What follows belongs to an exercise in optimizing a design on an open flow for small area; a production flow would make more cautious choices.
Only simulation tests tie the RTL to the original design; equivalence was not proved.
Some runs may be left out. An edit can pass the tests and still lose a function that they never use.

==> flow/design.v <==
`timescale 1ns / 1ps
module input_flow_control
(input val,full,
 output ret,write
 );
assign write = (full == 0 && val == 1)? 1'b1 : 1'b0;
assign ret = full;
endmodule
`timescale 1ns / 1ps
module FIFO_Buffer
#(parameter DATA_WIDTH = 8,
  parameter ADD_BIT = 2)  
(input [DATA_WIDTH-1:0] Data_in,
 input clk, rst, write, read,
 output [DATA_WIDTH-1:0] Data_out,
 output empty, full
 );
 reg [DATA_WIDTH-1:0] fifo[2**ADD_BIT-1:0]; 
 reg [ADD_BIT-1:0] rd_ptr_reg, rd_ptr_next, rd_ptr_succ;
 reg [ADD_BIT-1:0] wr_ptr_reg, wr_ptr_next, wr_ptr_succ;
 reg full_reg, full_next, empty_reg, empty_next;
 wire wr_en;
 always@(posedge clk)
	begin
		if(wr_en)
			fifo[wr_ptr_reg] <= Data_in;	
	end
assign Data_out = fifo[rd_ptr_reg];
assign wr_en = write & (~full_reg);
always@(posedge clk, posedge rst)
	begin
		if(rst)
			begin
				rd_ptr_reg <= 0;
				wr_ptr_reg <= 0;
				full_reg <= 1'b0;
				empty_reg <= 1'b1;
			end
		else
			begin
				rd_ptr_reg <= rd_ptr_next;
				wr_ptr_reg <= wr_ptr_next;
				full_reg <= full_next;
				empty_reg <= empty_next;
			end
	end
always @*
	begin
		rd_ptr_succ = rd_ptr_reg + 1;
		wr_ptr_succ = wr_ptr_reg + 1;
		wr_ptr_next = wr_ptr_reg;
		rd_ptr_next = rd_ptr_reg;
		full_next = full_reg;
		empty_next = empty_reg;
		case({write,read})
			2'b01:  
				if(~empty_reg)  
					begin
						rd_ptr_next = rd_ptr_succ;
						full_next = 1'b0;
						if(rd_ptr_succ == wr_ptr_reg)
							empty_next = 1'b1;
					end
			2'b10:  
				if(~full_reg)  
					begin
						wr_ptr_next = wr_ptr_succ;
						empty_next = 1'b0;
						if(wr_ptr_succ == rd_ptr_reg)
							full_next = 1'b1;
					end
			2'b11:  
				begin 
					rd_ptr_next = rd_ptr_succ;
					wr_ptr_next = wr_ptr_succ;
				end
		endcase
	end
assign full = full_reg;
assign empty = empty_reg;
endmodule
`timescale 1ns / 1ps
module input_controler
#(parameter DATA_WIDTH = 8,
  parameter N_REGISTER = 3,
  parameter N_ADD = 2)
(input [N_ADD-1:0] X_cur,Y_cur,
 input [DATA_WIDTH-1:0] Data_in,
 output reg [DATA_WIDTH-1:0] Data_out,
 input empty,grant,
 input clk,rst,
 output wire read,
 output reg [N_REGISTER-1:0] register
 );
wire [N_ADD-1:0] x_add_cur,y_add_cur;
reg [DATA_WIDTH-1:0] data_reg;
reg [N_ADD-1:0] x_add_des,y_add_des;
localparam [N_REGISTER-1:0] not_register = 3'b111;
assign x_add_cur = X_cur;
assign y_add_cur = Y_cur;
always@(posedge clk, posedge rst)
	begin
		if(rst)
			begin
				Data_out <= 0;
				register <= not_register;
			end
		else
			begin
				if(empty == 0)
				begin
					data_reg = Data_in;
					x_add_des = {data_reg[1],data_reg[0]};  
					y_add_des = {data_reg[3],data_reg[2]};  
					Data_out <= data_reg;
					if(x_add_des == x_add_cur)
						begin
							if(y_add_des == y_add_cur)
								register <= 3'b000;  
							else
								begin
									if(y_add_des > y_add_cur)
										register <= 3'b011;  
									if(y_add_des < y_add_cur)
										register <= 3'b100;  
								end
						end
					else
						begin
							if(x_add_des > x_add_cur)
								register <= 3'b001;  
							if(x_add_des < x_add_cur)
								register <= 3'b010;  
						end
				end
				if(empty == 1)
					begin
						Data_out <= 0;
						register <= not_register;
					end
			end
	end
assign read = (rst == 0 && empty == 0 && grant == 1) ? 1'b1 : 1'b0;
endmodule
`timescale 1ns / 1ps
module block_input
#(parameter DATA_WIDTH = 8,
  parameter N_REGISTER = 3,
  parameter N_ADD = 2)
(
input [N_ADD-1:0] X_cur,Y_cur,   
input clk,rst,
input grant,  
input val,   
output ret,  
input [DATA_WIDTH-1:0]Data_in,  
output [DATA_WIDTH-1:0]Data_out,
output [N_REGISTER-1:0] register    
    );
wire write_wire, read_wire;
wire empty_wire,full_wire; 
wire [DATA_WIDTH-1:0]Data_bus;
input_flow_control IFC(.val(val),.full(full_wire),.ret(ret),.write(write_wire));
FIFO_Buffer BUFFER(.Data_in(Data_in),
							.clk(clk),.rst(rst),
							.write(write_wire),.read(read_wire),
							.empty(empty_wire),.full(full_wire),
							.Data_out(Data_bus));
input_controler RC(.X_cur(X_cur),.Y_cur(Y_cur),
							.Data_in(Data_bus),.Data_out(Data_out),
							.clk(clk),.rst(rst),
							.register(register),.read(read_wire),
							.empty(empty_wire),.grant(grant));
endmodule
`timescale 1ns / 1ps
module crossbar
#(parameter DATA_WIDTH = 8,
  parameter N_BIT_SEL = 3)
(input [DATA_WIDTH-1:0] In_L, In_N, In_E, In_W, In_S,
 output reg [DATA_WIDTH-1:0] Out_L, Out_N, Out_E, Out_W, Out_S,
 input[N_BIT_SEL-1:0] Select_L, Select_N,Select_E, Select_W, Select_S
    );
	always@(*)
		begin
					case(Select_L)
						3'd0: Out_L = In_L;
						3'd1: Out_L = In_N;
						3'd2: Out_L = In_E;
						3'd3: Out_L = In_S;
						3'd4: Out_L = In_W;
						default: Out_L = 0;
					endcase
					case(Select_N)
						3'd0: Out_N = In_L;
						3'd1: Out_N = In_N;
						3'd2: Out_N = In_E;
						3'd3: Out_N = In_S;
						3'd4: Out_N = In_W;
						default: Out_N = 0;
					endcase
					case(Select_W)
						3'd0: Out_W = In_L;
						3'd1: Out_W = In_N;
						3'd2: Out_W = In_E;
						3'd3: Out_W = In_S;
						3'd4: Out_W = In_W;
						default: Out_W = 0;
					endcase
					case(Select_S)
						3'd0: Out_S = In_L;
						3'd1: Out_S = In_N;
						3'd2: Out_S = In_E;
						3'd3: Out_S = In_S;
						3'd4: Out_S = In_W;
						default: Out_S = 0;
					endcase
					case(Select_E)
						3'd0: Out_E = In_L;
						3'd1: Out_E = In_N;
						3'd2: Out_E = In_E;
						3'd3: Out_E = In_S;
						3'd4: Out_E = In_W;
						default: Out_E = 0;
					endcase
		end
endmodule
`timescale 1ns / 1ps
module switch_atriber
#(parameter N_BIT_SEL = 3,
  parameter N_REGISTER = 3)
( input [N_REGISTER-1:0] request_L, request_N, request_E, request_S, request_W,
  output reg grant_L,grant_N,grant_E,grant_S,grant_W,
  input full_L, full_N, full_E, full_S, full_W,
  input clk, rst,
  output reg [N_BIT_SEL-1:0] select_L, select_N, select_E, select_S, select_W
);
reg [N_REGISTER-1:0] request[4:0];
reg [2:0] count;
reg [N_BIT_SEL-1:0] sel_L, sel_N, sel_E, sel_S, sel_W;
reg gnt_L, gnt_N, gnt_E, gnt_S, gnt_W;
localparam [N_REGISTER-1:0] OUT_L = 3'b000;
localparam [N_REGISTER-1:0] OUT_E = 3'b001;
localparam [N_REGISTER-1:0] OUT_W = 3'b010;
localparam [N_REGISTER-1:0] OUT_N = 3'b011;
localparam [N_REGISTER-1:0] OUT_S = 3'b100;
localparam [N_BIT_SEL-1:0] IN_NON = 3'd5;
localparam [N_BIT_SEL-1:0] IN_L = 3'd0;
localparam [N_BIT_SEL-1:0] IN_N = 3'd1;
localparam [N_BIT_SEL-1:0] IN_E = 3'd2;
localparam [N_BIT_SEL-1:0] IN_S = 3'd3;
localparam [N_BIT_SEL-1:0] IN_W = 3'd4;
always@*
	begin
		request[0] <= request_L;
		request[1] <= request_N;
		request[2] <= request_E;
		request[3] <= request_S;
		request[4] <= request_W;
	end
always@(posedge clk, posedge rst)
	begin
		if(rst)
			begin
				select_L <= IN_NON;
				select_N <= IN_NON;
				select_E <= IN_NON;
				select_W <= IN_NON;
				select_S <= IN_NON;
				grant_L <= 0;
				grant_N <= 0;
				grant_E <= 0;
				grant_W <= 0;
				grant_S <= 0;
				count <= 0;
			end
		else
			begin
				sel_L = select_L; sel_N = select_N; sel_E = select_E; sel_W = select_W; sel_S = select_S;
				gnt_L = grant_L; gnt_N = grant_N; gnt_E = grant_E; gnt_W = grant_W; gnt_S = grant_S;
				if(count < 5)
					begin
						if(request[count] == OUT_L)  
							begin
								case(count)
									0: sel_L = IN_L;  
									1: sel_L = IN_N;  
									2: sel_L = IN_E;  
									3: sel_L = IN_S;  
									4: sel_L = IN_W;  
									default: sel_L = IN_NON;
								endcase
							end
						 else if(request[count] == OUT_E) 
							begin
								case(count)
									0: sel_E = IN_L;  
									1: sel_E = IN_N;  
									2: sel_E = IN_E;  
									3: sel_E = IN_S;  
									4: sel_E = IN_W;  
									default: sel_E = IN_NON;
								endcase
							end
						else if(request[count] == OUT_W) 
							begin
								case(count)
									0: sel_W = IN_L;  
									1: sel_W = IN_N;  
									2: sel_W = IN_E;  
									3: sel_W = IN_S;  
									4: sel_W = IN_W;  
									default: sel_W = IN_NON;
								endcase
							end
						else if(request[count] == OUT_N) 
							begin
								case(count)
									0: sel_N = IN_L;  
									1: sel_N = IN_N;  
									2: sel_N = IN_E;  
									3: sel_N = IN_S;  
									4: sel_N = IN_W;  
									default: sel_N = IN_NON;
								endcase
							end
						else if(request[count] == OUT_S) 
							begin
								case(count)
									0: sel_S = IN_L;  
									1: sel_S = IN_N;  
									2: sel_S = IN_E;  
									3: sel_S = IN_S;  
									4: sel_S = IN_W;  
									default: sel_S = IN_NON;
								endcase
							end
						else
							begin
								sel_L = IN_NON;
								sel_N = IN_NON;
								sel_E = IN_NON;
								sel_W = IN_NON;
								sel_S = IN_NON;
							end
						if((sel_L == IN_L && full_L == 1'b0) || (sel_N == IN_L && full_N == 1'b0) || (sel_E == IN_L && full_E == 1'b0) ||
							(sel_W == IN_L && full_W == 1'b0) || (sel_S == IN_L && full_S == 1'b0))
								gnt_L = 1;
						else
								gnt_L = 0;
						if((sel_L == IN_N && full_L == 1'b0) || (sel_N == IN_N && full_N == 1'b0) || (sel_E == IN_N && full_E == 1'b0)||
							(sel_W == IN_N && full_W == 1'b0) || (sel_S == IN_N && full_S == 1'b0))
								gnt_N = 1;
						else
								gnt_N = 0;
						if((sel_L == IN_E && full_L == 1'b0) || (sel_N == IN_E && full_N == 1'b0) || (sel_E == IN_E && full_E == 1'b0) ||
							(sel_W == IN_E && full_W == 1'b0) || (sel_S == IN_E && full_S == 1'b0))							 
								gnt_E = 1;
						else
								gnt_E = 0;	
						if((sel_L == IN_W && full_L == 1'b0) || (sel_N == IN_W && full_N == 1'b0)|| (sel_E == IN_W && full_E == 1'b0) ||
							(sel_W == IN_W && full_W == 1'b0) || (sel_S == IN_W && full_S == 1'b0))
								gnt_W = 1;
						else
								gnt_W = 0;
						if((sel_L == IN_S && full_L == 1'b0) || (sel_N == IN_S && full_N == 1'b0) || (sel_E == IN_S && full_E == 1'b0) ||
							(sel_W == IN_S && full_W == 1'b0) || (sel_S == IN_S && full_S == 1'b0))
								gnt_S = 1;
						else
								gnt_S = 0;
					end
				if(count == 4)
					count <= 0;
				else
					count <= count + 1;
				select_L <= sel_L; select_N <= sel_N; select_E <= sel_E; select_W <= sel_W; select_S <= sel_S;
				grant_L <= gnt_L; grant_N <= gnt_N; grant_E <= gnt_E; grant_W <= gnt_W; grant_S <= gnt_S;
			end
	end
endmodule
`timescale 1ns / 1ps
module switch
#(parameter N_BIT_SEL = 3,
  parameter N_REGISTER = 3,
  parameter DATA_WIDTH = 8)
(input [DATA_WIDTH-1:0] In_L, In_N, In_E, In_W, In_S,
 output [DATA_WIDTH-1:0] Out_L, Out_N, Out_E, Out_W, Out_S,
 input clk, rst,
 input [N_REGISTER-1:0] request_L, request_N, request_E, request_S, request_W,
 output grant_L,grant_N,grant_E,grant_S,grant_W,
 input full_L, full_N, full_E, full_S, full_W  
    );
wire [N_BIT_SEL-1:0] select_L, select_N, select_E, select_S, select_W;
crossbar ST (.In_L(In_L),.In_N(In_N),.In_E(In_E),.In_W(In_W),.In_S(In_S),
					.Out_L(Out_L),.Out_N(Out_N),.Out_E(Out_E),.Out_W(Out_W),.Out_S(Out_S),
					.Select_L(select_L),.Select_N(select_N),.Select_E(select_E),.Select_S(select_S),.Select_W(select_W));
switch_atriber SA (.clk(clk),.rst(rst),
							.select_L(select_L),.select_N(select_N),.select_E(select_E),.select_S(select_S),.select_W(select_W),
							.request_L(request_L),.request_N(request_N),.request_E(request_E),.request_S(request_S),.request_W(request_W),
							.grant_L(grant_L),.grant_N(grant_N),.grant_E(grant_E),.grant_S(grant_S),.grant_W(grant_W),
							.full_L(full_L),.full_N(full_N),.full_E(full_E),.full_S(full_S),.full_W(full_W));
endmodule
`timescale 1ns / 1ps
module output_controller
#(parameter DATA_WIDTH = 8)
(
input ret,  
output full_ret,   
input [DATA_WIDTH-1:0] Data_in,
output [DATA_WIDTH-1:0] Data_out,
output val  
 );
assign Data_out = Data_in;
assign val = (ret == 0 && Data_in!= 0) ? 1'b1 : 1'b0;  
assign full_ret = ret;
endmodule
`timescale 1ns / 1ps
module router_5p
#(	parameter DATA_WIDTH = 8,
	parameter N_ADD = 2,
	parameter N_REGISTER = 3)
(input clk,rst,
 input [N_ADD-1:0] X_address , Y_address,
 input [DATA_WIDTH-1:0]Data_in_L, Data_in_N, Data_in_S, Data_in_E, Data_in_W,
 output [DATA_WIDTH-1:0]Data_out_L, Data_out_N, Data_out_S, Data_out_E, Data_out_W,
 input val_in_L, val_in_N, val_in_S, val_in_E, val_in_W,     
 output ret_in_L, ret_in_N, ret_in_S, ret_in_E, ret_in_W,    
 input ret_out_L, ret_out_N, ret_out_S, ret_out_E, ret_out_W,   
 output val_out_L, val_out_N, val_out_S, val_out_E, val_out_W	 
    );
wire [DATA_WIDTH-1:0] In_L, In_N, In_E, In_W, In_S;
wire [DATA_WIDTH-1:0] Out_L, Out_N, Out_E, Out_W, Out_S;
wire [N_REGISTER-1:0] request_L, request_N, request_E, request_S, request_W;
wire grant_L,grant_N,grant_E,grant_S,grant_W;
wire full_L, full_N, full_E, full_S, full_W;
switch SW(.clk(clk),.rst(rst),
				.In_L(In_L),.In_N(In_N),.In_E(In_E),.In_W(In_W),.In_S(In_S),
				.Out_L(Out_L),.Out_N(Out_N),.Out_E(Out_E),.Out_W(Out_W),.Out_S(Out_S),
				.request_L(request_L),.request_N(request_N),.request_E(request_E),.request_S(request_S),.request_W(request_W),
				.grant_L(grant_L),.grant_N(grant_N),.grant_E(grant_E),.grant_S(grant_S),.grant_W(grant_W),
				.full_L(full_L),.full_N(full_N),.full_E(full_E),.full_S(full_S),.full_W(full_W));
block_input INPUT_L(.X_cur(X_address),.Y_cur(Y_address),.clk(clk),.rst(rst),
							.Data_in(Data_in_L),.Data_out(In_L),.register(request_L),
							.grant(grant_L),.val(val_in_L),.ret(ret_in_L));
block_input INPUT_N(.X_cur(X_address),.Y_cur(Y_address),.clk(clk),.rst(rst),
							.Data_in(Data_in_N),.Data_out(In_N),.register(request_N),
							.grant(grant_N),.val(val_in_N),.ret(ret_in_N));
block_input INPUT_E(.X_cur(X_address),.Y_cur(Y_address),.clk(clk),.rst(rst),
							.Data_in(Data_in_E),.Data_out(In_E),.register(request_E),
							.grant(grant_E),.val(val_in_E),.ret(ret_in_E));
block_input INPUT_W(.X_cur(X_address),.Y_cur(Y_address),.clk(clk),.rst(rst),
							.Data_in(Data_in_W),.Data_out(In_W),.register(request_W),
							.grant(grant_W),.val(val_in_W),.ret(ret_in_W));
block_input INPUT_S(.X_cur(X_address),.Y_cur(Y_address),.clk(clk),.rst(rst),
							.Data_in(Data_in_S),.Data_out(In_S),.register(request_S),
							.grant(grant_S),.val(val_in_S),.ret(ret_in_S));
output_controller OUTPUT_L(.ret(ret_out_L),.full_ret(full_L),
								.Data_in(Out_L),.Data_out(Data_out_L),.val(val_out_L));
output_controller OUTPUT_N(.ret(ret_out_N),.full_ret(full_N),
								.Data_in(Out_N),.Data_out(Data_out_N),.val(val_out_N));
output_controller OUTPUT_E(.ret(ret_out_E),.full_ret(full_E),
								.Data_in(Out_E),.Data_out(Data_out_E),.val(val_out_E));
output_controller OUTPUT_W(.ret(ret_out_W),.full_ret(full_W),
								.Data_in(Out_W),.Data_out(Data_out_W),.val(val_out_W));
output_controller OUTPUT_S(.ret(ret_out_S),.full_ret(full_S),
								.Data_in(Out_S),.Data_out(Data_out_S),.val(val_out_S));
endmodule
==> flow/run.sh <==
#!/bin/bash
# synth_recipe.tcl (not shown) runs the flow's synth.tcl, then flattens the netlist and writes it again
# the make line also repeats each setting of config.mk as NAME=value (left out here)
make -C /OpenROAD-flow-scripts/flow DESIGN_CONFIG=/design/flow/config.mk WORK_HOME=/design/flow/orfs CLKGATE_MAP_FILE= SYNTH_SCRIPT=/design/flow/synth_recipe.tcl finish
==> flow/config.mk <==
export PLATFORM = sky130hd
export DESIGN_NAME = router_5p
export DESIGN_NICKNAME = router_5p
export VERILOG_FILES = /design/flow/design.v
export SDC_FILE = /design/flow/constraint.sdc
export NUM_CORES = 4
export LEC_CHECK = 0
export CAP_MARGIN = 20
export CORE_MARGIN = 2
export CORE_UTILIZATION = 40
export PLACE_DENSITY = 0.6
export SLEW_MARGIN = 20
==> flow/constraint.sdc <==
create_clock -name core_clock -period 5.0 [get_ports {clk}]
set_input_delay 1.0000 -clock core_clock [delete_from_list [all_inputs] [get_ports {clk}]]
set_output_delay 1.0000 -clock core_clock [all_outputs]
set_load 0.01 [all_outputs]
**Run 1: signal wires on met1**

(2 px per um)
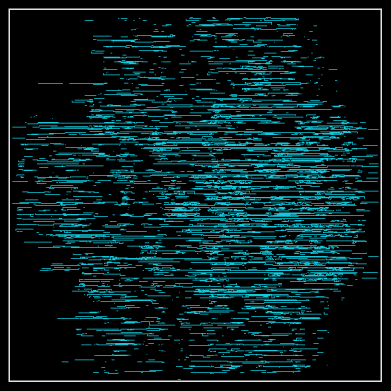
wire length on this layer	14700 um
share of all routed wire	47%
main direction	horizontal
longest straight run	92.9 um
nets with wire on the layer	1116

**Run 1: metal layers overlaid**

(2 px per um)
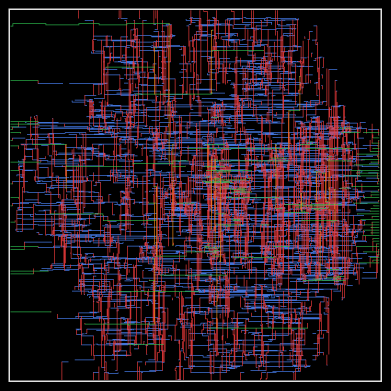
layer	color	wire length
metal 4	orange	622 um
metal 1	blue	14700 um
metal 3	green	1490 um
metal 2	red	14300 um
drt total wl: 31110 um
GRT Total Usage: 18.34%
vias: 8445
routed len/inst: 19.79 um

==> notes.md, run 1 <==
- R2r endpoint: SW.SA.grant_N
- Post-route ant nets: 0
- CTS Hold Bufs: 0
- CTS tree: yes
- GRT met2 Usage: 29.42%
- Grt ovf: 0
- WP data required: 4.00 ns
- Routing usage on met3: 2.458%
- CP endpoint kind: primary output
- Drt first pass iters: 5
- Post-synth EDFFs: 160
- Global routing's busiest layer: met2
- Post-Syn Area per Cell: 12.92 um2
- Clock Tree Root: clkbuf_16
- CP top delay family: flip-flops
- Worst-Skew Late Latency: 0.54 ns
- RSZ-0062 raised after global routing: false
- Post-Syn Instances: 1017
- Row count: 66
- Sequential-to-total area share from yosys stat: 57.41%
- Die area: 34320 um2
- Worst slew pin tran: 0.9468 ns
- Die Span Y: 185.3 um
- R2R Setup Slk: 1.60 ns
- Post-synth ARST share: 40.30%
- Final non-filler cell total: 1572
- Post_cts resized: 0
- I/O pins: 106
- Maximum clock path buffer count: 3
- Outcome: no timing/DRC/antenna violations
- Starting Density: 40.49%
- HP Start: SW.SA.count[0]
- Worst clock skew: 0.01763 ns
- Cell Area, Synth: 13140 um2
- Worst R2R Path Depth: 10
- Met1 Resource Use GR: 26.31%
- Number of global-route vias before repair: 8310
- Clock-pin slew on the worst setup and hold paths: 0.06 ns
- Post-Syn Nets: 1118
- Worst Slack Setup Final: 0.8855 ns
- Core area: 32450 um2
- Tcrit/Tclk final: 82.29%
- HP Class: register to register
- Final hold vios: 0
- Worst Path Arrival: 3.11 ns
- RR Startpoint: SW.SA.count[2]
- Layout cells sized above 1: 12.30%
**Run 1: routed metal per tile**

(2 px per um) The die is cut into 37 by 37 equal tiles; dark purple is low, yellow is high, scaled to the fullest tile. Values are wire area over tile area, all layers added.
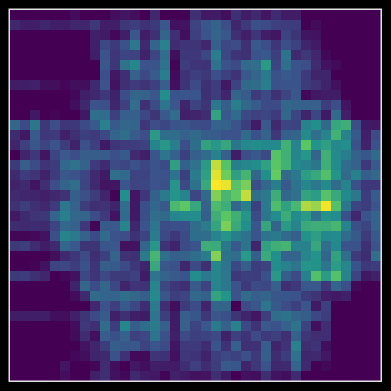
nearly empty tiles	19%
tiles over half the peak	7.7%
mean over tiles	0.14
fullest tile	0.66

run 1: how the worst max path moves through the flow:
stage                     slack, ns         startpoint                 endpoint  cells after the start
after floorplan                1.11                rst  INPUT_E.BUFFER.full_reg                      1
after global placement         1.47  SW.SA.select_W[1]                val_out_W                      6
after detailed placement       1.44  SW.SA.select_W[1]                val_out_W                      6
after CTS                      0.88  SW.SA.select_W[1]                val_out_W                      6
after global routing           0.70  SW.SA.select_S[1]                val_out_S                      6
final                          0.89  SW.SA.select_W[1]                val_out_W                      6
run 1: logic make-up after synthesis:
group | share of synthesized area [%]
flops | 57.41
simple gates | 9.417
compound gates | 9.445
mux | 14.43
buf+inv | 3.056
fa+ha+maj | 4.370
xor+xnor | 1.866
run 1: synthesized netlist by cell type, types with 6 or more instances:
master / n
mux4_2: 47
nand3_1: 8
mux2i_1: 69
nor2_1: 63
edfxtp_1: 160
nand2b_1: 8
nand2_1: 83
nor3_1: 6
o21ai_0: 34
buf_1: 10
nor4_1: 12
and2_1: 20
dfrtp_1: 78
xnor2_1: 18
nor3b_1: 6
a31oi_1: 22
o22a_1: 25
ha_1: 45
clkbuf_1: 43
nor2b_1: 36
a21oi_1: 35
o22ai_1: 38
dfstp_2: 30
inv_1: 52
xor2_1: 10
run 1: cell usage in the layout (no fill, tap or decap), types with 3 or more instances in the layout:
master	synthesis	final
a211oi_1	5	5
a21o_1	5	5
a21oi_1	35	35
a22oi_1	4	4
a31oi_1	22	22
a32oi_1	4	4
and2_1	20	20
buf_4	0	8
clkbuf_1	43	6
clkbuf_16	0	29
clkdlybuf4s50_1	0	105
clkinv_1	1	11
clkinv_2	0	4
dfrtp_1	78	78
dfstp_2	30	30
edfxtp_1	160	160
ha_1	45	45
inv_1	52	51
mux2_4	5	5
mux2i_1	69	69
mux4_2	47	47
nand2_1	83	83
nand2b_1	8	8
nand3_1	8	8
nor2_1	63	63
nor2b_1	36	36
nor3_1	6	6
nor3b_1	6	6
nor4_1	12	12
nor4b_1	3	3
o21ai_0	34	33
o21ai_1	2	3
o22a_1	25	25
o22ai_1	38	38
o32a_1	4	4
xnor2_1	18	18
xor2_1	10	10
run 1: stage by stage:
| step | hold WS (ns) | utilization [%] | cell area (um2) |
|---|---|---|---|
| after floorplan | 0.4687 | - | 13140 |
| after global placement | 0.5054 | 45.02 | 14610 |
| after detailed placement | 0.5136 | 45.02 | 14610 |
| after CTS | 0.5208 | 47.74 | 15490 |
| after global routing | 0.5623 | 47.74 | 15490 |
| final | 0.5140 | 47.74 | 15490 |
run 1: metal layers:
metal | routed length, um | vias up | share of wire (%)
li1 | - | 3977 | -
met1 | 14660 | 4159 | 47
met2 | 14340 | 258 | 46
met3 | 1489 | 51 | 4.8
met4 | 622 | 0 | 2.0
met5 | 0 | - | 0
run 1: layout make-up:
cell class	count	area, um2
clock inverters	18	135.1
flip-flops and latches	268	7545
fillers	2900	16960
repair buffers	113	1111
well taps	442	553.0
multi-input cells	642	5195
inverters	54	205.2
clock buffers	35	748.2
**Run 1: routing view**

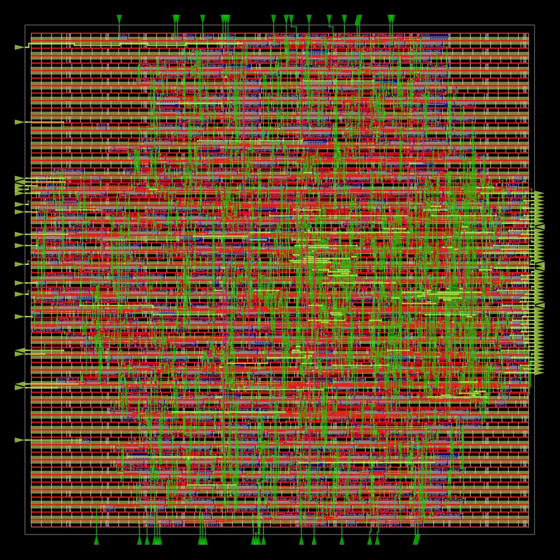

--- run 2 (changed files replaced; the others as in run 1) ---
==> flow/design.v <==
module FIFO_Buffer
(input clk, rst,
 input [7:0] Data_in,
 input val, grant,
 output ret,
 output [7:0] head,    
 output v              
 );
reg [7:0] m0, m1, m2, m3;
reg [1:0] p_reg;       
reg       r_reg;       
reg [1:0] wr;
reg       full, empty, v_reg;
wire [1:0] rd = p_reg + {1'b0, r_reg};
wire write = val & ~full;
wire read  = ~empty & grant;
always @(posedge clk)
	if (write)
		case (wr)
			2'd0: m0 <= Data_in;
			2'd1: m1 <= Data_in;
			2'd2: m2 <= Data_in;
			default: m3 <= Data_in;
		endcase
always @(posedge clk, posedge rst)
	if (rst) begin
		p_reg <= 0; r_reg <= 0; wr <= 0;
		full <= 1'b0; empty <= 1'b1; v_reg <= 1'b0;
	end else begin
		p_reg <= rd;
		r_reg <= read;
		v_reg <= ~empty;
		if (write) wr <= wr + 1'b1;
		if (read & ~write) begin
			full <= 1'b0;
			if (rd + 1'b1 == wr) empty <= 1'b1;
		end
		if (write & ~read) begin
			empty <= 1'b0;
			if (wr + 1'b1 == rd) full <= 1'b1;
		end
	end
assign head = (p_reg == 2'd0) ? m0 : (p_reg == 2'd1) ? m1 : (p_reg == 2'd2) ? m2 : m3;
assign v = v_reg;
assign ret = full;
endmodule
module block_input
(input [1:0] X_cur, Y_cur,
 input [3:0] addr,
 output [4:0] req
 );
wire [1:0] xd = addr[1:0];
wire [1:0] yd = addr[3:2];
wire xe = (xd == X_cur);
assign req[0] = xe & (yd == Y_cur);
assign req[1] = (xd > X_cur);
assign req[2] = (xd < X_cur);
assign req[3] = xe & (yd > Y_cur);
assign req[4] = xe & (yd < Y_cur);
endmodule
module switch
(input clk, rst,
 input [1:0] X_cur, Y_cur,
 input [7:0] In_L, In_N, In_E, In_S, In_W,
 input [4:0] v,                  
 input [4:0] full,               
 output [4:0] grant,
 output [7:0] Out_L, Out_N, Out_E, Out_S, Out_W
 );
reg [2:0] count;
reg [2:0] sel [0:4];             
reg [4:0] gnt;
wire [7:0] In [0:4];
assign In[0] = In_L; assign In[1] = In_N; assign In[2] = In_E; assign In[3] = In_S; assign In[4] = In_W;
reg [3:0] addr;
reg       rv;
always @* begin
	case (count)
		3'd0: begin addr = In_L[3:0]; rv = v[0]; end
		3'd1: begin addr = In_N[3:0]; rv = v[1]; end
		3'd2: begin addr = In_E[3:0]; rv = v[2]; end
		3'd3: begin addr = In_S[3:0]; rv = v[3]; end
		default: begin addr = In_W[3:0]; rv = v[4]; end
	endcase
end
wire [4:0] rq;                   
block_input RT(.X_cur(X_cur), .Y_cur(Y_cur), .addr(addr), .req(rq));
wire [4:0] hit = {5{rv}} & {rq[2], rq[4], rq[1], rq[3], rq[0]};
wire [4:0] dec [0:4];            
genvar o, p;
generate
	for (o = 0; o < 5; o = o + 1) begin : g_dec
		for (p = 0; p < 5; p = p + 1) begin : g_p
			assign dec[o][p] = (sel[o] == p);
		end
	end
endgenerate
reg [2:0] sel_n [0:4];
reg [4:0] gnt_n;
integer i, j;
always @* begin
	for (i = 0; i < 5; i = i + 1)
		sel_n[i] = hit[i] ? count : (rv ? sel[i] : 3'd5);
	for (j = 0; j < 5; j = j + 1) begin
		gnt_n[j] = 1'b0;
		for (i = 0; i < 5; i = i + 1)
			if (sel_n[i] == j && !full[i]) gnt_n[j] = 1'b1;
	end
end
always @(posedge clk, posedge rst)
	if (rst) begin
		count <= 0;
		gnt <= 0;
		sel[0] <= 3'd5; sel[1] <= 3'd5; sel[2] <= 3'd5; sel[3] <= 3'd5; sel[4] <= 3'd5;
	end else begin
		count <= (count == 3'd4) ? 3'd0 : count + 1'b1;
		gnt <= gnt_n;
		sel[0] <= sel_n[0]; sel[1] <= sel_n[1]; sel[2] <= sel_n[2]; sel[3] <= sel_n[3]; sel[4] <= sel_n[4];
	end
assign grant = gnt;
wire [7:0] Out [0:4];
generate
	for (o = 0; o < 5; o = o + 1) begin : g_out
		assign Out[o] = ({8{dec[o][0] & v[0]}} & In[0]) | ({8{dec[o][1] & v[1]}} & In[1]) |
		                ({8{dec[o][2] & v[2]}} & In[2]) | ({8{dec[o][3] & v[3]}} & In[3]) |
		                ({8{dec[o][4] & v[4]}} & In[4]);
	end
endgenerate
assign Out_L = Out[0]; assign Out_N = Out[1]; assign Out_E = Out[2]; assign Out_S = Out[3]; assign Out_W = Out[4];
endmodule
module router_5p
(input clk,rst,
 input [1:0] X_address , Y_address,
 input [7:0]Data_in_L, Data_in_N, Data_in_S, Data_in_E, Data_in_W,
 output [7:0]Data_out_L, Data_out_N, Data_out_S, Data_out_E, Data_out_W,
 input val_in_L, val_in_N, val_in_S, val_in_E, val_in_W,
 output ret_in_L, ret_in_N, ret_in_S, ret_in_E, ret_in_W,
 input ret_out_L, ret_out_N, ret_out_S, ret_out_E, ret_out_W,
 output val_out_L, val_out_N, val_out_S, val_out_E, val_out_W
    );
wire [7:0] In_L, In_N, In_E, In_S, In_W;
wire [4:0] v, grant;    
FIFO_Buffer INPUT_L(.clk(clk), .rst(rst), .Data_in(Data_in_L), .val(val_in_L), .grant(grant[0]), .ret(ret_in_L), .head(In_L), .v(v[0]));
FIFO_Buffer INPUT_N(.clk(clk), .rst(rst), .Data_in(Data_in_N), .val(val_in_N), .grant(grant[1]), .ret(ret_in_N), .head(In_N), .v(v[1]));
FIFO_Buffer INPUT_E(.clk(clk), .rst(rst), .Data_in(Data_in_E), .val(val_in_E), .grant(grant[2]), .ret(ret_in_E), .head(In_E), .v(v[2]));
FIFO_Buffer INPUT_S(.clk(clk), .rst(rst), .Data_in(Data_in_S), .val(val_in_S), .grant(grant[3]), .ret(ret_in_S), .head(In_S), .v(v[3]));
FIFO_Buffer INPUT_W(.clk(clk), .rst(rst), .Data_in(Data_in_W), .val(val_in_W), .grant(grant[4]), .ret(ret_in_W), .head(In_W), .v(v[4]));
switch SW(.clk(clk), .rst(rst), .X_cur(X_address), .Y_cur(Y_address),
	.In_L(In_L), .In_N(In_N), .In_E(In_E), .In_S(In_S), .In_W(In_W),
	.v(v), .full({ret_out_W, ret_out_S, ret_out_E, ret_out_N, ret_out_L}), .grant(grant),
	.Out_L(Data_out_L), .Out_N(Data_out_N), .Out_E(Data_out_E), .Out_S(Data_out_S), .Out_W(Data_out_W));
assign val_out_L = ~ret_out_L & (|Data_out_L);
assign val_out_N = ~ret_out_N & (|Data_out_N);
assign val_out_E = ~ret_out_E & (|Data_out_E);
assign val_out_S = ~ret_out_S & (|Data_out_S);
assign val_out_W = ~ret_out_W & (|Data_out_W);
endmodule
**Run 2: routing view**

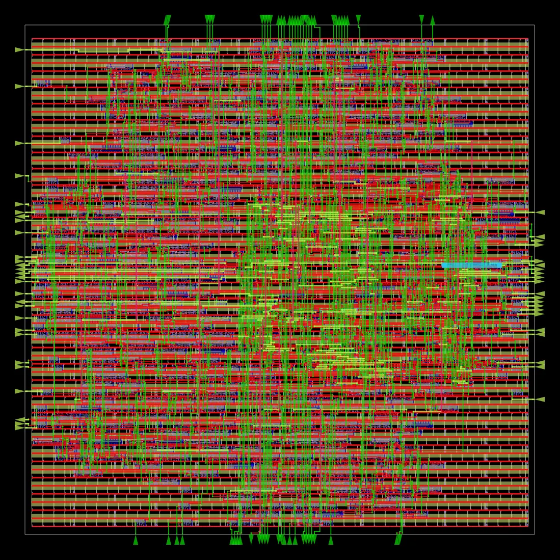
WL met2: 13460 um
top sig layer: met5

**Run 2: metal layers overlaid**

(2 px per um)
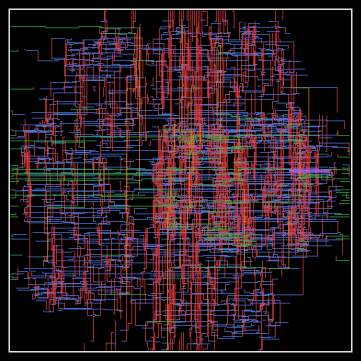
layer	color	wire length
metal 3	green	1930 um
metal 4	orange	873 um
metal 5	purple	18.4 um
metal 1	blue	12800 um
metal 2	red	13500 um

==> run 2 against run 1 <==
Still clean on timing, DRC and antenna. Via count fell by 11%. Worst hold slack got worse by 0.055 ns. Critical path depth is the same. Area after synthesis down 16%. Core utilization rose by 1.3 points. Clock skew is 0.0069 ns lower. Highest routed layer is now met5.
==> notes.md, run 2 <==
- Number of global-route vias before repair: 7349 (-12%)
- Clock-pin slew on the worst setup and hold paths: 0.05 ns (about the same)
- Post-Syn Nets: 943 (-16%)
- Post-synthesis simple-gate area fraction: 11.11% (+1.7 points)
- I/O pins: 106 (unchanged)
- Post-Syn Instances: 843 (-17%)
- Netlist cell types: 56
- Post-synth EDFFs: 160 (unchanged)
- Setup crit start: INPUT_S.p_reg[0]
- Most frequent cell after synthesis: edfxtp_1
- Most frequent cells in the layout: edfxtp_1 (160), clkdlybuf4s50_1 (105), nand2_1 (72)
- Post-Synth Adder-Cell Area: 4.966% (+0.60 points)
- Post-Syn Area per Cell: 13.15 um2 (+1.8%)
- Commonest non-fill, non-tap cell in the layout: edfxtp_1
- Outcome: no timing/DRC/antenna violations
- GRT Total Usage: 20.24% (+1.9 points)
- Worst slew pin tran: 1.005 ns (+0.05793 ns)
- Post-synth ARST share: 28.25% (-12 points)
- Worst clock skew: 0.01073 ns (-0.006892 ns)
- Worst R2R Path Depth: 12 (+2)
- Main combinational cell family by area after synthesis: simple AND/OR/NAND/NOR gates
- Vias: 7490 (-11%)
- Drt first pass iters: 6 (+1)
- R2r endpoint: SW.gnt[2]
- Post-route ant nets: 0 (unchanged)
- Core area: 27100 um2 (-16%)
- Grt ovf: 0 (unchanged)
- Tcrit/Tclk final: 94.93% (+13 points)
- Layout cells sized above 1: 10.96% (-1.3 points)
- RSZ-0062 raised after global routing: false
- Final hold vios: 0 (unchanged)
- Maximum clock path buffer count: 3 (unchanged)
- Post-layout util: 49.01% (+1.3 points)
- Row count: 60 (-9.1%)
- RD Place Congestion: 0.9029
- Setup crit end: val_out_L
- WP data required: 4.00 ns (about the same)
- Synth top cells by count: edfxtp_1 (160), nand2_1 (72), a22oi_1 (70), dfrtp_1 (48), inv_1 (48)
- RR Startpoint: INPUT_L.p_reg[0]
- Compound-Gate Fraction of Synth Area: 10.63% (+1.2 points)
- XOR/XNOR share of the synthesized area: 1.580% (-0.29 points)
- Drt total wl: 29050 um (-6.6%)
- Stages on the worst setup path: 6 (unchanged)
- Clock Tree Root: clkbuf_16
- HP Class: register to register
- CP top delay family: simple AND/OR/NAND/NOR gates
[run 2: changes by cell type in the layout (fill, tap and decap cells not counted), moves of 22 or more]
cell     change
a22oi_1     +66
dfrtp_1     -30
mux2i_1     -57
nand3_1     +27
nor2_1      -29
o22a_1      -22
o22ai_1     -32
[run 2: through the flow]
| step | hold WS, ns | setup WS (ns) | instances | cell area [um2] |
|---|---|---|---|---|
| 3_3_place_gp | 0.4394 | 0.8556 | 1277 | 12410 |
| 5_1_grt | 0.4761 | 0.1811 | 1321 | 13280 |
| 6_report | 0.4588 | 0.2536 | 1321 | 13280 |
| 3_5_place_dp | 0.4505 | 0.8357 | 1277 | 12410 |
| 2_1_floorplan | 0.4322 | 1.368 | 843 | 11090 |
| 4_1_cts | 0.4616 | 0.3046 | 1321 | 13280 |
[run 2: what timing repair did]
action / in CTS / in global routing
endpoints found under the setup margin: 0 / 1
hold buffers: 0 / 0
hold endpoints to repair: 0 / 0
resized for setup: 0 / 1
[run 2: how the worst min path moves through the flow]
stage                       start            end  cells past startpoint
finish              INPUT_S.empty  INPUT_S.v_reg                      1
global route        INPUT_S.empty  INPUT_S.v_reg                      1
CTS                 INPUT_S.empty  INPUT_S.v_reg                      1
detailed placement  INPUT_N.empty  INPUT_N.v_reg                      1
global placement    INPUT_N.empty  INPUT_N.v_reg                      1
floorplan           INPUT_E.empty  INPUT_E.v_reg                      1
[run 2: final cells by class]
| cell class | instances | area, um2 |
|---|---|---|
| clock buffer | 30 | 623.1 |
| clock inverter | 14 | 242.7 |
| multi-input combinational | 523 | 4275 |
| tap | 372 | 465.4 |
| inverter | 48 | 180.2 |
| sequential | 223 | 6400 |
| fill | 2364 | 13820 |
| timing repair buffer | 111 | 1096 |
[run 2: layer usage]
layer | vias up | routed length, um | global-route usage (%)
li1 | 3418 | - | -
met1 | 3699 | 12770 | 28.27
met2 | 313 | 13460 | 31.74
met3 | 58 | 1925 | 4.302
met4 | 2 | 872 | 6.392
met5 | - | 18 | 0
[run 2: logic make-up (layout without fill, tap and decap cells)]
logic type               after synthesis  in the layout
AND/OR/NAND/NOR                      235            235
flip-flops                           223            223
AO/OA/AOI/OAI                        165            165
buffers and inverters                 97            203
multiplexers                          59             59
adder cells (fa/ha/maj)               44             44
XOR/XNOR                              20             20
**Run 2: pin placement**

(3 px per um) Pins as bars across the die edge, other pins in gray.
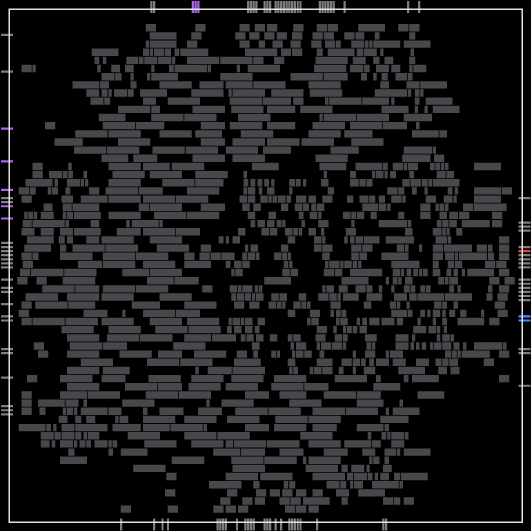

## Run 3: files that changed since run 2, shown whole
removed: flow/run.sh
==> flow/design.v <==
module FIFO_Buffer
(input clk, rst,
 input [7:0] Data_in,
 input val, grant,
 output ret,
 output [7:0] head,    
 output v              
 );
reg [7:0] m0, m1, m2, m3;
reg [1:0] p_reg;       
reg       r_reg;       
reg [2:0] occ;
reg       v_reg;
wire       full   = occ[2];
wire       nempty = |occ;
wire [1:0] rd = p_reg + {1'b0, r_reg};
wire [1:0] wr = rd + occ[1:0];
wire write = val & ~full;
wire read  = nempty & grant;
always @(posedge clk)
	if (write)
		case (wr)
			2'd0: m0 <= Data_in;
			2'd1: m1 <= Data_in;
			2'd2: m2 <= Data_in;
			default: m3 <= Data_in;
		endcase
always @(posedge clk) begin
	p_reg <= rd;
	r_reg <= read;
end
always @(posedge clk, posedge rst)
	if (rst) begin
		occ <= 3'd0;
		v_reg <= 1'b0;
	end else begin
		v_reg <= nempty;
		if (write & ~read) occ <= occ + 1'b1;
		if (read & ~write) occ <= occ - 1'b1;
	end
assign head = (p_reg == 2'd0) ? m0 : (p_reg == 2'd1) ? m1 : (p_reg == 2'd2) ? m2 : m3;
assign v = v_reg;
assign ret = full;
endmodule
module block_input
(input [1:0] X_cur, Y_cur,
 input [3:0] addr,
 output [4:0] req
 );
wire [1:0] xd = addr[1:0];
wire [1:0] yd = addr[3:2];
wire xe = (xd == X_cur);
assign req[0] = xe & (yd == Y_cur);
assign req[1] = (xd > X_cur);
assign req[2] = (xd < X_cur);
assign req[3] = xe & (yd > Y_cur);
assign req[4] = xe & (yd < Y_cur);
endmodule
module switch
(input clk, rst,
 input [1:0] X_cur, Y_cur,
 input [7:0] In_L, In_N, In_E, In_S, In_W,
 input [4:0] v,                  
 input [4:0] full,               
 output [4:0] grant,
 output [7:0] Out_L, Out_N, Out_E, Out_S, Out_W
 );
reg [2:0] count;
reg [2:0] sel [0:4];             
reg [4:0] gnt;
function [4:0] dec;              
	input [2:0] c;
	dec = {c[2] & ~c[1], c[1] & ~c[0], ~c[2] & c[1], ~c[1] & c[0], ~c[2] & ~c[0]};
endfunction
wire [7:0] In [0:4];
assign In[0] = In_L; assign In[1] = In_N; assign In[2] = In_E; assign In[3] = In_S; assign In[4] = In_W;
wire [4:0] cp = dec(count);
wire [3:0] addr = ({4{cp[0]}} & In_L[3:0]) | ({4{cp[1]}} & In_N[3:0]) | ({4{cp[2]}} & In_E[3:0]) |
                  ({4{cp[3]}} & In_S[3:0]) | ({4{cp[4]}} & In_W[3:0]);
wire rv = |(cp & v);
wire [4:0] rq;                   
block_input RT(.X_cur(X_cur), .Y_cur(Y_cur), .addr(addr), .req(rq));
wire [4:0] hit = {5{rv}} & {rq[2], rq[4], rq[1], rq[3], rq[0]};
wire [4:0] ds [0:4];             
wire [4:0] dsT [0:4];            
genvar o, p;
generate
	for (o = 0; o < 5; o = o + 1) begin : g_dec
		assign ds[o] = dec(sel[o]);
		for (p = 0; p < 5; p = p + 1) begin : g_p
			assign dsT[p][o] = ds[o][p];
		end
	end
endgenerate
wire [4:0] keep = ~full & ~hit;
wire       hnew = |(hit & ~full);
wire [4:0] gnt_n;
generate
	for (p = 0; p < 5; p = p + 1) begin : g_gnt
		assign gnt_n[p] = rv & ((cp[p] & hnew) | (|(keep & dsT[p])));
	end
endgenerate
always @(posedge clk, posedge rst)
	if (rst)
		count <= 3'b000;
	else
		count <= {count[1:0], ~(count[2] | count[1])};
always @(posedge clk) begin
	gnt <= gnt_n;
	sel[0] <= hit[0] ? count : {3{~rv}} | sel[0];
	sel[1] <= hit[1] ? count : {3{~rv}} | sel[1];
	sel[2] <= hit[2] ? count : {3{~rv}} | sel[2];
	sel[3] <= hit[3] ? count : {3{~rv}} | sel[3];
	sel[4] <= hit[4] ? count : {3{~rv}} | sel[4];
end
assign grant = gnt;
wire [7:0] Out [0:4];
generate
	for (o = 0; o < 5; o = o + 1) begin : g_out
		wire [4:0] e = ds[o] & v;
		assign Out[o] = ({8{e[0]}} & In[0]) | ({8{e[1]}} & In[1]) | ({8{e[2]}} & In[2]) |
		                ({8{e[3]}} & In[3]) | ({8{e[4]}} & In[4]);
	end
endgenerate
assign Out_L = Out[0]; assign Out_N = Out[1]; assign Out_E = Out[2]; assign Out_S = Out[3]; assign Out_W = Out[4];
endmodule
module router_5p
(input clk,rst,
 input [1:0] X_address , Y_address,
 input [7:0]Data_in_L, Data_in_N, Data_in_S, Data_in_E, Data_in_W,
 output [7:0]Data_out_L, Data_out_N, Data_out_S, Data_out_E, Data_out_W,
 input val_in_L, val_in_N, val_in_S, val_in_E, val_in_W,
 output ret_in_L, ret_in_N, ret_in_S, ret_in_E, ret_in_W,
 input ret_out_L, ret_out_N, ret_out_S, ret_out_E, ret_out_W,
 output val_out_L, val_out_N, val_out_S, val_out_E, val_out_W
    );
wire [7:0] In_L, In_N, In_E, In_S, In_W;
wire [4:0] v, grant;    
FIFO_Buffer INPUT_L(.clk(clk), .rst(rst), .Data_in(Data_in_L), .val(val_in_L), .grant(grant[0]), .ret(ret_in_L), .head(In_L), .v(v[0]));
FIFO_Buffer INPUT_N(.clk(clk), .rst(rst), .Data_in(Data_in_N), .val(val_in_N), .grant(grant[1]), .ret(ret_in_N), .head(In_N), .v(v[1]));
FIFO_Buffer INPUT_E(.clk(clk), .rst(rst), .Data_in(Data_in_E), .val(val_in_E), .grant(grant[2]), .ret(ret_in_E), .head(In_E), .v(v[2]));
FIFO_Buffer INPUT_S(.clk(clk), .rst(rst), .Data_in(Data_in_S), .val(val_in_S), .grant(grant[3]), .ret(ret_in_S), .head(In_S), .v(v[3]));
FIFO_Buffer INPUT_W(.clk(clk), .rst(rst), .Data_in(Data_in_W), .val(val_in_W), .grant(grant[4]), .ret(ret_in_W), .head(In_W), .v(v[4]));
switch SW(.clk(clk), .rst(rst), .X_cur(X_address), .Y_cur(Y_address),
	.In_L(In_L), .In_N(In_N), .In_E(In_E), .In_S(In_S), .In_W(In_W),
	.v(v), .full({ret_out_W, ret_out_S, ret_out_E, ret_out_N, ret_out_L}), .grant(grant),
	.Out_L(Data_out_L), .Out_N(Data_out_N), .Out_E(Data_out_E), .Out_S(Data_out_S), .Out_W(Data_out_W));
assign val_out_L = ~ret_out_L & (|Data_out_L);
assign val_out_N = ~ret_out_N & (|Data_out_N);
assign val_out_E = ~ret_out_E & (|Data_out_E);
assign val_out_S = ~ret_out_S & (|Data_out_S);
assign val_out_W = ~ret_out_W & (|Data_out_W);
endmodule
==> flow/flow/run.sh <==
#!/bin/bash
# Standard layout, except that the port buffers use the smallest buffer cell.
set -euo pipefail
export BUFFER_PORTS_ARGS="-buffer_cell sky130_fd_sc_hd__buf_1"
bash standard.sh > standard_flow.log 2>&1
==> flow/standard.sh <==
#!/bin/bash
# synth_recipe.tcl (not shown) runs the flow's synth.tcl, then flattens the netlist and writes it again
# the make line also repeats each setting of config.mk as NAME=value (left out here)
make -C /OpenROAD-flow-scripts/flow DESIGN_CONFIG=/design/flow/config.mk WORK_HOME=/design/flow/orfs CLKGATE_MAP_FILE= SYNTH_SCRIPT=/design/flow/synth_recipe.tcl "${@:-finish}"
==> flow/config.mk <==
export PLATFORM = sky130hd
export DESIGN_NAME = router_5p
export DESIGN_NICKNAME = router_5p
export VERILOG_FILES = /design/flow/design.v
export SDC_FILE = /design/flow/constraint.sdc
export NUM_CORES = 4
export LEC_CHECK = 0
export CAP_MARGIN = 20
export CORE_MARGIN = 2
export CORE_UTILIZATION = 65
export PLACE_DENSITY = 0.75
export SLEW_MARGIN = 20
**Run 3: pin placement**

(4 px per um) Pins as bars across the die edge, other pins in gray.
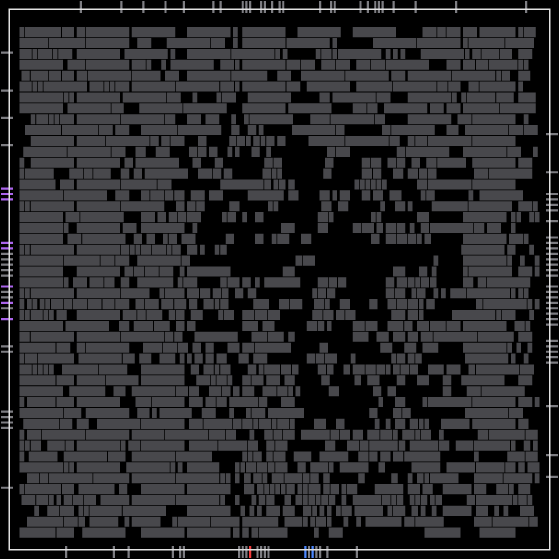
port	color	pins	direction	edge
`ret_out_W`	red	1	input	bottom
`Data_in_W`	purple	8	input	left
`Y_address`	blue	2	input	bottom
Die W: 134.7 um
port bufs: 105
Die Span Y: 134.7 um

==> run 3 against run 2 <==
Synthesized cell count grew 10%. Setup slack better by 0.013 ns. Die area shrank 38%. Sequential cell count fell by 5. Final cell count down 5.0%. Register-to-register slack lost 0.20 ns.
==> notes.md, run 3 <==
- WHS Endpoint: INPUT_N.r_reg
- Post_cts resized: 0 (unchanged)
- Vias: 9329 (+25%)
- Clock Tree Root: clkbuf_16
- Netlist cell types: 62 (+11%)
- Clock-pin slew on the worst setup and hold paths: 0.07 ns (+0.02 ns)
- Post-synth ARST share: 10.55% (-18 points)
- Post-Syn Nets: 1008 (+6.9%)
- RSZ-0062 raised after global routing: false
- HP Class: register to register
- Hold Path Depth: 1 (unchanged)
- Outcome: no timing/DRC/antenna violations
- Post-Syn Instances: 928 (+10%)
- Final hold vios: 0 (unchanged)
- Post-layout util: 74.39% (+25 points)
- Grt ovf: 0 (unchanged)
- Main combinational cell family by area after synthesis: compound AO/OA/AOI/OAI gates
- Worst clock skew: 0.01316 ns (+0.002423 ns)
- R2r endpoint: SW.gnt[3]
- Tcrit/Tclk final: 94.66% (-0.27 points)
- Worst-Skew Late Latency: 0.51 ns
- Maximum clock path buffer count: 3 (unchanged)
- CP top delay family: compound AO/OA/AOI/OAI gates
- Core area: 16640 um2 (-39%)
- RR Startpoint: INPUT_N.p_reg[0]
- Fill count: 1073 (-55%)
- Post-synth EDFFs: 160 (unchanged)
- Drt first pass iters: 8 (+2)
- Most frequent cells in the layout: edfxtp_1 (160), buf_1 (105), mux2i_1 (93)
- Post-route ant nets: 0 (unchanged)
- Hold WS: 0.4916 ns (+0.03284 ns)
- Final design area excluding fillers: 12380 um2 (-6.8%)
- Commonest non-fill, non-tap cell in the layout: edfxtp_1
- XOR/XNOR share of the synthesized area: 2.759% (+1.2 points)
- Placed inst area: 11670 um2 (-5.9%)
- Synth top cells by count: edfxtp_1 (160), mux2i_1 (93), o22ai_1 (87), nand2_1 (66), nor2_1 (40)
- Worst Path Arrival: 3.73 ns
- CTS Hold Bufs: 0 (unchanged)
- Post-Syn Area per Cell: 11.97 um2 (-9.0%)
- Number of global-route vias before repair: 8955 (+22%)
- I/O pins: 106 (unchanged)
- Most frequent cell after synthesis: edfxtp_1
- Post-Synth Adder-Cell Area: 3.041% (-1.9 points)
- Layout cells sized above 1: 6.473% (-4.5 points)
- Drt total wl: 37010 um (+27%)
- Worst slew pin tran: 1.106 ns (+0.1017 ns)
- RD Place Congestion: 1.021 (+13%)
- HP Start: SW.gnt[1]
- WP data required: 4.00 ns (about the same)
**Run 3: signal wires on met1**

(3 px per um)
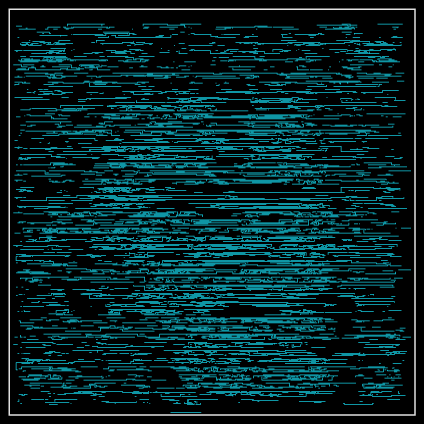
nets with wire on the layer	1024
wire length on this layer	13300 um
share of all routed wire	36%
longest straight run	64.9 um
main direction	horizontal

==> run 3: kinds of logic (layout without fill, tap and decap cells) <==
family | count (synthesis) | after routing
DFF | 218 | 218
buffers and inverters | 78 | 185
and+or+nand+nor | 251 | 251
adders and majority gates | 24 | 24
xor gates and xnor gates | 35 | 35
AOI/OAI and AO/OA | 219 | 219
muxes | 103 | 103
==> run 3: per-layer routing <==
| metal | vias up | GRT usage, % | share of wire [%] |
|---|---|---|---|
| li1 | 3837 | - | - |
| met1 | 4415 | 54.30 | 36 |
| met2 | 898 | 63.85 | 45 |
| met3 | 179 | 11.64 | 14 |
| met4 | 0 | 14.44 | 4.9 |
| met5 | - | 0 | 0 |
==> run 3: final cells by class <==
type                       instances  area, um2  share of cell area [%]
clock buffer                      27      558.0                   4.507
clock inverter                    11      113.9                  0.9197
inverter                          27      101.3                  0.8186
multi-input combinational        632       4745                   38.32
sequential                       218       6081                   49.12
tap                              220      275.3                   2.223
timing repair buffer             120      506.7                   4.093
==> run 3: worst register-to-register path, delay by kind of cell (launching register included) <==
family | cells | cell delay [ns]
AO/OA/AOI/OAI | 6 | 1.38
adder cells (fa/ha/maj) | 1 | 0.17
buffers and inverters | 1 | 0.28
flip-flops | 1 | 0.80
multiplexers | 2 | 0.73
AND/OR/NAND/NOR | 2 | 0.88
==> run 3: metrics by stage <==
step                cells  setup slack [ns]
finish               1255            0.2670
global route         1255            0.2527
CTS                  1255            0.4103
detailed placement   1217            0.8196
global placement     1217             1.004
floorplan             928             1.649
==> run 3: how the worst max path moves through the flow <==
stage	from	end	slack [ns]	depth (start not counted)
after global routing	INPUT_W.p_reg[0]	val_out_L	0.25	7
after global placement	INPUT_N.p_reg[0]	SW.gnt[0]	1.00	13
after floorplan	INPUT_E.p_reg[1]	SW.gnt[3]	1.65	11
final	INPUT_W.p_reg[0]	val_out_L	0.27	7
after detailed placement	INPUT_N.p_reg[0]	SW.gnt[3]	0.82	12
after CTS	INPUT_W.p_reg[0]	val_out_L	0.41	7
**Run 3: routing view**

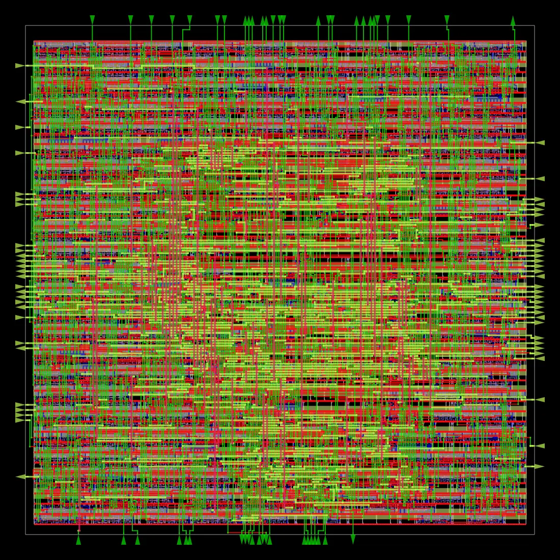

==> run 4, diff against run 3 <==
==> flow/flow/run.sh (replaced) <==
#!/bin/bash
# Standard layout (standard.sh) with two changes:
#  - ABC maps the logic for area: flow/abc_map.script replaces ORFS's abc_speed.script
#    in a copy of ORFS's scripts folder; the rest of the synthesis is unchanged.
#  - the port buffers use the smallest buffer cell.
set -euo pipefail
rm -rf myscripts
cp -r "$FLOW_HOME/scripts" myscripts
cp flow/abc_map.script myscripts/abc_speed.script
export SCRIPTS_DIR="$PWD/myscripts"
export BUFFER_PORTS_ARGS="-buffer_cell sky130_fd_sc_hd__buf_1"
bash standard.sh > standard_flow.log 2>&1
==> flow/flow/abc_map.script (new file) <==
strash
dch
map -a
topo
stime -c
--- a/flow/config.mk
+++ b/flow/config.mk
@@ -9,4 +9,6 @@
 export CORE_MARGIN = 2
-export CORE_UTILIZATION = 65
-export PLACE_DENSITY = 0.75
+export CORE_UTILIZATION = 40
+export CTS_CLUSTER_DIAMETER = 100
+export CTS_CLUSTER_SIZE = 25
+export PLACE_DENSITY = 0.6
 export SLEW_MARGIN = 20
**Run 4: routing view**

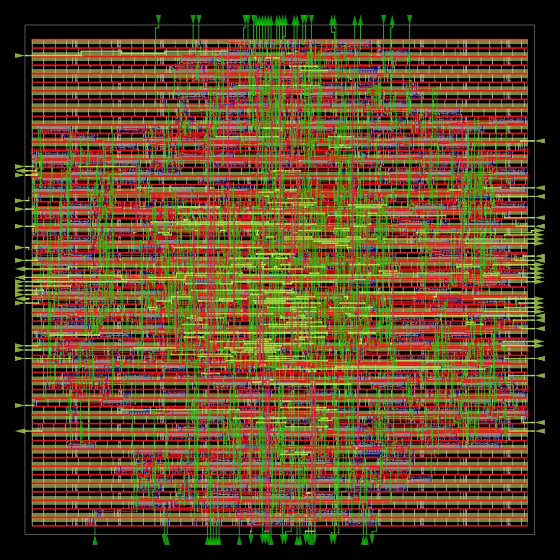
WL met2: 13010 um
top sig layer: met4
routed len/inst: 20.32 um
GRT Total Usage: 21.67%
Met3 Wirelength: 2339 um

==> run 4 against run 3 <==
Wire length is 22% lower. Die area rose by 45%. Global-route usage down 19 points. Critical path type unchanged. Still clean on timing, DRC and antenna. Critical endpoint is now val_out_N. First-iteration DRC count decreased by 48%.
==> notes.md, run 4 <==
- Outcome: no timing/DRC/antenna violations
- Final design area excluding fillers: 11480 um2 (-7.3%)
- Core area: 24460 um2 (+47%)
- Ant diodes: 0
- Post-synth ARST share: 10.55% (unchanged)
- Drt first pass iters: 5 (-3)
- Worst Path Arrival: 3.79 ns (+0.06 ns)
- Post-route ant nets: 0 (unchanged)
- Die Span Y: 162.4 um (+21%)
- Vias: 8163 (-12%)
- Post-layout util: 46.92% (-27 points)
- Layout cells sized above 1: 5.813% (-0.66 points)
- Most frequent cell after synthesis: edfxtp_1
- Final hold vios: 0 (unchanged)
- Drt total wl: 28960 um (-22%)
- Netlist cell types: 31 (-50%)
- RSZ-0062 raised after global routing: false
- Worst slew pin tran: 1.088 ns (-0.01817 ns)
- Commonest non-fill, non-tap cell in the layout: edfxtp_1
- Post-Syn Area per Cell: 10.62 um2 (-11%)
- Die W: 162.4 um (+21%)
- Maximum clock path buffer count: 3 (unchanged)
- RD Place Congestion: 1.001 (-2.0%)
- Number of global-route vias before repair: 7782 (-13%)
- Post-synth EDFFs: 160 (unchanged)
- Clock Tree Root: clkbuf_16
- Post-Syn Nets: 1025 (+1.7%)
- Clock-pin slew on the worst setup and hold paths: 0.10 ns (+0.03 ns)
- Most frequent cells in the layout: edfxtp_1 (160), clkinv_1 (121), buf_1 (105)
- Max Slew Vio Count: 0
- Worst Slack Setup Final: 0.2061 ns (-0.06090 ns)
- Worst-Skew Late Latency: 0.48 ns (-0.03 ns)
- I/O pins: 106 (unchanged)
- Fill count: 2315 (+120%)
- Placed inst area: 11080 um2 (-5.1%)
- Grt ovf: 0 (unchanged)
- Final setup violation count: 0
- Tcrit/Tclk final: 95.88% (+1.2 points)
- WP data required: 4.00 ns (about the same)
- Synth top cells by count: edfxtp_1 (160), clkinv_1 (121), nand2_1 (102), nor2_1 (95), o21ai_0 (70)
- Max reg flops: 15
- Post-Syn Instances: 945 (+1.8%)
- Worst clock skew: 0.009230 ns (-0.003928 ns)
- Port bufs: 105 (unchanged)
- H-tree depth: 1
- Pre-CTS WS: 0.6694 ns (-0.1502 ns)
- Hold WS: 0.4967 ns (+0.005017 ns)
- Critical path's slowest cell: a21oi_1
- HP Class: register to register
- Max-slew headroom: 26.83%
- Critical path class: register to primary output
**Run 4: routed metal per tile**

(2 px per um) The die is cut into 32 by 32 equal tiles; dark purple is low, yellow is high, scaled to the fullest tile. Values are wire area over tile area, all layers added.
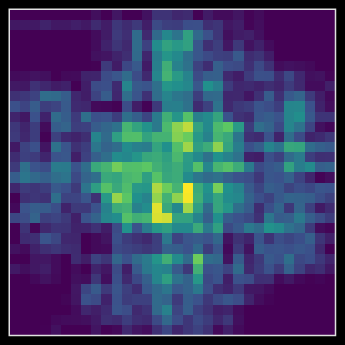
densest ninth of the die	center
tiles over half the peak	12%
mean over tiles	0.18
emptiest ninth of the die	lower left
nearly empty tiles	18%
fullest tile	0.79

run 4: cell types whose count changed after synthesis, moves of 21 or more:
cell / previous run / this run
o21ai_0: 9 / 70
o221ai_1: 1 / 22
nor3_1: 17 / 59
a211oi_1: 27 / 2
clkinv_1: 1 / 121
a21oi_1: 15 / 59
nand2_1: 66 / 102
mux2i_1: 93 / 0
o22ai_1: 87 / 18
inv_1: 25 / 0
nor2_1: 40 / 95
clkbuf_1: 32 / 0
run 4: critical path: cells and delay by family, from the launching register on:
family / cells / cell delay, ns
buffers and inverters: 3 / 0.59
DFF: 1 / 0.47
and+or+nand+nor: 3 / 0.95
AOI/OAI and AO/OA: 4 / 1.30
run 4: repair_timing:
item	in CTS	in global routing
endpoints found under the setup margin	0	5
hold buffers	0	0
gates resized for setup	0	8
run 4: final cells by class:
| type | instances | area, um2 | area share [%] |
|---|---|---|---|
| clock inverter | 1 | 8.758 | 0.07630 |
| sequential | 218 | 6081 | 52.98 |
| clock buffer | 19 | 347.8 | 3.030 |
| inverter | 121 | 454.2 | 3.957 |
| timing repair buffer | 136 | 626.9 | 5.461 |
| multi-input combinational | 606 | 3555 | 30.97 |
| tap | 324 | 405.4 | 3.532 |
run 4: routing by layer:
metal / global-route usage (%) / up-vias / part of all wire (%)
met5: 0 / - / 0
met4: 9.010 / 0 / 4.3
met3: 3.743 / 83 / 8.1
met2: 33.71 / 374 / 45
met1: 30.21 / 3885 / 43
li1: - / 3821 / -
run 4: stage by stage:
| step | cells |
|---|---|
| final | 1425 |
| after floorplan | 945 |
| after detailed placement | 1405 |
| after global placement | 1405 |
| after CTS | 1425 |
| after global routing | 1425 |
run 4: logic make-up (layout without fill, tap and decap cells):
| family | after synthesis | after routing | synth area share (%) |
|---|---|---|---|
| AOI/OAI and AO/OA | 264 | 264 | 16.94 |
| xor gates and xnor gates | 25 | 25 | 2.181 |
| adders and majority gates | 24 | 24 | 3.365 |
| buffers and inverters | 121 | 277 | 4.525 |
| DFF | 218 | 218 | 60.58 |
| and+or+nand+nor | 293 | 293 | 12.41 |
run 4: worst paths after layout:
check | slack (ns) | from | endpoint | cells after the start
hold / removal | 0.50 | INPUT_N.occ[0] | INPUT_N.occ[0] | 1
setup / recovery | 0.21 | INPUT_L.p_reg[1] | val_out_N | 10
max in group asynchronous | 4.13 | rst | INPUT_S.occ[2] | 3
hold reg to reg | 0.50 | INPUT_N.occ[0] | INPUT_N.occ[0] | 1
setup reg to reg | 1.07 | INPUT_N.p_reg[1] | SW.gnt[1] | 17
min in group asynchronous | 0.56 | rst | INPUT_W.occ[2] | 3
**Run 4: signal wires on met1**

(2 px per um)
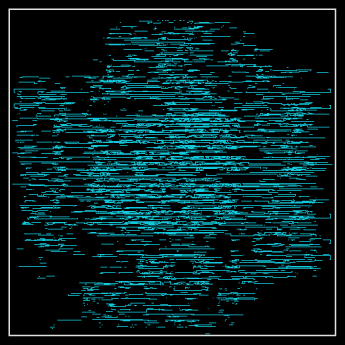

==> run 5, diff against run 4 <==
==> flow/flow/abc_map.script (replaced) <==
strash
&get -n
&st
&synch2
&dch -f
&put
amap
topo
--- a/flow/config.mk
+++ b/flow/config.mk
@@ -12,2 +12,3 @@
 export CTS_CLUSTER_SIZE = 25
+export GPL_TIMING_DRIVEN = 0
 export PLACE_DENSITY = 0.6
**Run 5: signal wires on met1**

(2 px per um)
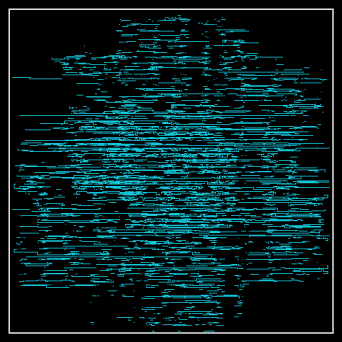
share of all routed wire	43%
longest straight run	43.2 um
met1 Resource Use GR: 28.91%
vias: 7863
drt total wl: 27800 um

==> run 5 against run 4 <==
Wire length down 4.0%. Sequential cell count unchanged. Still clean. Area after synthesis fell by 1.7%. Sequential share of layout area is 2.0 points higher. Synthesized cell count fell by 8.0%.
==> notes.md, run 5 <==
- Worst clock skew: 0.02050 ns (+0.01127 ns)
- Worst slew pin tran: 0.8835 ns (-0.2048 ns)
- Port bufs: 105 (unchanged)
- H-tree depth: 1 (unchanged)
- Grt ovf: 0 (unchanged)
- Hold Path Depth: 1 (unchanged)
- Clock Tree Root: clkbuf_16
- Max reg flops: 15 (unchanged)
- Post-synth EDFFs: 160 (unchanged)
- WP data required: 4.00 ns (about the same)
- Critical path class: register to primary output
- GRT Total Usage: 20.98% (-0.69 points)
- Synth top cells by count: nor2_1 (161), edfxtp_1 (160), o22ai_1 (91), clkinv_1 (74), o221ai_1 (43)
- HP Class: register to register
- Netlist cell types: 30 (-3.2%)
- Clock-pin slew on the worst setup and hold paths: 0.10 ns (about the same)
- Multiplexer share of the synthesized area: 0% (unchanged)
- Post-synthesis simple-gate area fraction: 12.13% (-0.28 points)
- Outcome: no timing/DRC/antenna violations
- Most frequent cells in the layout: nor2_1 (161), edfxtp_1 (160), buf_1 (105)
- Post-Syn Nets: 949 (-7.4%)
- Commonest non-fill, non-tap cell in the layout: nor2_1
- Most frequent cell after synthesis: nor2_1
- XOR/XNOR share of the synthesized area: 0% (-2.2 points)
- Post-Syn Area per Cell: 11.36 um2 (+6.9%)
- R2R Setup Slk: 0.53 ns (-0.54 ns)
- RSZ-0062 raised after global routing: false
- Max Slew Vio Count: 0 (unchanged)
- Post_cts resized: 0 (unchanged)
- CTS Hold Bufs: 0 (unchanged)
- Compound-Gate Fraction of Synth Area: 20.01% (+3.1 points)
- Ant diodes: 0 (unchanged)
- Worst Path Arrival: 3.56 ns (-0.23 ns)
- Maximum clock path buffer count: 3 (unchanged)
- Worst-Skew Late Latency: 0.48 ns (about the same)
- Final hold vios: 0 (unchanged)
- Post-synth ARST share: 10.55% (unchanged)
- RD Place Congestion: 0.9565 (-4.4%)
- Drt first pass iters: 5 (unchanged)
- Placed inst area: 10680 um2 (-3.6%)
- Number of global-route vias before repair: 7539 (-3.1%)
- Worst R2R Path Depth: 15 (-2)
- Final non-filler cell total: 1319 (-7.4%)
- Max-slew headroom: 40.88% (+14 points)
- Final setup violation count: 0 (unchanged)
- Core area: 24250 um2 (-0.87%)
- Layout cells sized above 1: 2.714% (-3.1 points)
**Run 5: routed metal per tile**

(2 px per um) The die is cut into 32 by 32 equal tiles; dark purple is low, yellow is high, scaled to the fullest tile. Values are wire area over tile area, all layers added.
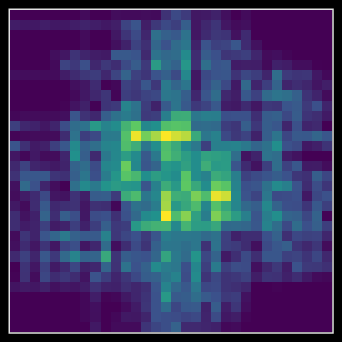
densest ninth of the die	center
mean over tiles	0.18
emptiest ninth of the die	upper left
fullest tile	0.83
tiles over half the peak	8.6%

run 5: cell count changes after synthesis, sizes merged, moves of 17 or more:
cell	change
nand2	-91
a21oi	-26
nor2	+66
a22oi	+23
o21ai	-49
clkinv	-47
o22a	+40
o22ai	+73
o221ai	+21
nor3	-25
a221oi	-17
run 5: final timing paths:
kind | startpoint | end
max | INPUT_L.p_reg[0] | val_out_E
min | SW.gnt[3] | INPUT_S.r_reg
max reg2reg | INPUT_L.p_reg[0] | SW.gnt[3]
min reg2reg | SW.gnt[3] | INPUT_S.r_reg
max in group asynchronous | rst | INPUT_L.occ[0]
min in group asynchronous | rst | INPUT_W.occ[2]
run 5: logic make-up after synthesis:
| family | after synthesis |
|---|---|
| AOI/OAI and AO/OA | 281 |
| adders and majority gates | 24 |
| buffers and inverters | 74 |
| DFF | 218 |
| and+or+nand+nor | 272 |
run 5: routing by layer:
layer,track usage [%],vias up,part of all wire (%)
met1,28.91,3792,43
met2,33.61,355,46
met3,3.261,65,7.3
met4,8.117,0,3.7
met5,0,-,0
li1,-,3651,-
run 5: stage by stage:
step           utilization [%]  hold slack [ns]  setup slack (ns)
2_1_floorplan                -           0.4523             1.432
3_3_place_gp             43.99           0.4650           0.09974
3_5_place_dp             44.06           0.4663            0.1419
4_1_cts                  45.53           0.4779           0.01876
5_1_grt                  45.63           0.4953            0.2700
6_report                 45.63           0.4760            0.4385
run 5: layout make-up:
type                            instances  area, um2
Multi-Input combinational cell        577       3516
Inverter                               74      297.8
Fill cell                            2326      13180
Clock buffer                           19      347.8
Clock inverter                          1      8.758
Tap cell                              324      405.4
Timing Repair Buffer                  106      401.6
Sequential cell                       218       6087
run 5: critical path, cell delays in order (launching register included):
cell and delay (ns):
dfxtp_2 0.58, clkinvlp_4 0.41, a22oi_1 0.30, o22a_1 0.41, nor2_1 0.10, nor3_1 0.21
o221ai_1 0.17, or4_1 0.55, nor2_1 0.12, nor2_1 0.07, buf_1 0.17
**Run 5: routing view**

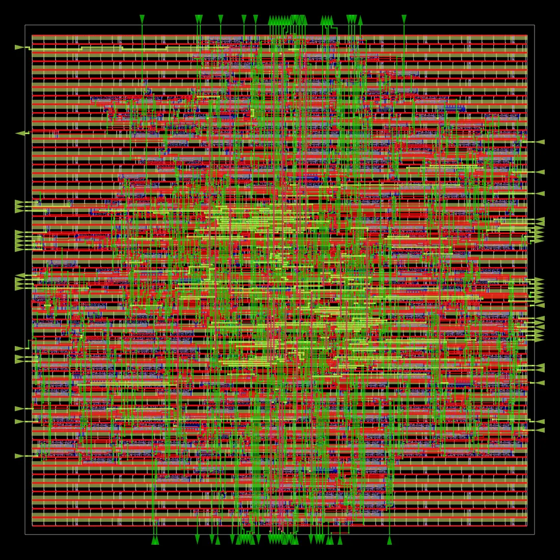

==> run 6, diff against run 5 <==
--- a/flow/design.v
+++ b/flow/design.v
@@ -69,3 +69,2 @@
 reg [2:0] sel [0:4];             
-reg [4:0] gnt;
 function [4:0] dec;              
@@ -94,8 +93,7 @@
 endgenerate
-wire [4:0] keep = ~full & ~hit;
-wire       hnew = |(hit & ~full);
-wire [4:0] gnt_n;
+reg [4:0] rf;
+wire [4:0] gnt_c;
 generate
 	for (p = 0; p < 5; p = p + 1) begin : g_gnt
-		assign gnt_n[p] = rv & ((cp[p] & hnew) | (|(keep & dsT[p])));
+		assign gnt_c[p] = |(rf & dsT[p]);
 	end
@@ -107,11 +105,12 @@
 		count <= {count[1:0], ~(count[2] | count[1])};
+wire [2:0] sel_d = count | {3{~rv}};
 always @(posedge clk) begin
-	gnt <= gnt_n;
-	sel[0] <= hit[0] ? count : {3{~rv}} | sel[0];
-	sel[1] <= hit[1] ? count : {3{~rv}} | sel[1];
-	sel[2] <= hit[2] ? count : {3{~rv}} | sel[2];
-	sel[3] <= hit[3] ? count : {3{~rv}} | sel[3];
-	sel[4] <= hit[4] ? count : {3{~rv}} | sel[4];
+	rf <= ~full;
+	if (hit[0] | ~rv) sel[0] <= sel_d;
+	if (hit[1] | ~rv) sel[1] <= sel_d;
+	if (hit[2] | ~rv) sel[2] <= sel_d;
+	if (hit[3] | ~rv) sel[3] <= sel_d;
+	if (hit[4] | ~rv) sel[4] <= sel_d;
 end
-assign grant = gnt;
+assign grant = gnt_c;
 wire [7:0] Out [0:4];
--- a/flow/config.mk
+++ b/flow/config.mk
@@ -10,4 +10,4 @@
 export CORE_UTILIZATION = 40
-export CTS_CLUSTER_DIAMETER = 100
-export CTS_CLUSTER_SIZE = 25
+export CTS_CLUSTER_DIAMETER = 120
+export CTS_CLUSTER_SIZE = 30
 export GPL_TIMING_DRIVEN = 0
**Run 6: routing view**

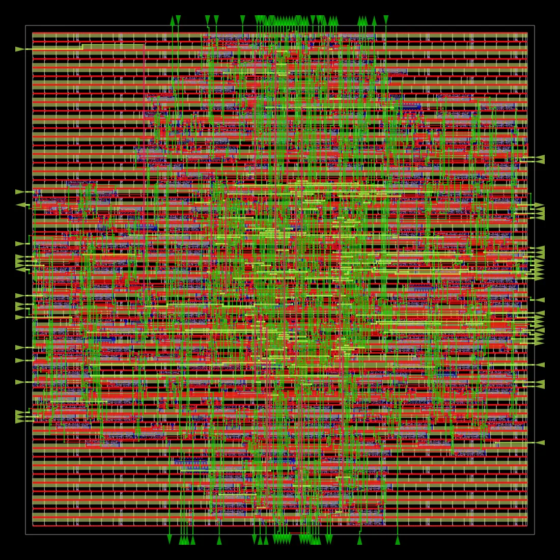
drt total wl: 26110 um
Met3 Wirelength: 1715 um
WL met2: 12530 um
vias: 7349
routed len/inst: 20.68 um

==> run 6 against run 5 <==
Sequential share of layout area is 2.2 points higher. Global-route usage shrank 1.0 points. Non-clock buffer count is 1 lower. Synthesized cell count fell by 6.0%. Clock-buffer cell count decreased by 3. Final cell count shrank 4.2%. Register-to-register slack improved by 0.63 ns. Sequential cell count stayed put. Highest routed layer unchanged.
==> notes.md, run 6 <==
- Post-Syn Nets: 897 (-5.5%)
- Clock Tree Root: clkbuf_16
- Post-layout util: 45.20% (-0.43 points)
- Core area: 24110 um2 (-0.59%)
- Ant diodes: 0 (unchanged)
- Number of global-route vias before repair: 7047 (-6.5%)
- Final setup violation count: 0 (unchanged)
- RSZ-0062 raised after global routing: false
- Synth top cells by count: edfxtp_1 (175), nor2_1 (141), o22ai_1 (82), clkinv_1 (76), o22a_1 (45)
- Max-slew headroom: 44.32% (+3.4 points)
- Clock-pin slew on the worst setup and hold paths: 0.11 ns (about the same)
- Placed inst area: 10550 um2 (-1.3%)
- Netlist cell types: 24 (-20%)
- RD Place Congestion: 0.9197 (-3.8%)
- Max-cap violations: 0
- Max reg flops: 15 (unchanged)
- Layout cells sized above 1: 2.236% (-0.48 points)
- Grt ovf: 0 (unchanged)
- Hold WS: 0.4422 ns (-0.03381 ns)
- Outcome: no timing/DRC/antenna violations
- Worst clock skew: 0.02730 ns (+0.006802 ns)
- Pre-CTS WS: 0.6088 ns (+0.4669 ns)
- Worst Slack Setup Final: 0.1976 ns (-0.2409 ns)
- Max Slew Vio Count: 0 (unchanged)
- Port bufs: 105 (unchanged)
- Most frequent cells in the layout: edfxtp_1 (175), nor2_1 (141), buf_1 (105)
- Commonest non-fill, non-tap cell in the layout: edfxtp_1
- Maximum clock path buffer count: 3 (unchanged)
- HP Class: register to register
- Post-synth EDFFs: 175 (+9.4%)
- Post-Syn Area per Cell: 11.93 um2 (+5.1%)
- Most frequent cell after synthesis: edfxtp_1
**Run 6: routed metal per tile**

(2 px per um) The die is cut into 32 by 32 equal tiles; dark purple is low, yellow is high, scaled to the fullest tile. Values are wire area over tile area, all layers added.
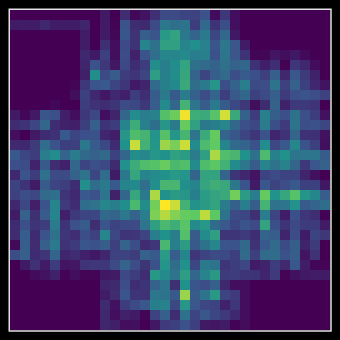
nearly empty tiles	21%
mean over tiles	0.16
tiles over half the peak	12%
emptiest ninth of the die	upper left
fullest tile	0.70
GRT Total Usage: 19.98%

run 6: cell types whose count changed after synthesis, moves of 12 or more:
cell,before,now
nor2_1,161,141
dfxtp_1,35,20
edfxtp_1,160,175
nor3_1,34,22
o21ai_0,21,9
run 6: stage by stage:
| step | std cells |
|---|---|
| 2_1_floorplan | 817 |
| 3_3_place_gp | 1246 |
| 3_5_place_dp | 1246 |
| 4_1_cts | 1263 |
| 5_1_grt | 1263 |
| 6_report | 1263 |
run 6: kinds of logic (layout without fill, tap and decap cells):
logic type | count (synthesis) | after routing | synth area share (%)
AO/OA/AOI/OAI | 266 | 266 | 19.46
adder cells (fa/ha/maj) | 24 | 24 | 3.465
AND/OR/NAND/NOR | 233 | 233 | 10.24
buffers and inverters | 76 | 198 | 2.926
flip-flops | 218 | 218 | 63.91
run 6: repair_timing:
item	4_1_cts	5_1_grt
hold buffers	0	0
setup endpoints to repair	0	3
resized for setup	0	8
run 6: layout make-up:
class | count | area [um2]
clock buffer | 16 | 294.0
clock inverter | 1 | 30.03
fill | 2256 | 13210
inverter | 76 | 304.0
multi-input combinational | 523 | 3233
sequential | 218 | 6235
tap | 324 | 405.4
timing repair buffer | 105 | 394.1
run 6: worst paths after layout:
check                            endpoint  slack, ns  cells after the start              from
max                             val_out_W       0.20                      7  INPUT_E.p_reg[1]
min                           SW.count[1]       0.44                      0       SW.count[0]
max reg2reg                  SW.sel[2][0]       1.16                     10  INPUT_W.p_reg[0]
min reg2reg                   SW.count[1]       0.44                      0       SW.count[0]
max in group asynchronous  INPUT_N.occ[2]       4.01                      2               rst
min in group asynchronous  INPUT_L.occ[2]       0.55                      2               rst
run 6: layer usage:
metal | GRT usage, % | vias to the layer above | wire (um)
li1 | - | 3471 | -
met1 | 25.93 | 3571 | 11140
met2 | 33.79 | 261 | 12530
met3 | 3.662 | 46 | 1715
met4 | 6.962 | 0 | 722
met5 | 0 | - | 0
run 6: critical path, cell delays in order (launching register included):
cell,delay (ns)
dfxtp_1,0.84
clkinvlp_4,0.53
a22oi_1,0.29
o22a_1,0.40
o221ai_1,0.27
nor4_1,0.68
a21oi_1,0.15
buf_1,0.15
**Run 6: pin placement**

(3 px per um) Pins as bars across the die edge, other pins in gray.
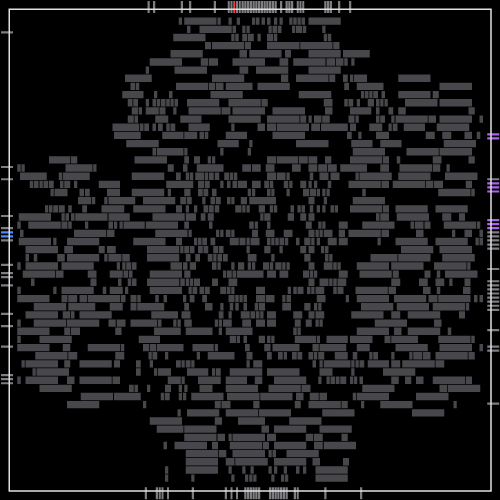

==> run 7, diff against run 6 <==
--- a/flow/config.mk
+++ b/flow/config.mk
@@ -10,4 +10,4 @@
 export CORE_UTILIZATION = 40
-export CTS_CLUSTER_DIAMETER = 120
-export CTS_CLUSTER_SIZE = 30
+export CTS_CLUSTER_DIAMETER = 100
+export CTS_CLUSTER_SIZE = 25
 export GPL_TIMING_DRIVEN = 0
**Run 7: pin placement**

(3 px per um) Pins as bars across the die edge, other pins in gray.
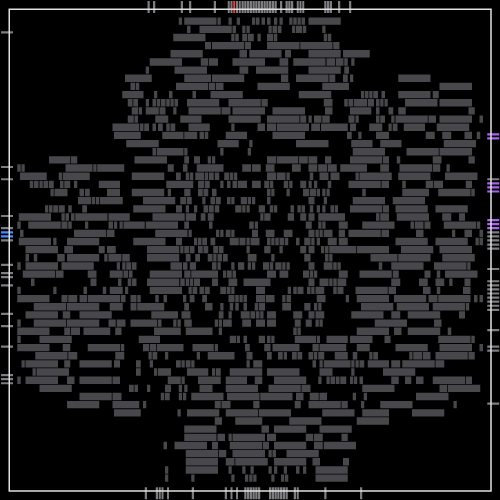
Die Span Y: 160.1 um
Die W: 160.1 um

**Run 7: signal wires on met1**

(2 px per um)
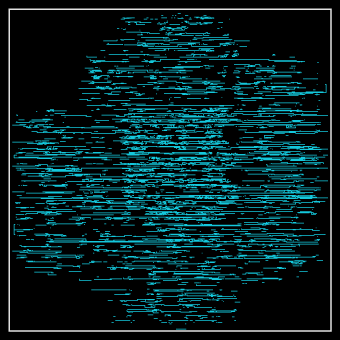
main direction	horizontal
share of all routed wire	43%
wire length on this layer	11200 um

==> run 7 against run 6 <==
Non-clock buffer count stayed put. Final area is 0.30% higher. Sequential share of layout area down 0.17 points. Wire length up 0.16%. Setup slack worse by 0.012 ns. First-iteration DRC count increased by 2.1%. Clock-buffer cell count up 3. Critical path depth stayed put.
==> notes.md, run 7 <==
- Outcome: no timing/DRC/antenna violations
- Post_cts resized: 0 (unchanged)
- Worst clock skew: 0.01695 ns (-0.01035 ns)
- Stages on the worst setup path: 7 (unchanged)
- Netlist cell types: 24 (unchanged)
- Worst R2R Path Depth: 10 (unchanged)
- CP top delay family: compound AO/OA/AOI/OAI gates
- Post-Syn Area per Cell: 11.93 um2 (unchanged)
- Worst path cell trace: clkinvlp_4 > o22ai_1 > o22a_1 > o221ai_1 > nor4_1 > a21oi_1 > buf_1
- Max-slew headroom: 43.91% (-0.41 points)
- Grt ovf: 0 (unchanged)
- Ant diodes: 0 (unchanged)
- Vias: 7335 (-0.19%)
- Clock Tree Root: clkbuf_16
- Post-layout util: 45.33% (+0.13 points)
- CP bufs+invs: 2 (unchanged)
- Synth top cells by count: edfxtp_1 (175), nor2_1 (141), o22ai_1 (82), clkinv_1 (76), o22a_1 (45)
- Max reg flops: 15 (unchanged)
- Most frequent cells in the layout: edfxtp_1 (175), nor2_1 (141), buf_1 (105)
- Maximum clock path buffer count: 3 (unchanged)
- Crit path largest cell delay: 0.83 ns (about the same)
- Clock-pin slew on the worst setup and hold paths: 0.09 ns (-0.02 ns)
- Final setup violation count: 0 (unchanged)
- RD Place Congestion: 0.9197 (unchanged)
- Hold Path Depth: 0 (unchanged)
- Routed len/inst: 20.66 um (about the same)
- Placed cells: 1246 (unchanged)
- Core area: 24110 um2 (unchanged)
- Number of global-route vias before repair: 7110 (+0.89%)
run 7: cell counts after synthesis:
No cell type changed its count.
run 7: worst paths after layout:
kind                                  end  slack, ns             start
setup reg to reg             SW.sel[2][0]       1.17  INPUT_W.p_reg[0]
max in group asynchronous  INPUT_W.occ[1]       4.03               rst
hold / removal                SW.count[1]       0.43       SW.count[0]
hold reg to reg               SW.count[1]       0.43       SW.count[0]
min in group asynchronous  INPUT_L.occ[2]       0.56               rst
setup / recovery                val_out_W       0.19  INPUT_E.p_reg[1]
run 7: per-stage QoR:
stage	worst slack [ns]	area, um2
floorplan	1.702	9749
global placement	0.5790	10550
detailed placement	0.6088	10550
CTS	0.06995	10910
global route	0.06553	10930
finish	0.1857	10930
run 7: routing by layer:
metal	global-route usage (%)	part of all wire [%]
met4	8.272	3.9
met3	3.351	6.1
met1	26.22	43
met5	0	0
met2	33.63	47
run 7: cells by family after synthesis:
logic type / Yosys count / share of synthesized area, %
AOI/OAI and AO/OA: 266 / 19.46
adders and majority gates: 24 / 3.465
buffers and inverters: 76 / 2.926
DFF: 218 / 63.91
and+or+nand+nor: 233 / 10.24
run 7: layout make-up:
class                   instances  area (um2)
clock buffers                  19       347.8
clock inverters                 1       8.758
fillers                      2252       13180
inverters                      76       304.0
multi-input cells             523        3233
flip-flops and latches        218        6235
well taps                     324       405.4
repair buffers                105       394.1
run 7: worst register-to-register path: cells and delay by family (launching register included):
kind | cells | cell delay [ns]
DFF | 1 | 0.81
AOI/OAI and AO/OA | 4 | 1.25
and+or+nand+nor | 3 | 0.51
adders and majority gates | 1 | 0.32
buffers and inverters | 2 | 0.63
**Run 7: routed metal per tile**

(2 px per um) The die is cut into 32 by 32 equal tiles; dark purple is low, yellow is high, scaled to the fullest tile. Values are wire area over tile area, all layers added.
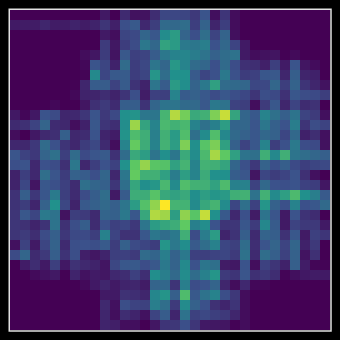

==> run 8, diff against run 7 <==
--- a/flow/flow/run.sh
+++ b/flow/flow/run.sh
@@ -5,2 +5,3 @@
 #  - the port buffers use the smallest buffer cell.
+#  - adders are left to ABC (no ADDER_MAP_FILE), as the rest of the logic.
 set -euo pipefail
@@ -11,2 +12,3 @@
 export BUFFER_PORTS_ARGS="-buffer_cell sky130_fd_sc_hd__buf_1"
+export ADDER_MAP_FILE=""
 bash standard.sh > standard_flow.log 2>&1
--- a/flow/config.mk
+++ b/flow/config.mk
@@ -10,4 +10,4 @@
 export CORE_UTILIZATION = 40
-export CTS_CLUSTER_DIAMETER = 100
-export CTS_CLUSTER_SIZE = 25
+export CTS_CLUSTER_DIAMETER = 120
+export CTS_CLUSTER_SIZE = 30
 export GPL_TIMING_DRIVEN = 0
**Run 8: routed metal per tile**

(2 px per um) The die is cut into 32 by 32 equal tiles; dark purple is low, yellow is high, scaled to the fullest tile. Values are wire area over tile area, all layers added.
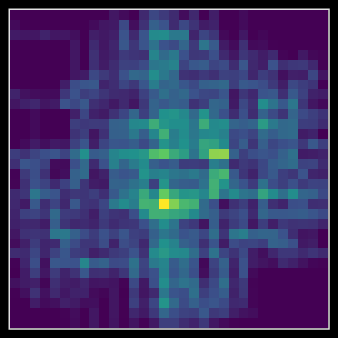
emptiest ninth of the die	upper left
densest ninth of the die	center
mean over tiles	0.17
tiles over half the peak	4.4%
drt total wl: 26460 um
vias: 7485
routed len/inst: 21.03 um

==> run 8 against run 7 <==
Wire length grew 1.2%. Sequential share of layout area grew 0.70 points. Clock skew grew 0.012 ns. Critical path type unchanged. Setup slack gained 0.098 ns. Fmax grew 2.1%. Final area shrank 1.2%. Global-route usage is essentially flat. Synthesized cell count is the same. Non-clock buffer count is the same. Via count grew 2.0%.
==> notes.md, run 8 <==
- Outcome: no timing/DRC/antenna violations
- Max reg flops: 15 (unchanged)
- Post-Syn Area per Cell: 11.79 um2 (-1.2%)
- Port bufs: 105
- Clock-pin slew on the worst setup and hold paths: 0.10 ns (about the same)
- Worst Slack Setup Final: 0.2837 ns (+0.09800 ns)
- Die W: 159.2 um (-0.59%)
- Grt ovf: 0 (unchanged)
- RD Place Congestion: 0.9149 (-0.52%)
- Number of global-route vias before repair: 7046 (-0.90%)
- Maximum clock path buffer count: 3 (unchanged)
- Max-slew headroom: 38.62% (-5.3 points)
- Final setup violation count: 0 (unchanged)
- Core area: 23540 um2 (-2.3%)
- Clock Tree Root: clkbuf_16
- Synth top cells by count: edfxtp_1 (175), nor2_1 (142), o22ai_1 (83), clkinv_1 (67)
- Worst clock skew: 0.02942 ns (+0.01246 ns)
- Max Clk Rate: 212.0 MHz
- Post-Syn Nets: 873
- Netlist cell types: 25 (+4.2%)
- Most frequent cells in the layout: edfxtp_1 (175), nor2_1 (142), buf_1 (105)
**Run 8: signal wires on met1**

(2 px per um)
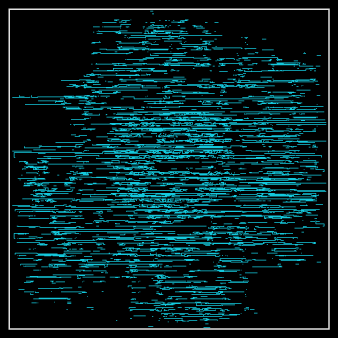
met1 Resource Use GR: 28.57%

run 8: cell count changes in the layout (fill, tap and decap cells not counted), moves of 11 or more:
cell and change:
a31oi_1 -11, a21oi_1 -19, nand2_1 +15, o221a_1 +11
ha_1 -19, o21ai_0 +16
run 8: through the flow:
step	cells	cell area [um2]
after floorplan	817	9632
after global placement	1241	10430
after detailed placement	1241	10430
after CTS	1258	10760
after global routing	1258	10790
final	1258	10790
run 8: logic make-up after synthesis:
group / synth area share (%)
AO/OA/AOI/OAI: 21.62
buffers and inverters: 2.611
flip-flops: 64.69
AND/OR/NAND/NOR: 11.08
run 8: critical path: stages (launching register included):
cell      delay, ns
dfxtp_1        0.82
clkinv_2       0.43
a22oi_1        0.27
o22a_1         0.32
o22ai_1        0.13
nor2_1         0.11
o221ai_1       0.20
nor4_1         0.66
a21oi_1        0.15
buf_1          0.15
run 8: per-layer routing:
layer  track usage (%)  vias up  part of all wire (%)
li1                  -     3508                     -
met1             28.57     3641                    45
met2             32.75      289                    47
met3             2.605       47                   6.0
met4             5.744        0                   2.4
met5                 0        -                     0
run 8: timing repair:
item                                    in CTS  in global routing
endpoints found under the hold margin        0                  0
gates cloned                                 0                  0
endpoints found under the setup margin       1                  4
buffers inserted                             0                  0
gates resized for setup                      3                  3
run 8: final timing paths:
| path | from | endpoint | slack [ns] | cells past startpoint |
|---|---|---|---|---|
| min reg2reg | INPUT_S.occ[1] | INPUT_S.occ[1] | 0.52 | 1 |
| min in group asynchronous | rst | INPUT_W.v_reg | 0.55 | 2 |
| max reg2reg | INPUT_E.p_reg[0] | SW.sel[0][2] | 1.10 | 9 |
| min | INPUT_S.occ[1] | INPUT_S.occ[1] | 0.52 | 1 |
| max | INPUT_N.p_reg[0] | val_out_E | 0.28 | 9 |
| max in group asynchronous | rst | INPUT_S.occ[1] | 4.05 | 2 |
run 8: layout make-up:
cell class                      instances  area, um2
Tap cell                              319      399.1
Timing Repair Buffer                  105      394.1
Multi-Input combinational cell        532       3179
Inverter                               67      262.8
Fill cell                            2224      12750
Clock inverter                          1      30.03
Sequential cell                       218       6232
Clock buffer                           16      294.0
**Run 8: routing view**

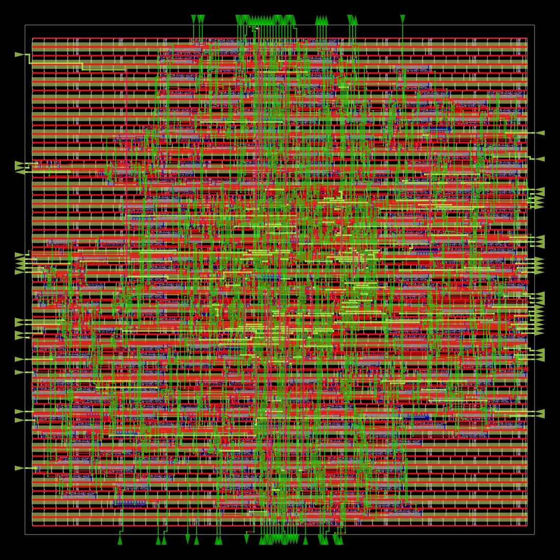

==> run 9, diff against run 8 <==
--- a/flow/flow/run.sh
+++ b/flow/flow/run.sh
@@ -13,2 +13,3 @@
 export ADDER_MAP_FILE=""
+export CTS_ARGS="-sink_clustering_enable -repair_clock_nets -sink_clustering_size 30 -sink_clustering_max_diameter 120 -dont_use_dummy_load"
 bash standard.sh > standard_flow.log 2>&1
**Run 9: routing view**

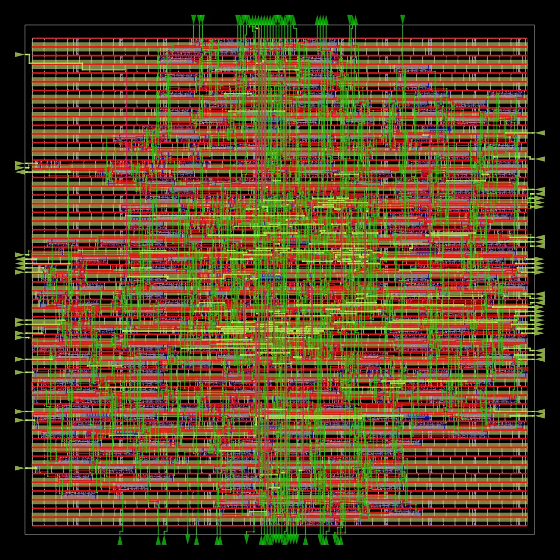
Routed met1 length: 11620 um
WL met2: 12380 um

==> run 9 against run 8 <==
Via count decreased by 0.68%. Final area decreased by 0.45%. Clock skew increased by 0.027 ns. Still clean. Core utilization decreased by 0.21 points. Non-clock buffer count unchanged. Critical endpoint unchanged.
==> notes.md, run 9 <==
- Vias: 7434 (-0.68%)
- Post-Syn Nets: 873 (unchanged)
- Worst clock skew: 0.05603 ns (+0.02661 ns)
- Synth top cells by count: edfxtp_1 (175), nor2_1 (142), o22ai_1 (83), clkinv_1 (67)
- Core area: 23540 um2 (unchanged)
- Final setup violation count: 0 (unchanged)
- Final non-filler cell total: 1252 (-0.48%)
- Placed inst area: 10430 um2 (unchanged)
- Post-Syn Area per Cell: 11.79 um2 (unchanged)
- Routed len/inst: 21.07 um (+0.19%)
- Max Clk Rate: 212.3 MHz (+0.11%)
- RD Place Congestion: 0.9149 (unchanged)
- R2R Setup Slk: 1.11 ns (about the same)
- Grt ovf: 0 (unchanged)
- Worst Slack Setup Final: 0.2890 ns (+0.005295 ns)
- Max reg flops: 15 (unchanged)
- HP Start: INPUT_S.occ[1]
- Outcome: no timing/DRC/antenna violations
- Clock Tree Root: clkbuf_16
- Number of global-route vias before repair: 7017 (-0.41%)
- Max-slew headroom: 38.27% (-0.34 points)
- Port bufs: 105 (unchanged)
- Clock-pin slew on the worst setup and hold paths: 0.10 ns (about the same)
**Run 9: pin placement**

(3 px per um) Pins as bars across the die edge, other pins in gray.
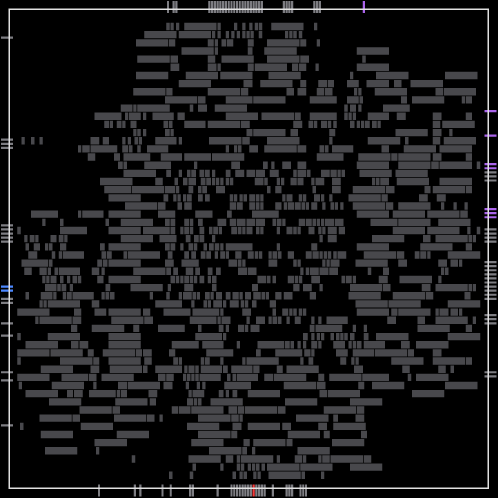
Die Span Y: 159.2 um
Die W: 159.2 um

[run 9: cells by family (layout without fill, tap and decap cells)]
family | Yosys count | in the layout | synth area share, %
buffers and inverters | 67 | 183 | 2.611
AND/OR/NAND/NOR | 250 | 250 | 11.08
AO/OA/AOI/OAI | 282 | 282 | 21.62
flip-flops | 218 | 218 | 64.69
[run 9: routing by layer]
layer	part of all wire, %	global-route usage, %
met1	44	28.44
met2	47	32.61
met3	6.4	2.787
met4	2.6	6.157
met5	0	0
[run 9: worst max-delay path by stage]
| stage | cells past startpoint | to |
|---|---|---|
| final | 9 | val_out_E |
| after global routing | 9 | val_out_E |
| after CTS | 7 | val_out_E |
| after detailed placement | 9 | val_out_E |
| after global placement | 9 | val_out_E |
| after floorplan | 8 | val_out_E |
[run 9: final cells by class]
class	instances	area, um2
timing repair buffer	105	394.1
clock buffer	11	275.3
tap	319	399.1
multi-input combinational	532	3179
inverter	67	262.8
sequential	218	6232
fill	2221	12800
[run 9: what timing repair did]
action	CTS	global route
resized for setup	3	3
setup buffers	0	0
setup endpoints to repair	1	4
hold buffers	0	0
[run 9: critical path, stage by stage (launching register included)]
cell and delay, ns:
dfxtp_1 0.81, clkinv_2 0.43, a22oi_1 0.27, o22a_1 0.33, o22ai_1 0.13, nor2_1 0.11, o221ai_1 0.22, nor4_1 0.64
a21oi_1 0.15, buf_1 0.15
**Run 9: metal layers overlaid**

(2 px per um)
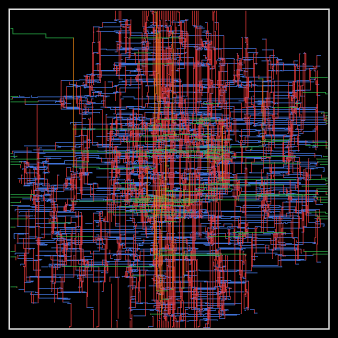

==> run 10, diff against run 9 <==
--- a/flow/flow/run.sh
+++ b/flow/flow/run.sh
@@ -13,3 +13,3 @@
 export ADDER_MAP_FILE=""
-export CTS_ARGS="-sink_clustering_enable -repair_clock_nets -sink_clustering_size 30 -sink_clustering_max_diameter 120 -dont_use_dummy_load"
+export CTS_ARGS="-sink_clustering_enable -repair_clock_nets -sink_clustering_size 30 -sink_clustering_max_diameter 120 -dont_use_dummy_load -root_buf sky130_fd_sc_hd__clkbuf_4"
 bash standard.sh > standard_flow.log 2>&1
**Run 10: metal layers overlaid**

(2 px per um)
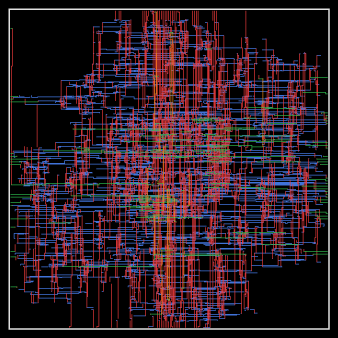
drt total wl: 26530 um
GRT Total Usage: 20.15%
vias: 7478
routed len/inst: 21.17 um

==> run 10 against run 9 <==
Die area unchanged. Register-to-register slack improved by 0.12 ns. Worst hold slack got worse by 0.091 ns. Via count increased by 0.59%. Global-route usage about the same. Sequential cell count unchanged. Sequential share of layout area increased by 0.26 points. Highest routed layer unchanged.
==> notes.md, run 10 <==
- Final hold vios: 0
- Post-route minimum period: 4.757 ns
- I/O pins: 106
- RSZ-0062 raised after global routing: false
- Post-CTS setup buffer count: 0 (unchanged)
- Crit path largest cell delay: 0.81 ns (about the same)
- CTS Hold Bufs: 0 (unchanged)
- Clock Sinks: 218
- Most frequent cell after synthesis: edfxtp_1
- Met3 Wirelength: 1502 um (-11%)
- Critical path's slowest cell: dfxtp_1
- Routed met1 length: 11930 um (+2.7%)
- Crit-path max FO: 19
- Grt ovf: 0 (unchanged)
- Core area: 23540 um2 (unchanged)
- Max-slew headroom: 37.71% (-0.56 points)
- Synth Register Bits: 218
- CTS tree: yes
- Post-Syn Nets: 873 (unchanged)
- Top FF cell, synth: edfxtp_1
- Clock Tree Root: clkbuf_4
- WL met2: 12570 um (+1.5%)
- Die W: 159.2 um (unchanged)
- Die Span Y: 159.2 um (unchanged)
- RD Place Congestion: 0.9149 (unchanged)
- Worst clock skew: 0.06670 ns (+0.01068 ns)
- Clock-pin slew on the worst setup and hold paths: 0.11 ns (about the same)
- Number of global-route vias before repair: 7022 (+0.071%)
- Top sig layer: met4
- Worst-Skew Late Latency: 0.60 ns
- Critical path class: register to primary output
- Max reg flops: 15 (unchanged)
- First DRT Iteration DRCs: 700
- R2R Setup Slk: 1.23 ns (+0.12 ns)
- Sequential-to-total area share from yosys stat: 64.69%
- Final setup violation count: 0 (unchanged)
- Worst path cell trace: clkinv_2 > a22oi_1 > o22a_1 > o22ai_1 > nor2_1 > o221ai_1 > nor4_1 > a21oi_1 > buf_1
- Row count: 56
- Largest net degree at the start of global routing: 31
- Worst R2R Path Depth: 9
- CP Launch Type: register
- Synth top cells by count: edfxtp_1 (175), nor2_1 (142), o22ai_1 (83), clkinv_1 (67)
- Port bufs: 105 (unchanged)
- Post-Syn Area per Cell: 11.79 um2 (unchanged)
- Area Overhead vs Synth: 11.02%
- Initial antenna violation count: 1
- Outcome: no timing/DRC/antenna violations
- Yosys warnings: 3
- Most frequent cells in the layout: edfxtp_1 (175), nor2_1 (142), buf_1 (105)
- DRC viols: 0
- Max Clk Rate: 210.2 MHz (-0.97%)
- Post-Syn Instances: 817
**Run 10: pin placement**

(3 px per um) Pins as bars across the die edge, other pins in gray.
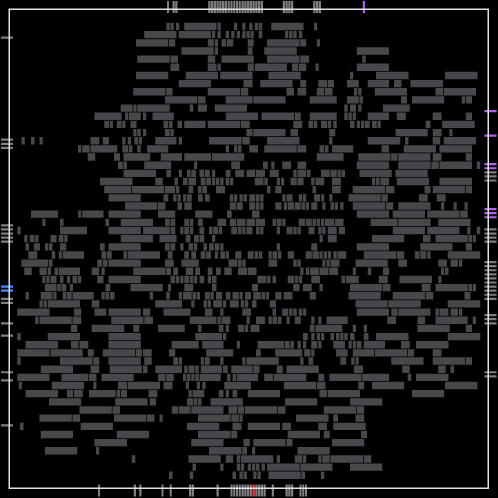
port	color	pins	direction	edge
`Data_in_W`	purple	8	input	7 right, 1 top
`ret_out_W`	red	1	input	bottom
`Y_address`	blue	2	input	left

==> run 10: cell count changes in the layout (fill, tap and decap cells not counted), sizes merged <==
cell,previous run,this run
clkinv,64,66
clkinvlp,2,0
diode,0,1
==> run 10: layer usage <==
layer,GRT usage (%),up-vias
met5,0,-
met4,5.909,0
met3,2.683,35
met2,32.79,270
met1,28.39,3682
li1,-,3491
==> run 10: area by class of cell <==
type                       count  area [um2]
inverter                      67       257.7
tap                          319       399.1
antenna                        1       2.502
fill                        2230       12850
multi-input combinational    532        3186
timing repair buffer         105       394.1
clock buffer                  11       222.7
sequential                   218        6231
==> run 10: per-stage QoR <==
| stage | instance area, um2 | worst slack (ns) | hold WS, ns | std cells |
|---|---|---|---|---|
| floorplan | 9632 | 1.699 | 0.4584 | 817 |
| global placement | 10430 | 0.4836 | 0.4866 | 1241 |
| detailed placement | 10430 | 0.4067 | 0.4988 | 1241 |
| CTS | 10660 | 0.05250 | 0.4686 | 1252 |
| global route | 10690 | 0.02658 | 0.4545 | 1253 |
| finish | 10690 | 0.2431 | 0.4172 | 1253 |
==> run 10: how the worst max path moves through the flow <==
stage,startpoint,endpoint,slack [ns],depth (start not counted)
after floorplan,INPUT_L.p_reg[1],val_out_E,1.70,8
after global placement,INPUT_L.p_reg[1],val_out_E,0.48,9
after detailed placement,INPUT_N.p_reg[0],val_out_E,0.41,9
after CTS,INPUT_N.p_reg[0],val_out_E,0.05,9
after global routing,INPUT_S.p_reg[0],val_out_W,0.03,9
final,INPUT_N.p_reg[0],val_out_S,0.24,9
==> run 10: worst max-delay path, delay by kind of cell (launching register included) <==
| family | cells | cell delay, ns |
|---|---|---|
| flip-flops | 1 | 0.81 |
| buffers and inverters | 2 | 0.62 |
| AO/OA/AOI/OAI | 5 | 1.09 |
| AND/OR/NAND/NOR | 2 | 0.63 |
==> run 10: kinds of logic after synthesis <==
| family | Yosys count | synth area share (%) |
|---|---|---|
| AOI/OAI and AO/OA | 282 | 21.62 |
| and+or+nand+nor | 250 | 11.08 |
| DFF | 218 | 64.69 |
| buffers and inverters | 67 | 2.611 |
==> run 10: what timing repair did <==
item                                    in CTS  in global routing
endpoints found under the setup margin       3                  1
gates resized for setup                      5                  1
hold endpoints to repair                     0                  0
==> run 11, diff against run 10 <==
--- a/flow/flow/run.sh
+++ b/flow/flow/run.sh
@@ -1,3 +1,3 @@
 #!/bin/bash
-# Standard layout (standard.sh) with two changes:
+# Standard layout (standard.sh) with these changes:
 #  - ABC maps the logic for area: flow/abc_map.script replaces ORFS's abc_speed.script
@@ -6,2 +6,3 @@
 #  - adders are left to ABC (no ADDER_MAP_FILE), as the rest of the logic.
+#  - clock tree: clusters of up to 30 sinks within 120 um, a clkbuf_4 root, no dummy loads.
 set -euo pipefail
**Run 11: routed metal per tile**

(2 px per um) The die is cut into 32 by 32 equal tiles; dark purple is low, yellow is high, scaled to the fullest tile. Values are wire area over tile area, all layers added.
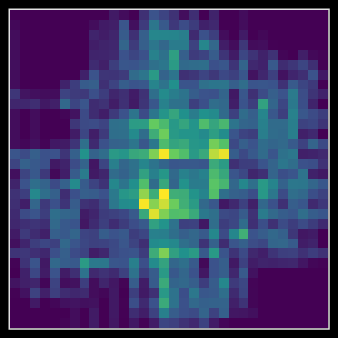

**Run 11: routing view**

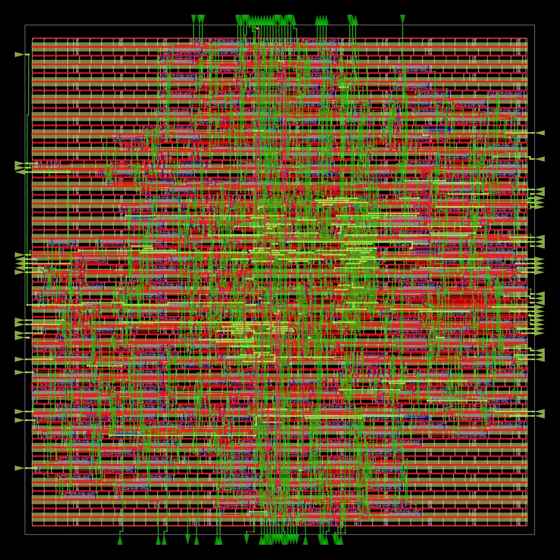
Routed met1 length: 11930 um
WL met2: 12570 um
Met3 Wirelength: 1502 um

==> run 11 against run 10 <==
Still clean on timing, DRC and antenna. Final cell count is the same. First-iteration DRC count is the same. Sequential cell count is the same. Sequential share of layout area is the same.
==> notes.md, run 11 <==
- Outcome: no timing/DRC/antenna violations
- Post-synthesis simple-gate area fraction: 11.08% (unchanged)
- RSZ-0062 raised after global routing: false
- Post-Syn Area per Cell: 11.79 um2 (unchanged)
- Core area: 23540 um2 (unchanged)
- Max-slew headroom: 37.71% (unchanged)
- Area Overhead vs Synth: 11.02% (unchanged)
- Initial antenna violation count: 1 (unchanged)
- Vias: 7478 (unchanged)
- Multiplexer share of the synthesized area: 0% (unchanged)
- Routed len/inst: 21.17 um (unchanged)
- Global routing's busiest layer: met2
- Final design area excluding fillers: 10690 um2 (unchanged)
- Main combinational cell family by area after synthesis: compound AO/OA/AOI/OAI gates
- Top FF cell, synth: edfxtp_1
- Clock Tree Root: clkbuf_4
- I/O pins: 106 (unchanged)
- Most frequent cell after synthesis: edfxtp_1
- Final hold vios: 0 (unchanged)
- Synth Register Bits: 218 (unchanged)
- R2R Setup Slk: 1.23 ns (about the same)
- Clock-pin slew on the worst setup and hold paths: 0.11 ns (about the same)
- GRT Total Usage: 20.15% (unchanged)
- Yosys warnings: 3 (unchanged)
- RD Place Congestion: 0.9149 (unchanged)
- Worst-Skew Late Latency: 0.60 ns (about the same)
- Grt ovf: 0 (unchanged)
- Routing usage on met3: 2.683% (unchanged)
- Largest net degree at the start of global routing: 31 (unchanged)
- Worst clock skew: 0.06670 ns (unchanged)
- Compound-Gate Fraction of Synth Area: 21.62% (unchanged)
run 11: cell counts after synthesis:
No cell type changed its count.
run 11: metrics by stage:
step / hold slack [ns] / utilization, % / std cells
after floorplan: 0.4584 / - / 817
final: 0.4172 / 45.42 / 1253
after CTS: 0.4686 / 45.29 / 1252
after global routing: 0.4545 / 45.42 / 1253
after global placement: 0.4866 / 44.28 / 1241
after detailed placement: 0.4988 / 44.31 / 1241
run 11: area by class of cell:
| type | instances | area, um2 | area share [%] |
|---|---|---|---|
| Antenna cell | 1 | 2.502 | 0.02340 |
| Tap cell | 319 | 399.1 | 3.733 |
| Multi-Input combinational cell | 532 | 3186 | 29.79 |
| Inverter | 67 | 257.7 | 2.410 |
| Clock buffer | 11 | 222.7 | 2.083 |
| Sequential cell | 218 | 6231 | 58.27 |
| Timing Repair Buffer | 105 | 394.1 | 3.686 |
run 11: final timing paths:
check / endpoint / depth (start not counted)
worst max-delay path: val_out_S / 9
worst min-delay path: INPUT_W.v_reg / 2
worst max register to register: SW.sel[3][2] / 9
worst min register to register: INPUT_S.occ[1] / 1
max in group asynchronous: INPUT_S.occ[1] / 2
min in group core_clock: INPUT_S.occ[1] / 1
run 11: what timing repair did:
item / 4_1_cts / 5_1_grt
gates resized for setup: 5 / 1
cloned: 0 / 0
hold buffers: 0 / 0
buffers inserted: 0 / 0
endpoints found under the setup margin: 3 / 1
pin swaps: 0 / 0
run 11: logic make-up (layout without fill, tap and decap cells):
logic type	Yosys count	after routing
compound gates	282	282
buf+inv	67	183
flops	218	218
other cells	0	1
simple gates	250	250
run 11: critical path, stage by stage, from the launching register on:
cell      delay [ns]
dfxtp_1         0.81
clkinv_2        0.43
a22oi_1         0.27
o22a_1          0.32
o22ai_1         0.14
nor2_1          0.12
o221ai_1        0.20
nor4_1          0.51
a21oi_1         0.16
buf_1           0.19
run 11: layer usage:
metal,part of all wire (%),vias up,routed length [um]
met5,0,-,0
met4,2.0,0,533
met3,5.7,35,1502
met2,47,270,12570
met1,45,3682,11930
li1,-,3491,-
**Run 11: signal wires on met1**

(2 px per um)
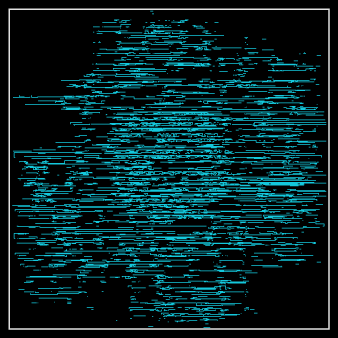

==> run 12, diff against run 11 <==
==> flow/flow/abc_map.script (replaced) <==
strash
&get -n
&st
&synch2
&dch
&put
amap
topo
**Run 12: signal wires on met1**

(2 px per um)
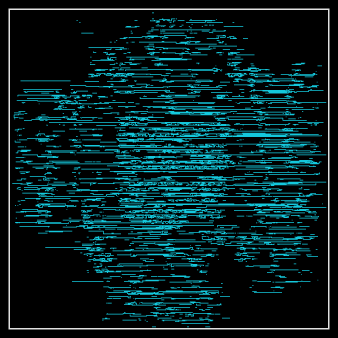
drt total wl: 26160 um
vias: 7397
met1 Resource Use GR: 27.49%

==> run 12 against run 11 <==
Still clean on timing, DRC and antenna. Via count down 1.1%. Critical endpoint unchanged. Highest routed layer unchanged. Fmax decreased by 1.7%. Clock skew shrank 0.011 ns.
==> notes.md, run 12 <==
- Outcome: no timing/DRC/antenna violations
- Critical path's slowest cell: dfxtp_1
- Top FF cell, synth: edfxtp_1
- I/O pins: 106 (unchanged)
- Post-Syn Area per Cell: 11.73 um2 (-0.46%)
- Worst-Skew Late Latency: 0.63 ns (+0.03 ns)
- Grt ovf: 0 (unchanged)
- Worst clock skew: 0.05538 ns (-0.01132 ns)
- Yosys warnings: 3 (unchanged)
- Post-CTS setup buffer count: 0 (unchanged)
- Worst path cell trace: clkinv_2 > a22oi_1 > a22o_1 > o22ai_1 > nor2_1 > o221ai_1 > nor4_1 > a21oi_1 > buf_1
- Crit path largest cell delay: 0.77 ns (-0.04 ns)
- Final hold vios: 0 (unchanged)
- Post-Syn Nets: 875
- Area Overhead vs Synth: 10.86%
- Post-layout util: 45.25% (-0.16 points)
- Routed len/inst: 20.83 um (-1.6%)
- CP top delay family: compound AO/OA/AOI/OAI gates
- Core area: 23540 um2 (unchanged)
- Die area: 25280 um2
- Synth Register Bits: 218 (unchanged)
- CP bufs+invs: 2 (unchanged)
- RD Place Congestion: 0.8619 (-5.8%)
- Largest net degree at the start of global routing: 31 (unchanged)
- RSZ-0062 raised after global routing: false
- Clock Tree Root: clkbuf_4
- Clock-pin slew on the worst setup and hold paths: 0.12 ns (about the same)
- Initial antenna violation count: 1 (unchanged)
- CTS Hold Bufs: 0 (unchanged)
**Run 12: pin placement**

(3 px per um) Pins as bars across the die edge, other pins in gray.
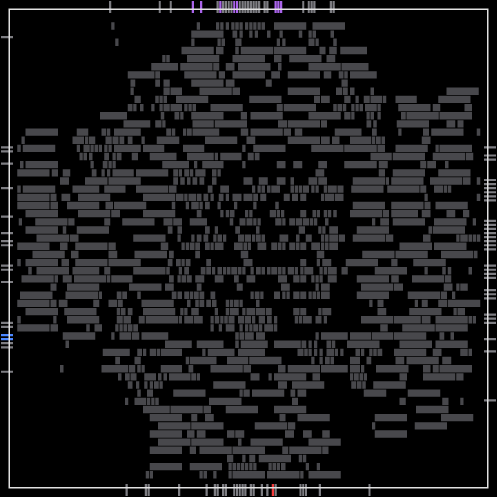
Die Span Y: 159.0 um
Die W: 159.0 um

==> run 12: cell count changes after synthesis, sizes merged, moves of 3 or more <==
cell   before  now
a22o        0   40
o22a       43    4
a21oi      12   15
nand2      28   38
o22ai      83   80
a31oi       0    4
o21a        8    0
a31o        4    0
nor2      142  134
o21ai      25   33
==> run 12: worst paths after layout <==
path                       depth (start not counted)        startpoint             end
max in group asynchronous                          2               rst  INPUT_L.occ[0]
max reg2reg                                        9  INPUT_E.p_reg[0]    SW.sel[0][1]
min                                                2               rst   INPUT_L.v_reg
max                                                9  INPUT_L.p_reg[1]       val_out_S
min reg2reg                                        0       SW.count[0]     SW.count[1]
min in group core_clock                            0       SW.count[0]     SW.count[1]
==> run 12: repair_timing <==
item	4_1_cts	5_1_grt
gates cloned	0	0
pin swaps	0	0
gates resized for setup	3	5
setup endpoints to repair	3	5
==> run 12: area by class of cell <==
type / instances / area [um2] / share of cell area, %
repair buffers: 105 / 394.1 / 3.699
diodes: 2 / 5.005 / 0.04698
well taps: 319 / 399.1 / 3.746
flip-flops and latches: 218 / 6235 / 58.52
inverters: 65 / 255.2 / 2.396
clock buffers: 11 / 222.7 / 2.090
multi-input cells: 536 / 3143 / 29.50
==> run 12: kinds of logic (layout without fill, tap and decap cells) <==
kind of cell           count (synthesis)  in the layout  share of synthesized area (%)
AND/OR/NAND/NOR                      253            253                          11.25
other                                  0              2                              0
AO/OA/AOI/OAI                        283            283                          21.38
buffers and inverters                 65            181                          2.539
flip-flops                           218            218                          64.84
==> run 12: through the flow <==
| step | hold WS, ns | std cells |
|---|---|---|
| after global routing | 0.4583 | 1256 |
| after global placement | 0.4983 | 1243 |
| after floorplan | 0.4401 | 819 |
| after detailed placement | 0.4820 | 1243 |
| after CTS | 0.4604 | 1254 |
| final | 0.3943 | 1256 |
==> run 12: metal layers <==
layer	global-route usage [%]	vias to the layer above	routed length (um)
met1	27.49	3554	11130
li1	-	3514	-
met5	0.1894	-	0
met4	6.736	0	732
met3	3.517	39	1974
met2	32.89	290	12330

## Gallery

Routed metal per tile.
panel A
(2 px per um) The die is cut into 32 by 32 equal tiles; dark purple is low, yellow is high, scaled to the fullest tile. Values are wire area over tile area, all layers added.
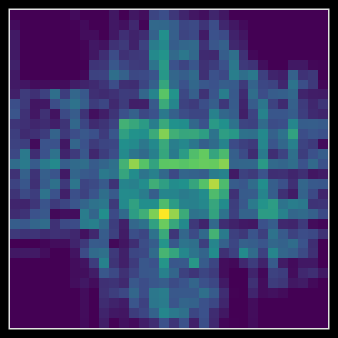
panel B
(2 px per um) The die is cut into 34 by 34 equal tiles; dark purple is low, yellow is high, scaled to the fullest tile. Values are wire area over tile area, all layers added.
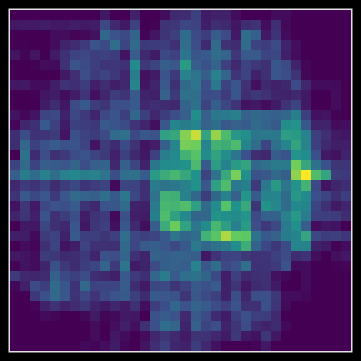
panel C
(3 px per um) The die is cut into 27 by 27 equal tiles; dark purple is low, yellow is high, scaled to the fullest tile. Values are wire area over tile area, all layers added.
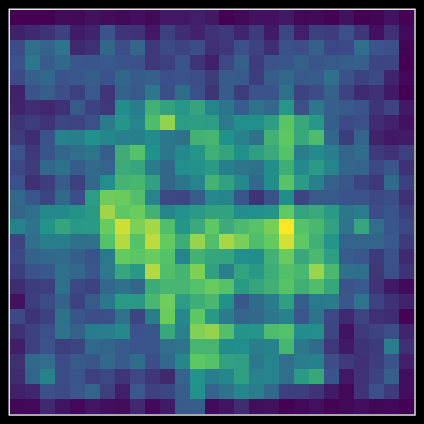
panel D
(2 px per um) The die is cut into 32 by 32 equal tiles; dark purple is low, yellow is high, scaled to the fullest tile. Values are wire area over tile area, all layers added.
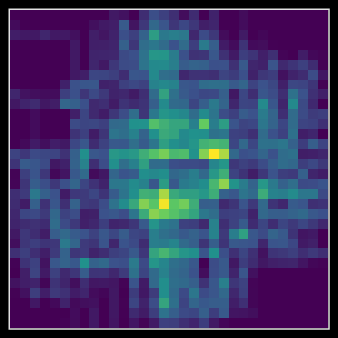
For run 9, see panel D.
For run 12, see panel A.
For run 3, see panel C.
For run 2, see panel B.

Key to panel B:
densest ninth of the die	center
tiles over half the peak	6.6%
mean over tiles	0.16
fullest tile	0.82


## Gallery

Pin placement.
(3 px per um) Pins as bars across the die edge, other pins in gray.
shot_01.png
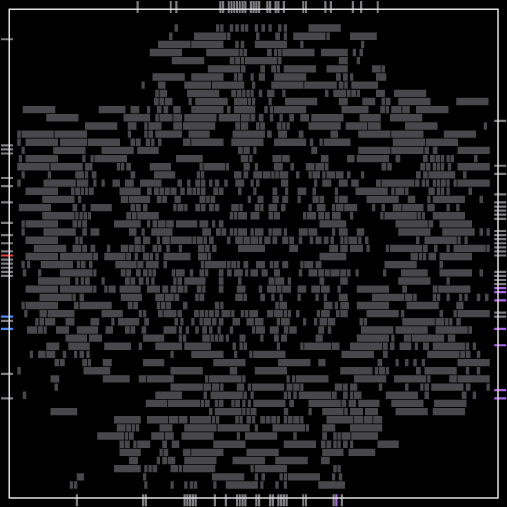
shot_02.png
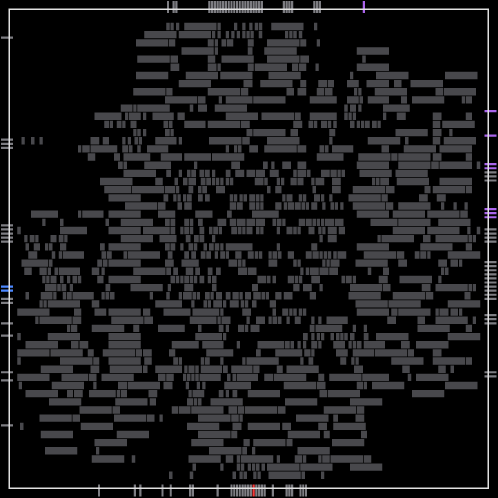
shot_03.png
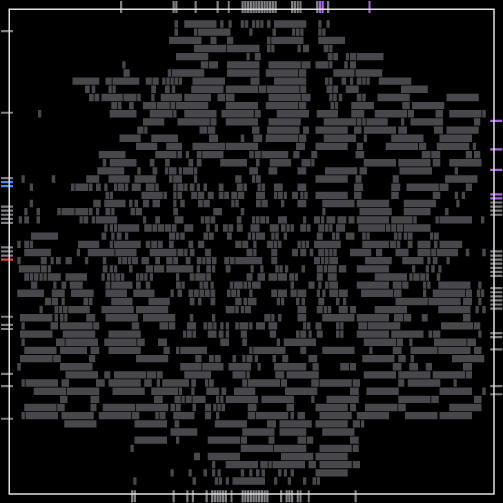
run 8 -> shot_02.png
run 5 -> shot_03.png
run 4 -> shot_01.png

Key to shot_03.png:
port	color	pins	direction	edge
`Y_address`	blue	2	input	left
`ret_out_W`	red	1	input	left
`Data_in_W`	purple	8	input	5 right, 3 top
all pins by edge	31 bottom, 28 top, 27 right, 20 left

afterwards: timing with drivers on the ports:
Ports are ideal in the flow. The routed layouts listed here were re-timed in OpenROAD.
Step 1 assumes that a clkbuf_16 drives the clock port and a buf_2 every other input.
Step 2 also shifts input and output timing later by t, the mid clock arrival at the registers, as if the neighbouring blocks saw the same clock.
Three values: ideal ports, drivers, drivers and shift; two values: the first two.
| run | t (ns) | setup WS [ns] | worst setup path at the end |
|---|---|---|---|
| run 1 | 0.579 | 0.885 / 0.839 / 1.418 | register to output |
| run 2 | 0.579 | 0.254 / 0.206 / 0.785 | register to output |
| run 3 | 0.550 | 0.267 / 0.223 / 0.619 | register to register |
| run 4 | 0.520 | 0.206 / 0.160 / 0.680 | register to output |
| run 5 | 0.524 | 0.439 / 0.390 / 0.531 | register to register |
| run 6 | 0.516 | 0.198 / 0.148 / 0.664 | register to output |
| run 7 | 0.524 | 0.186 / 0.134 / 0.659 | register to output |
| run 8 | 0.506 | 0.284 / 0.237 / 0.743 | register to output |
| run 9 | 0.489 | 0.289 / 0.243 / 0.732 | register to output |
| run 10 | 0.611 | 0.243 / 0.205 / 0.816 | register to output |
| run 11 | 0.611 | 0.243 / 0.205 / 0.816 | register to output |
| run 12 | 0.647 | 0.163 / 0.122 / 0.769 | register to output |
After both steps setup and hold are still met in every run listed.
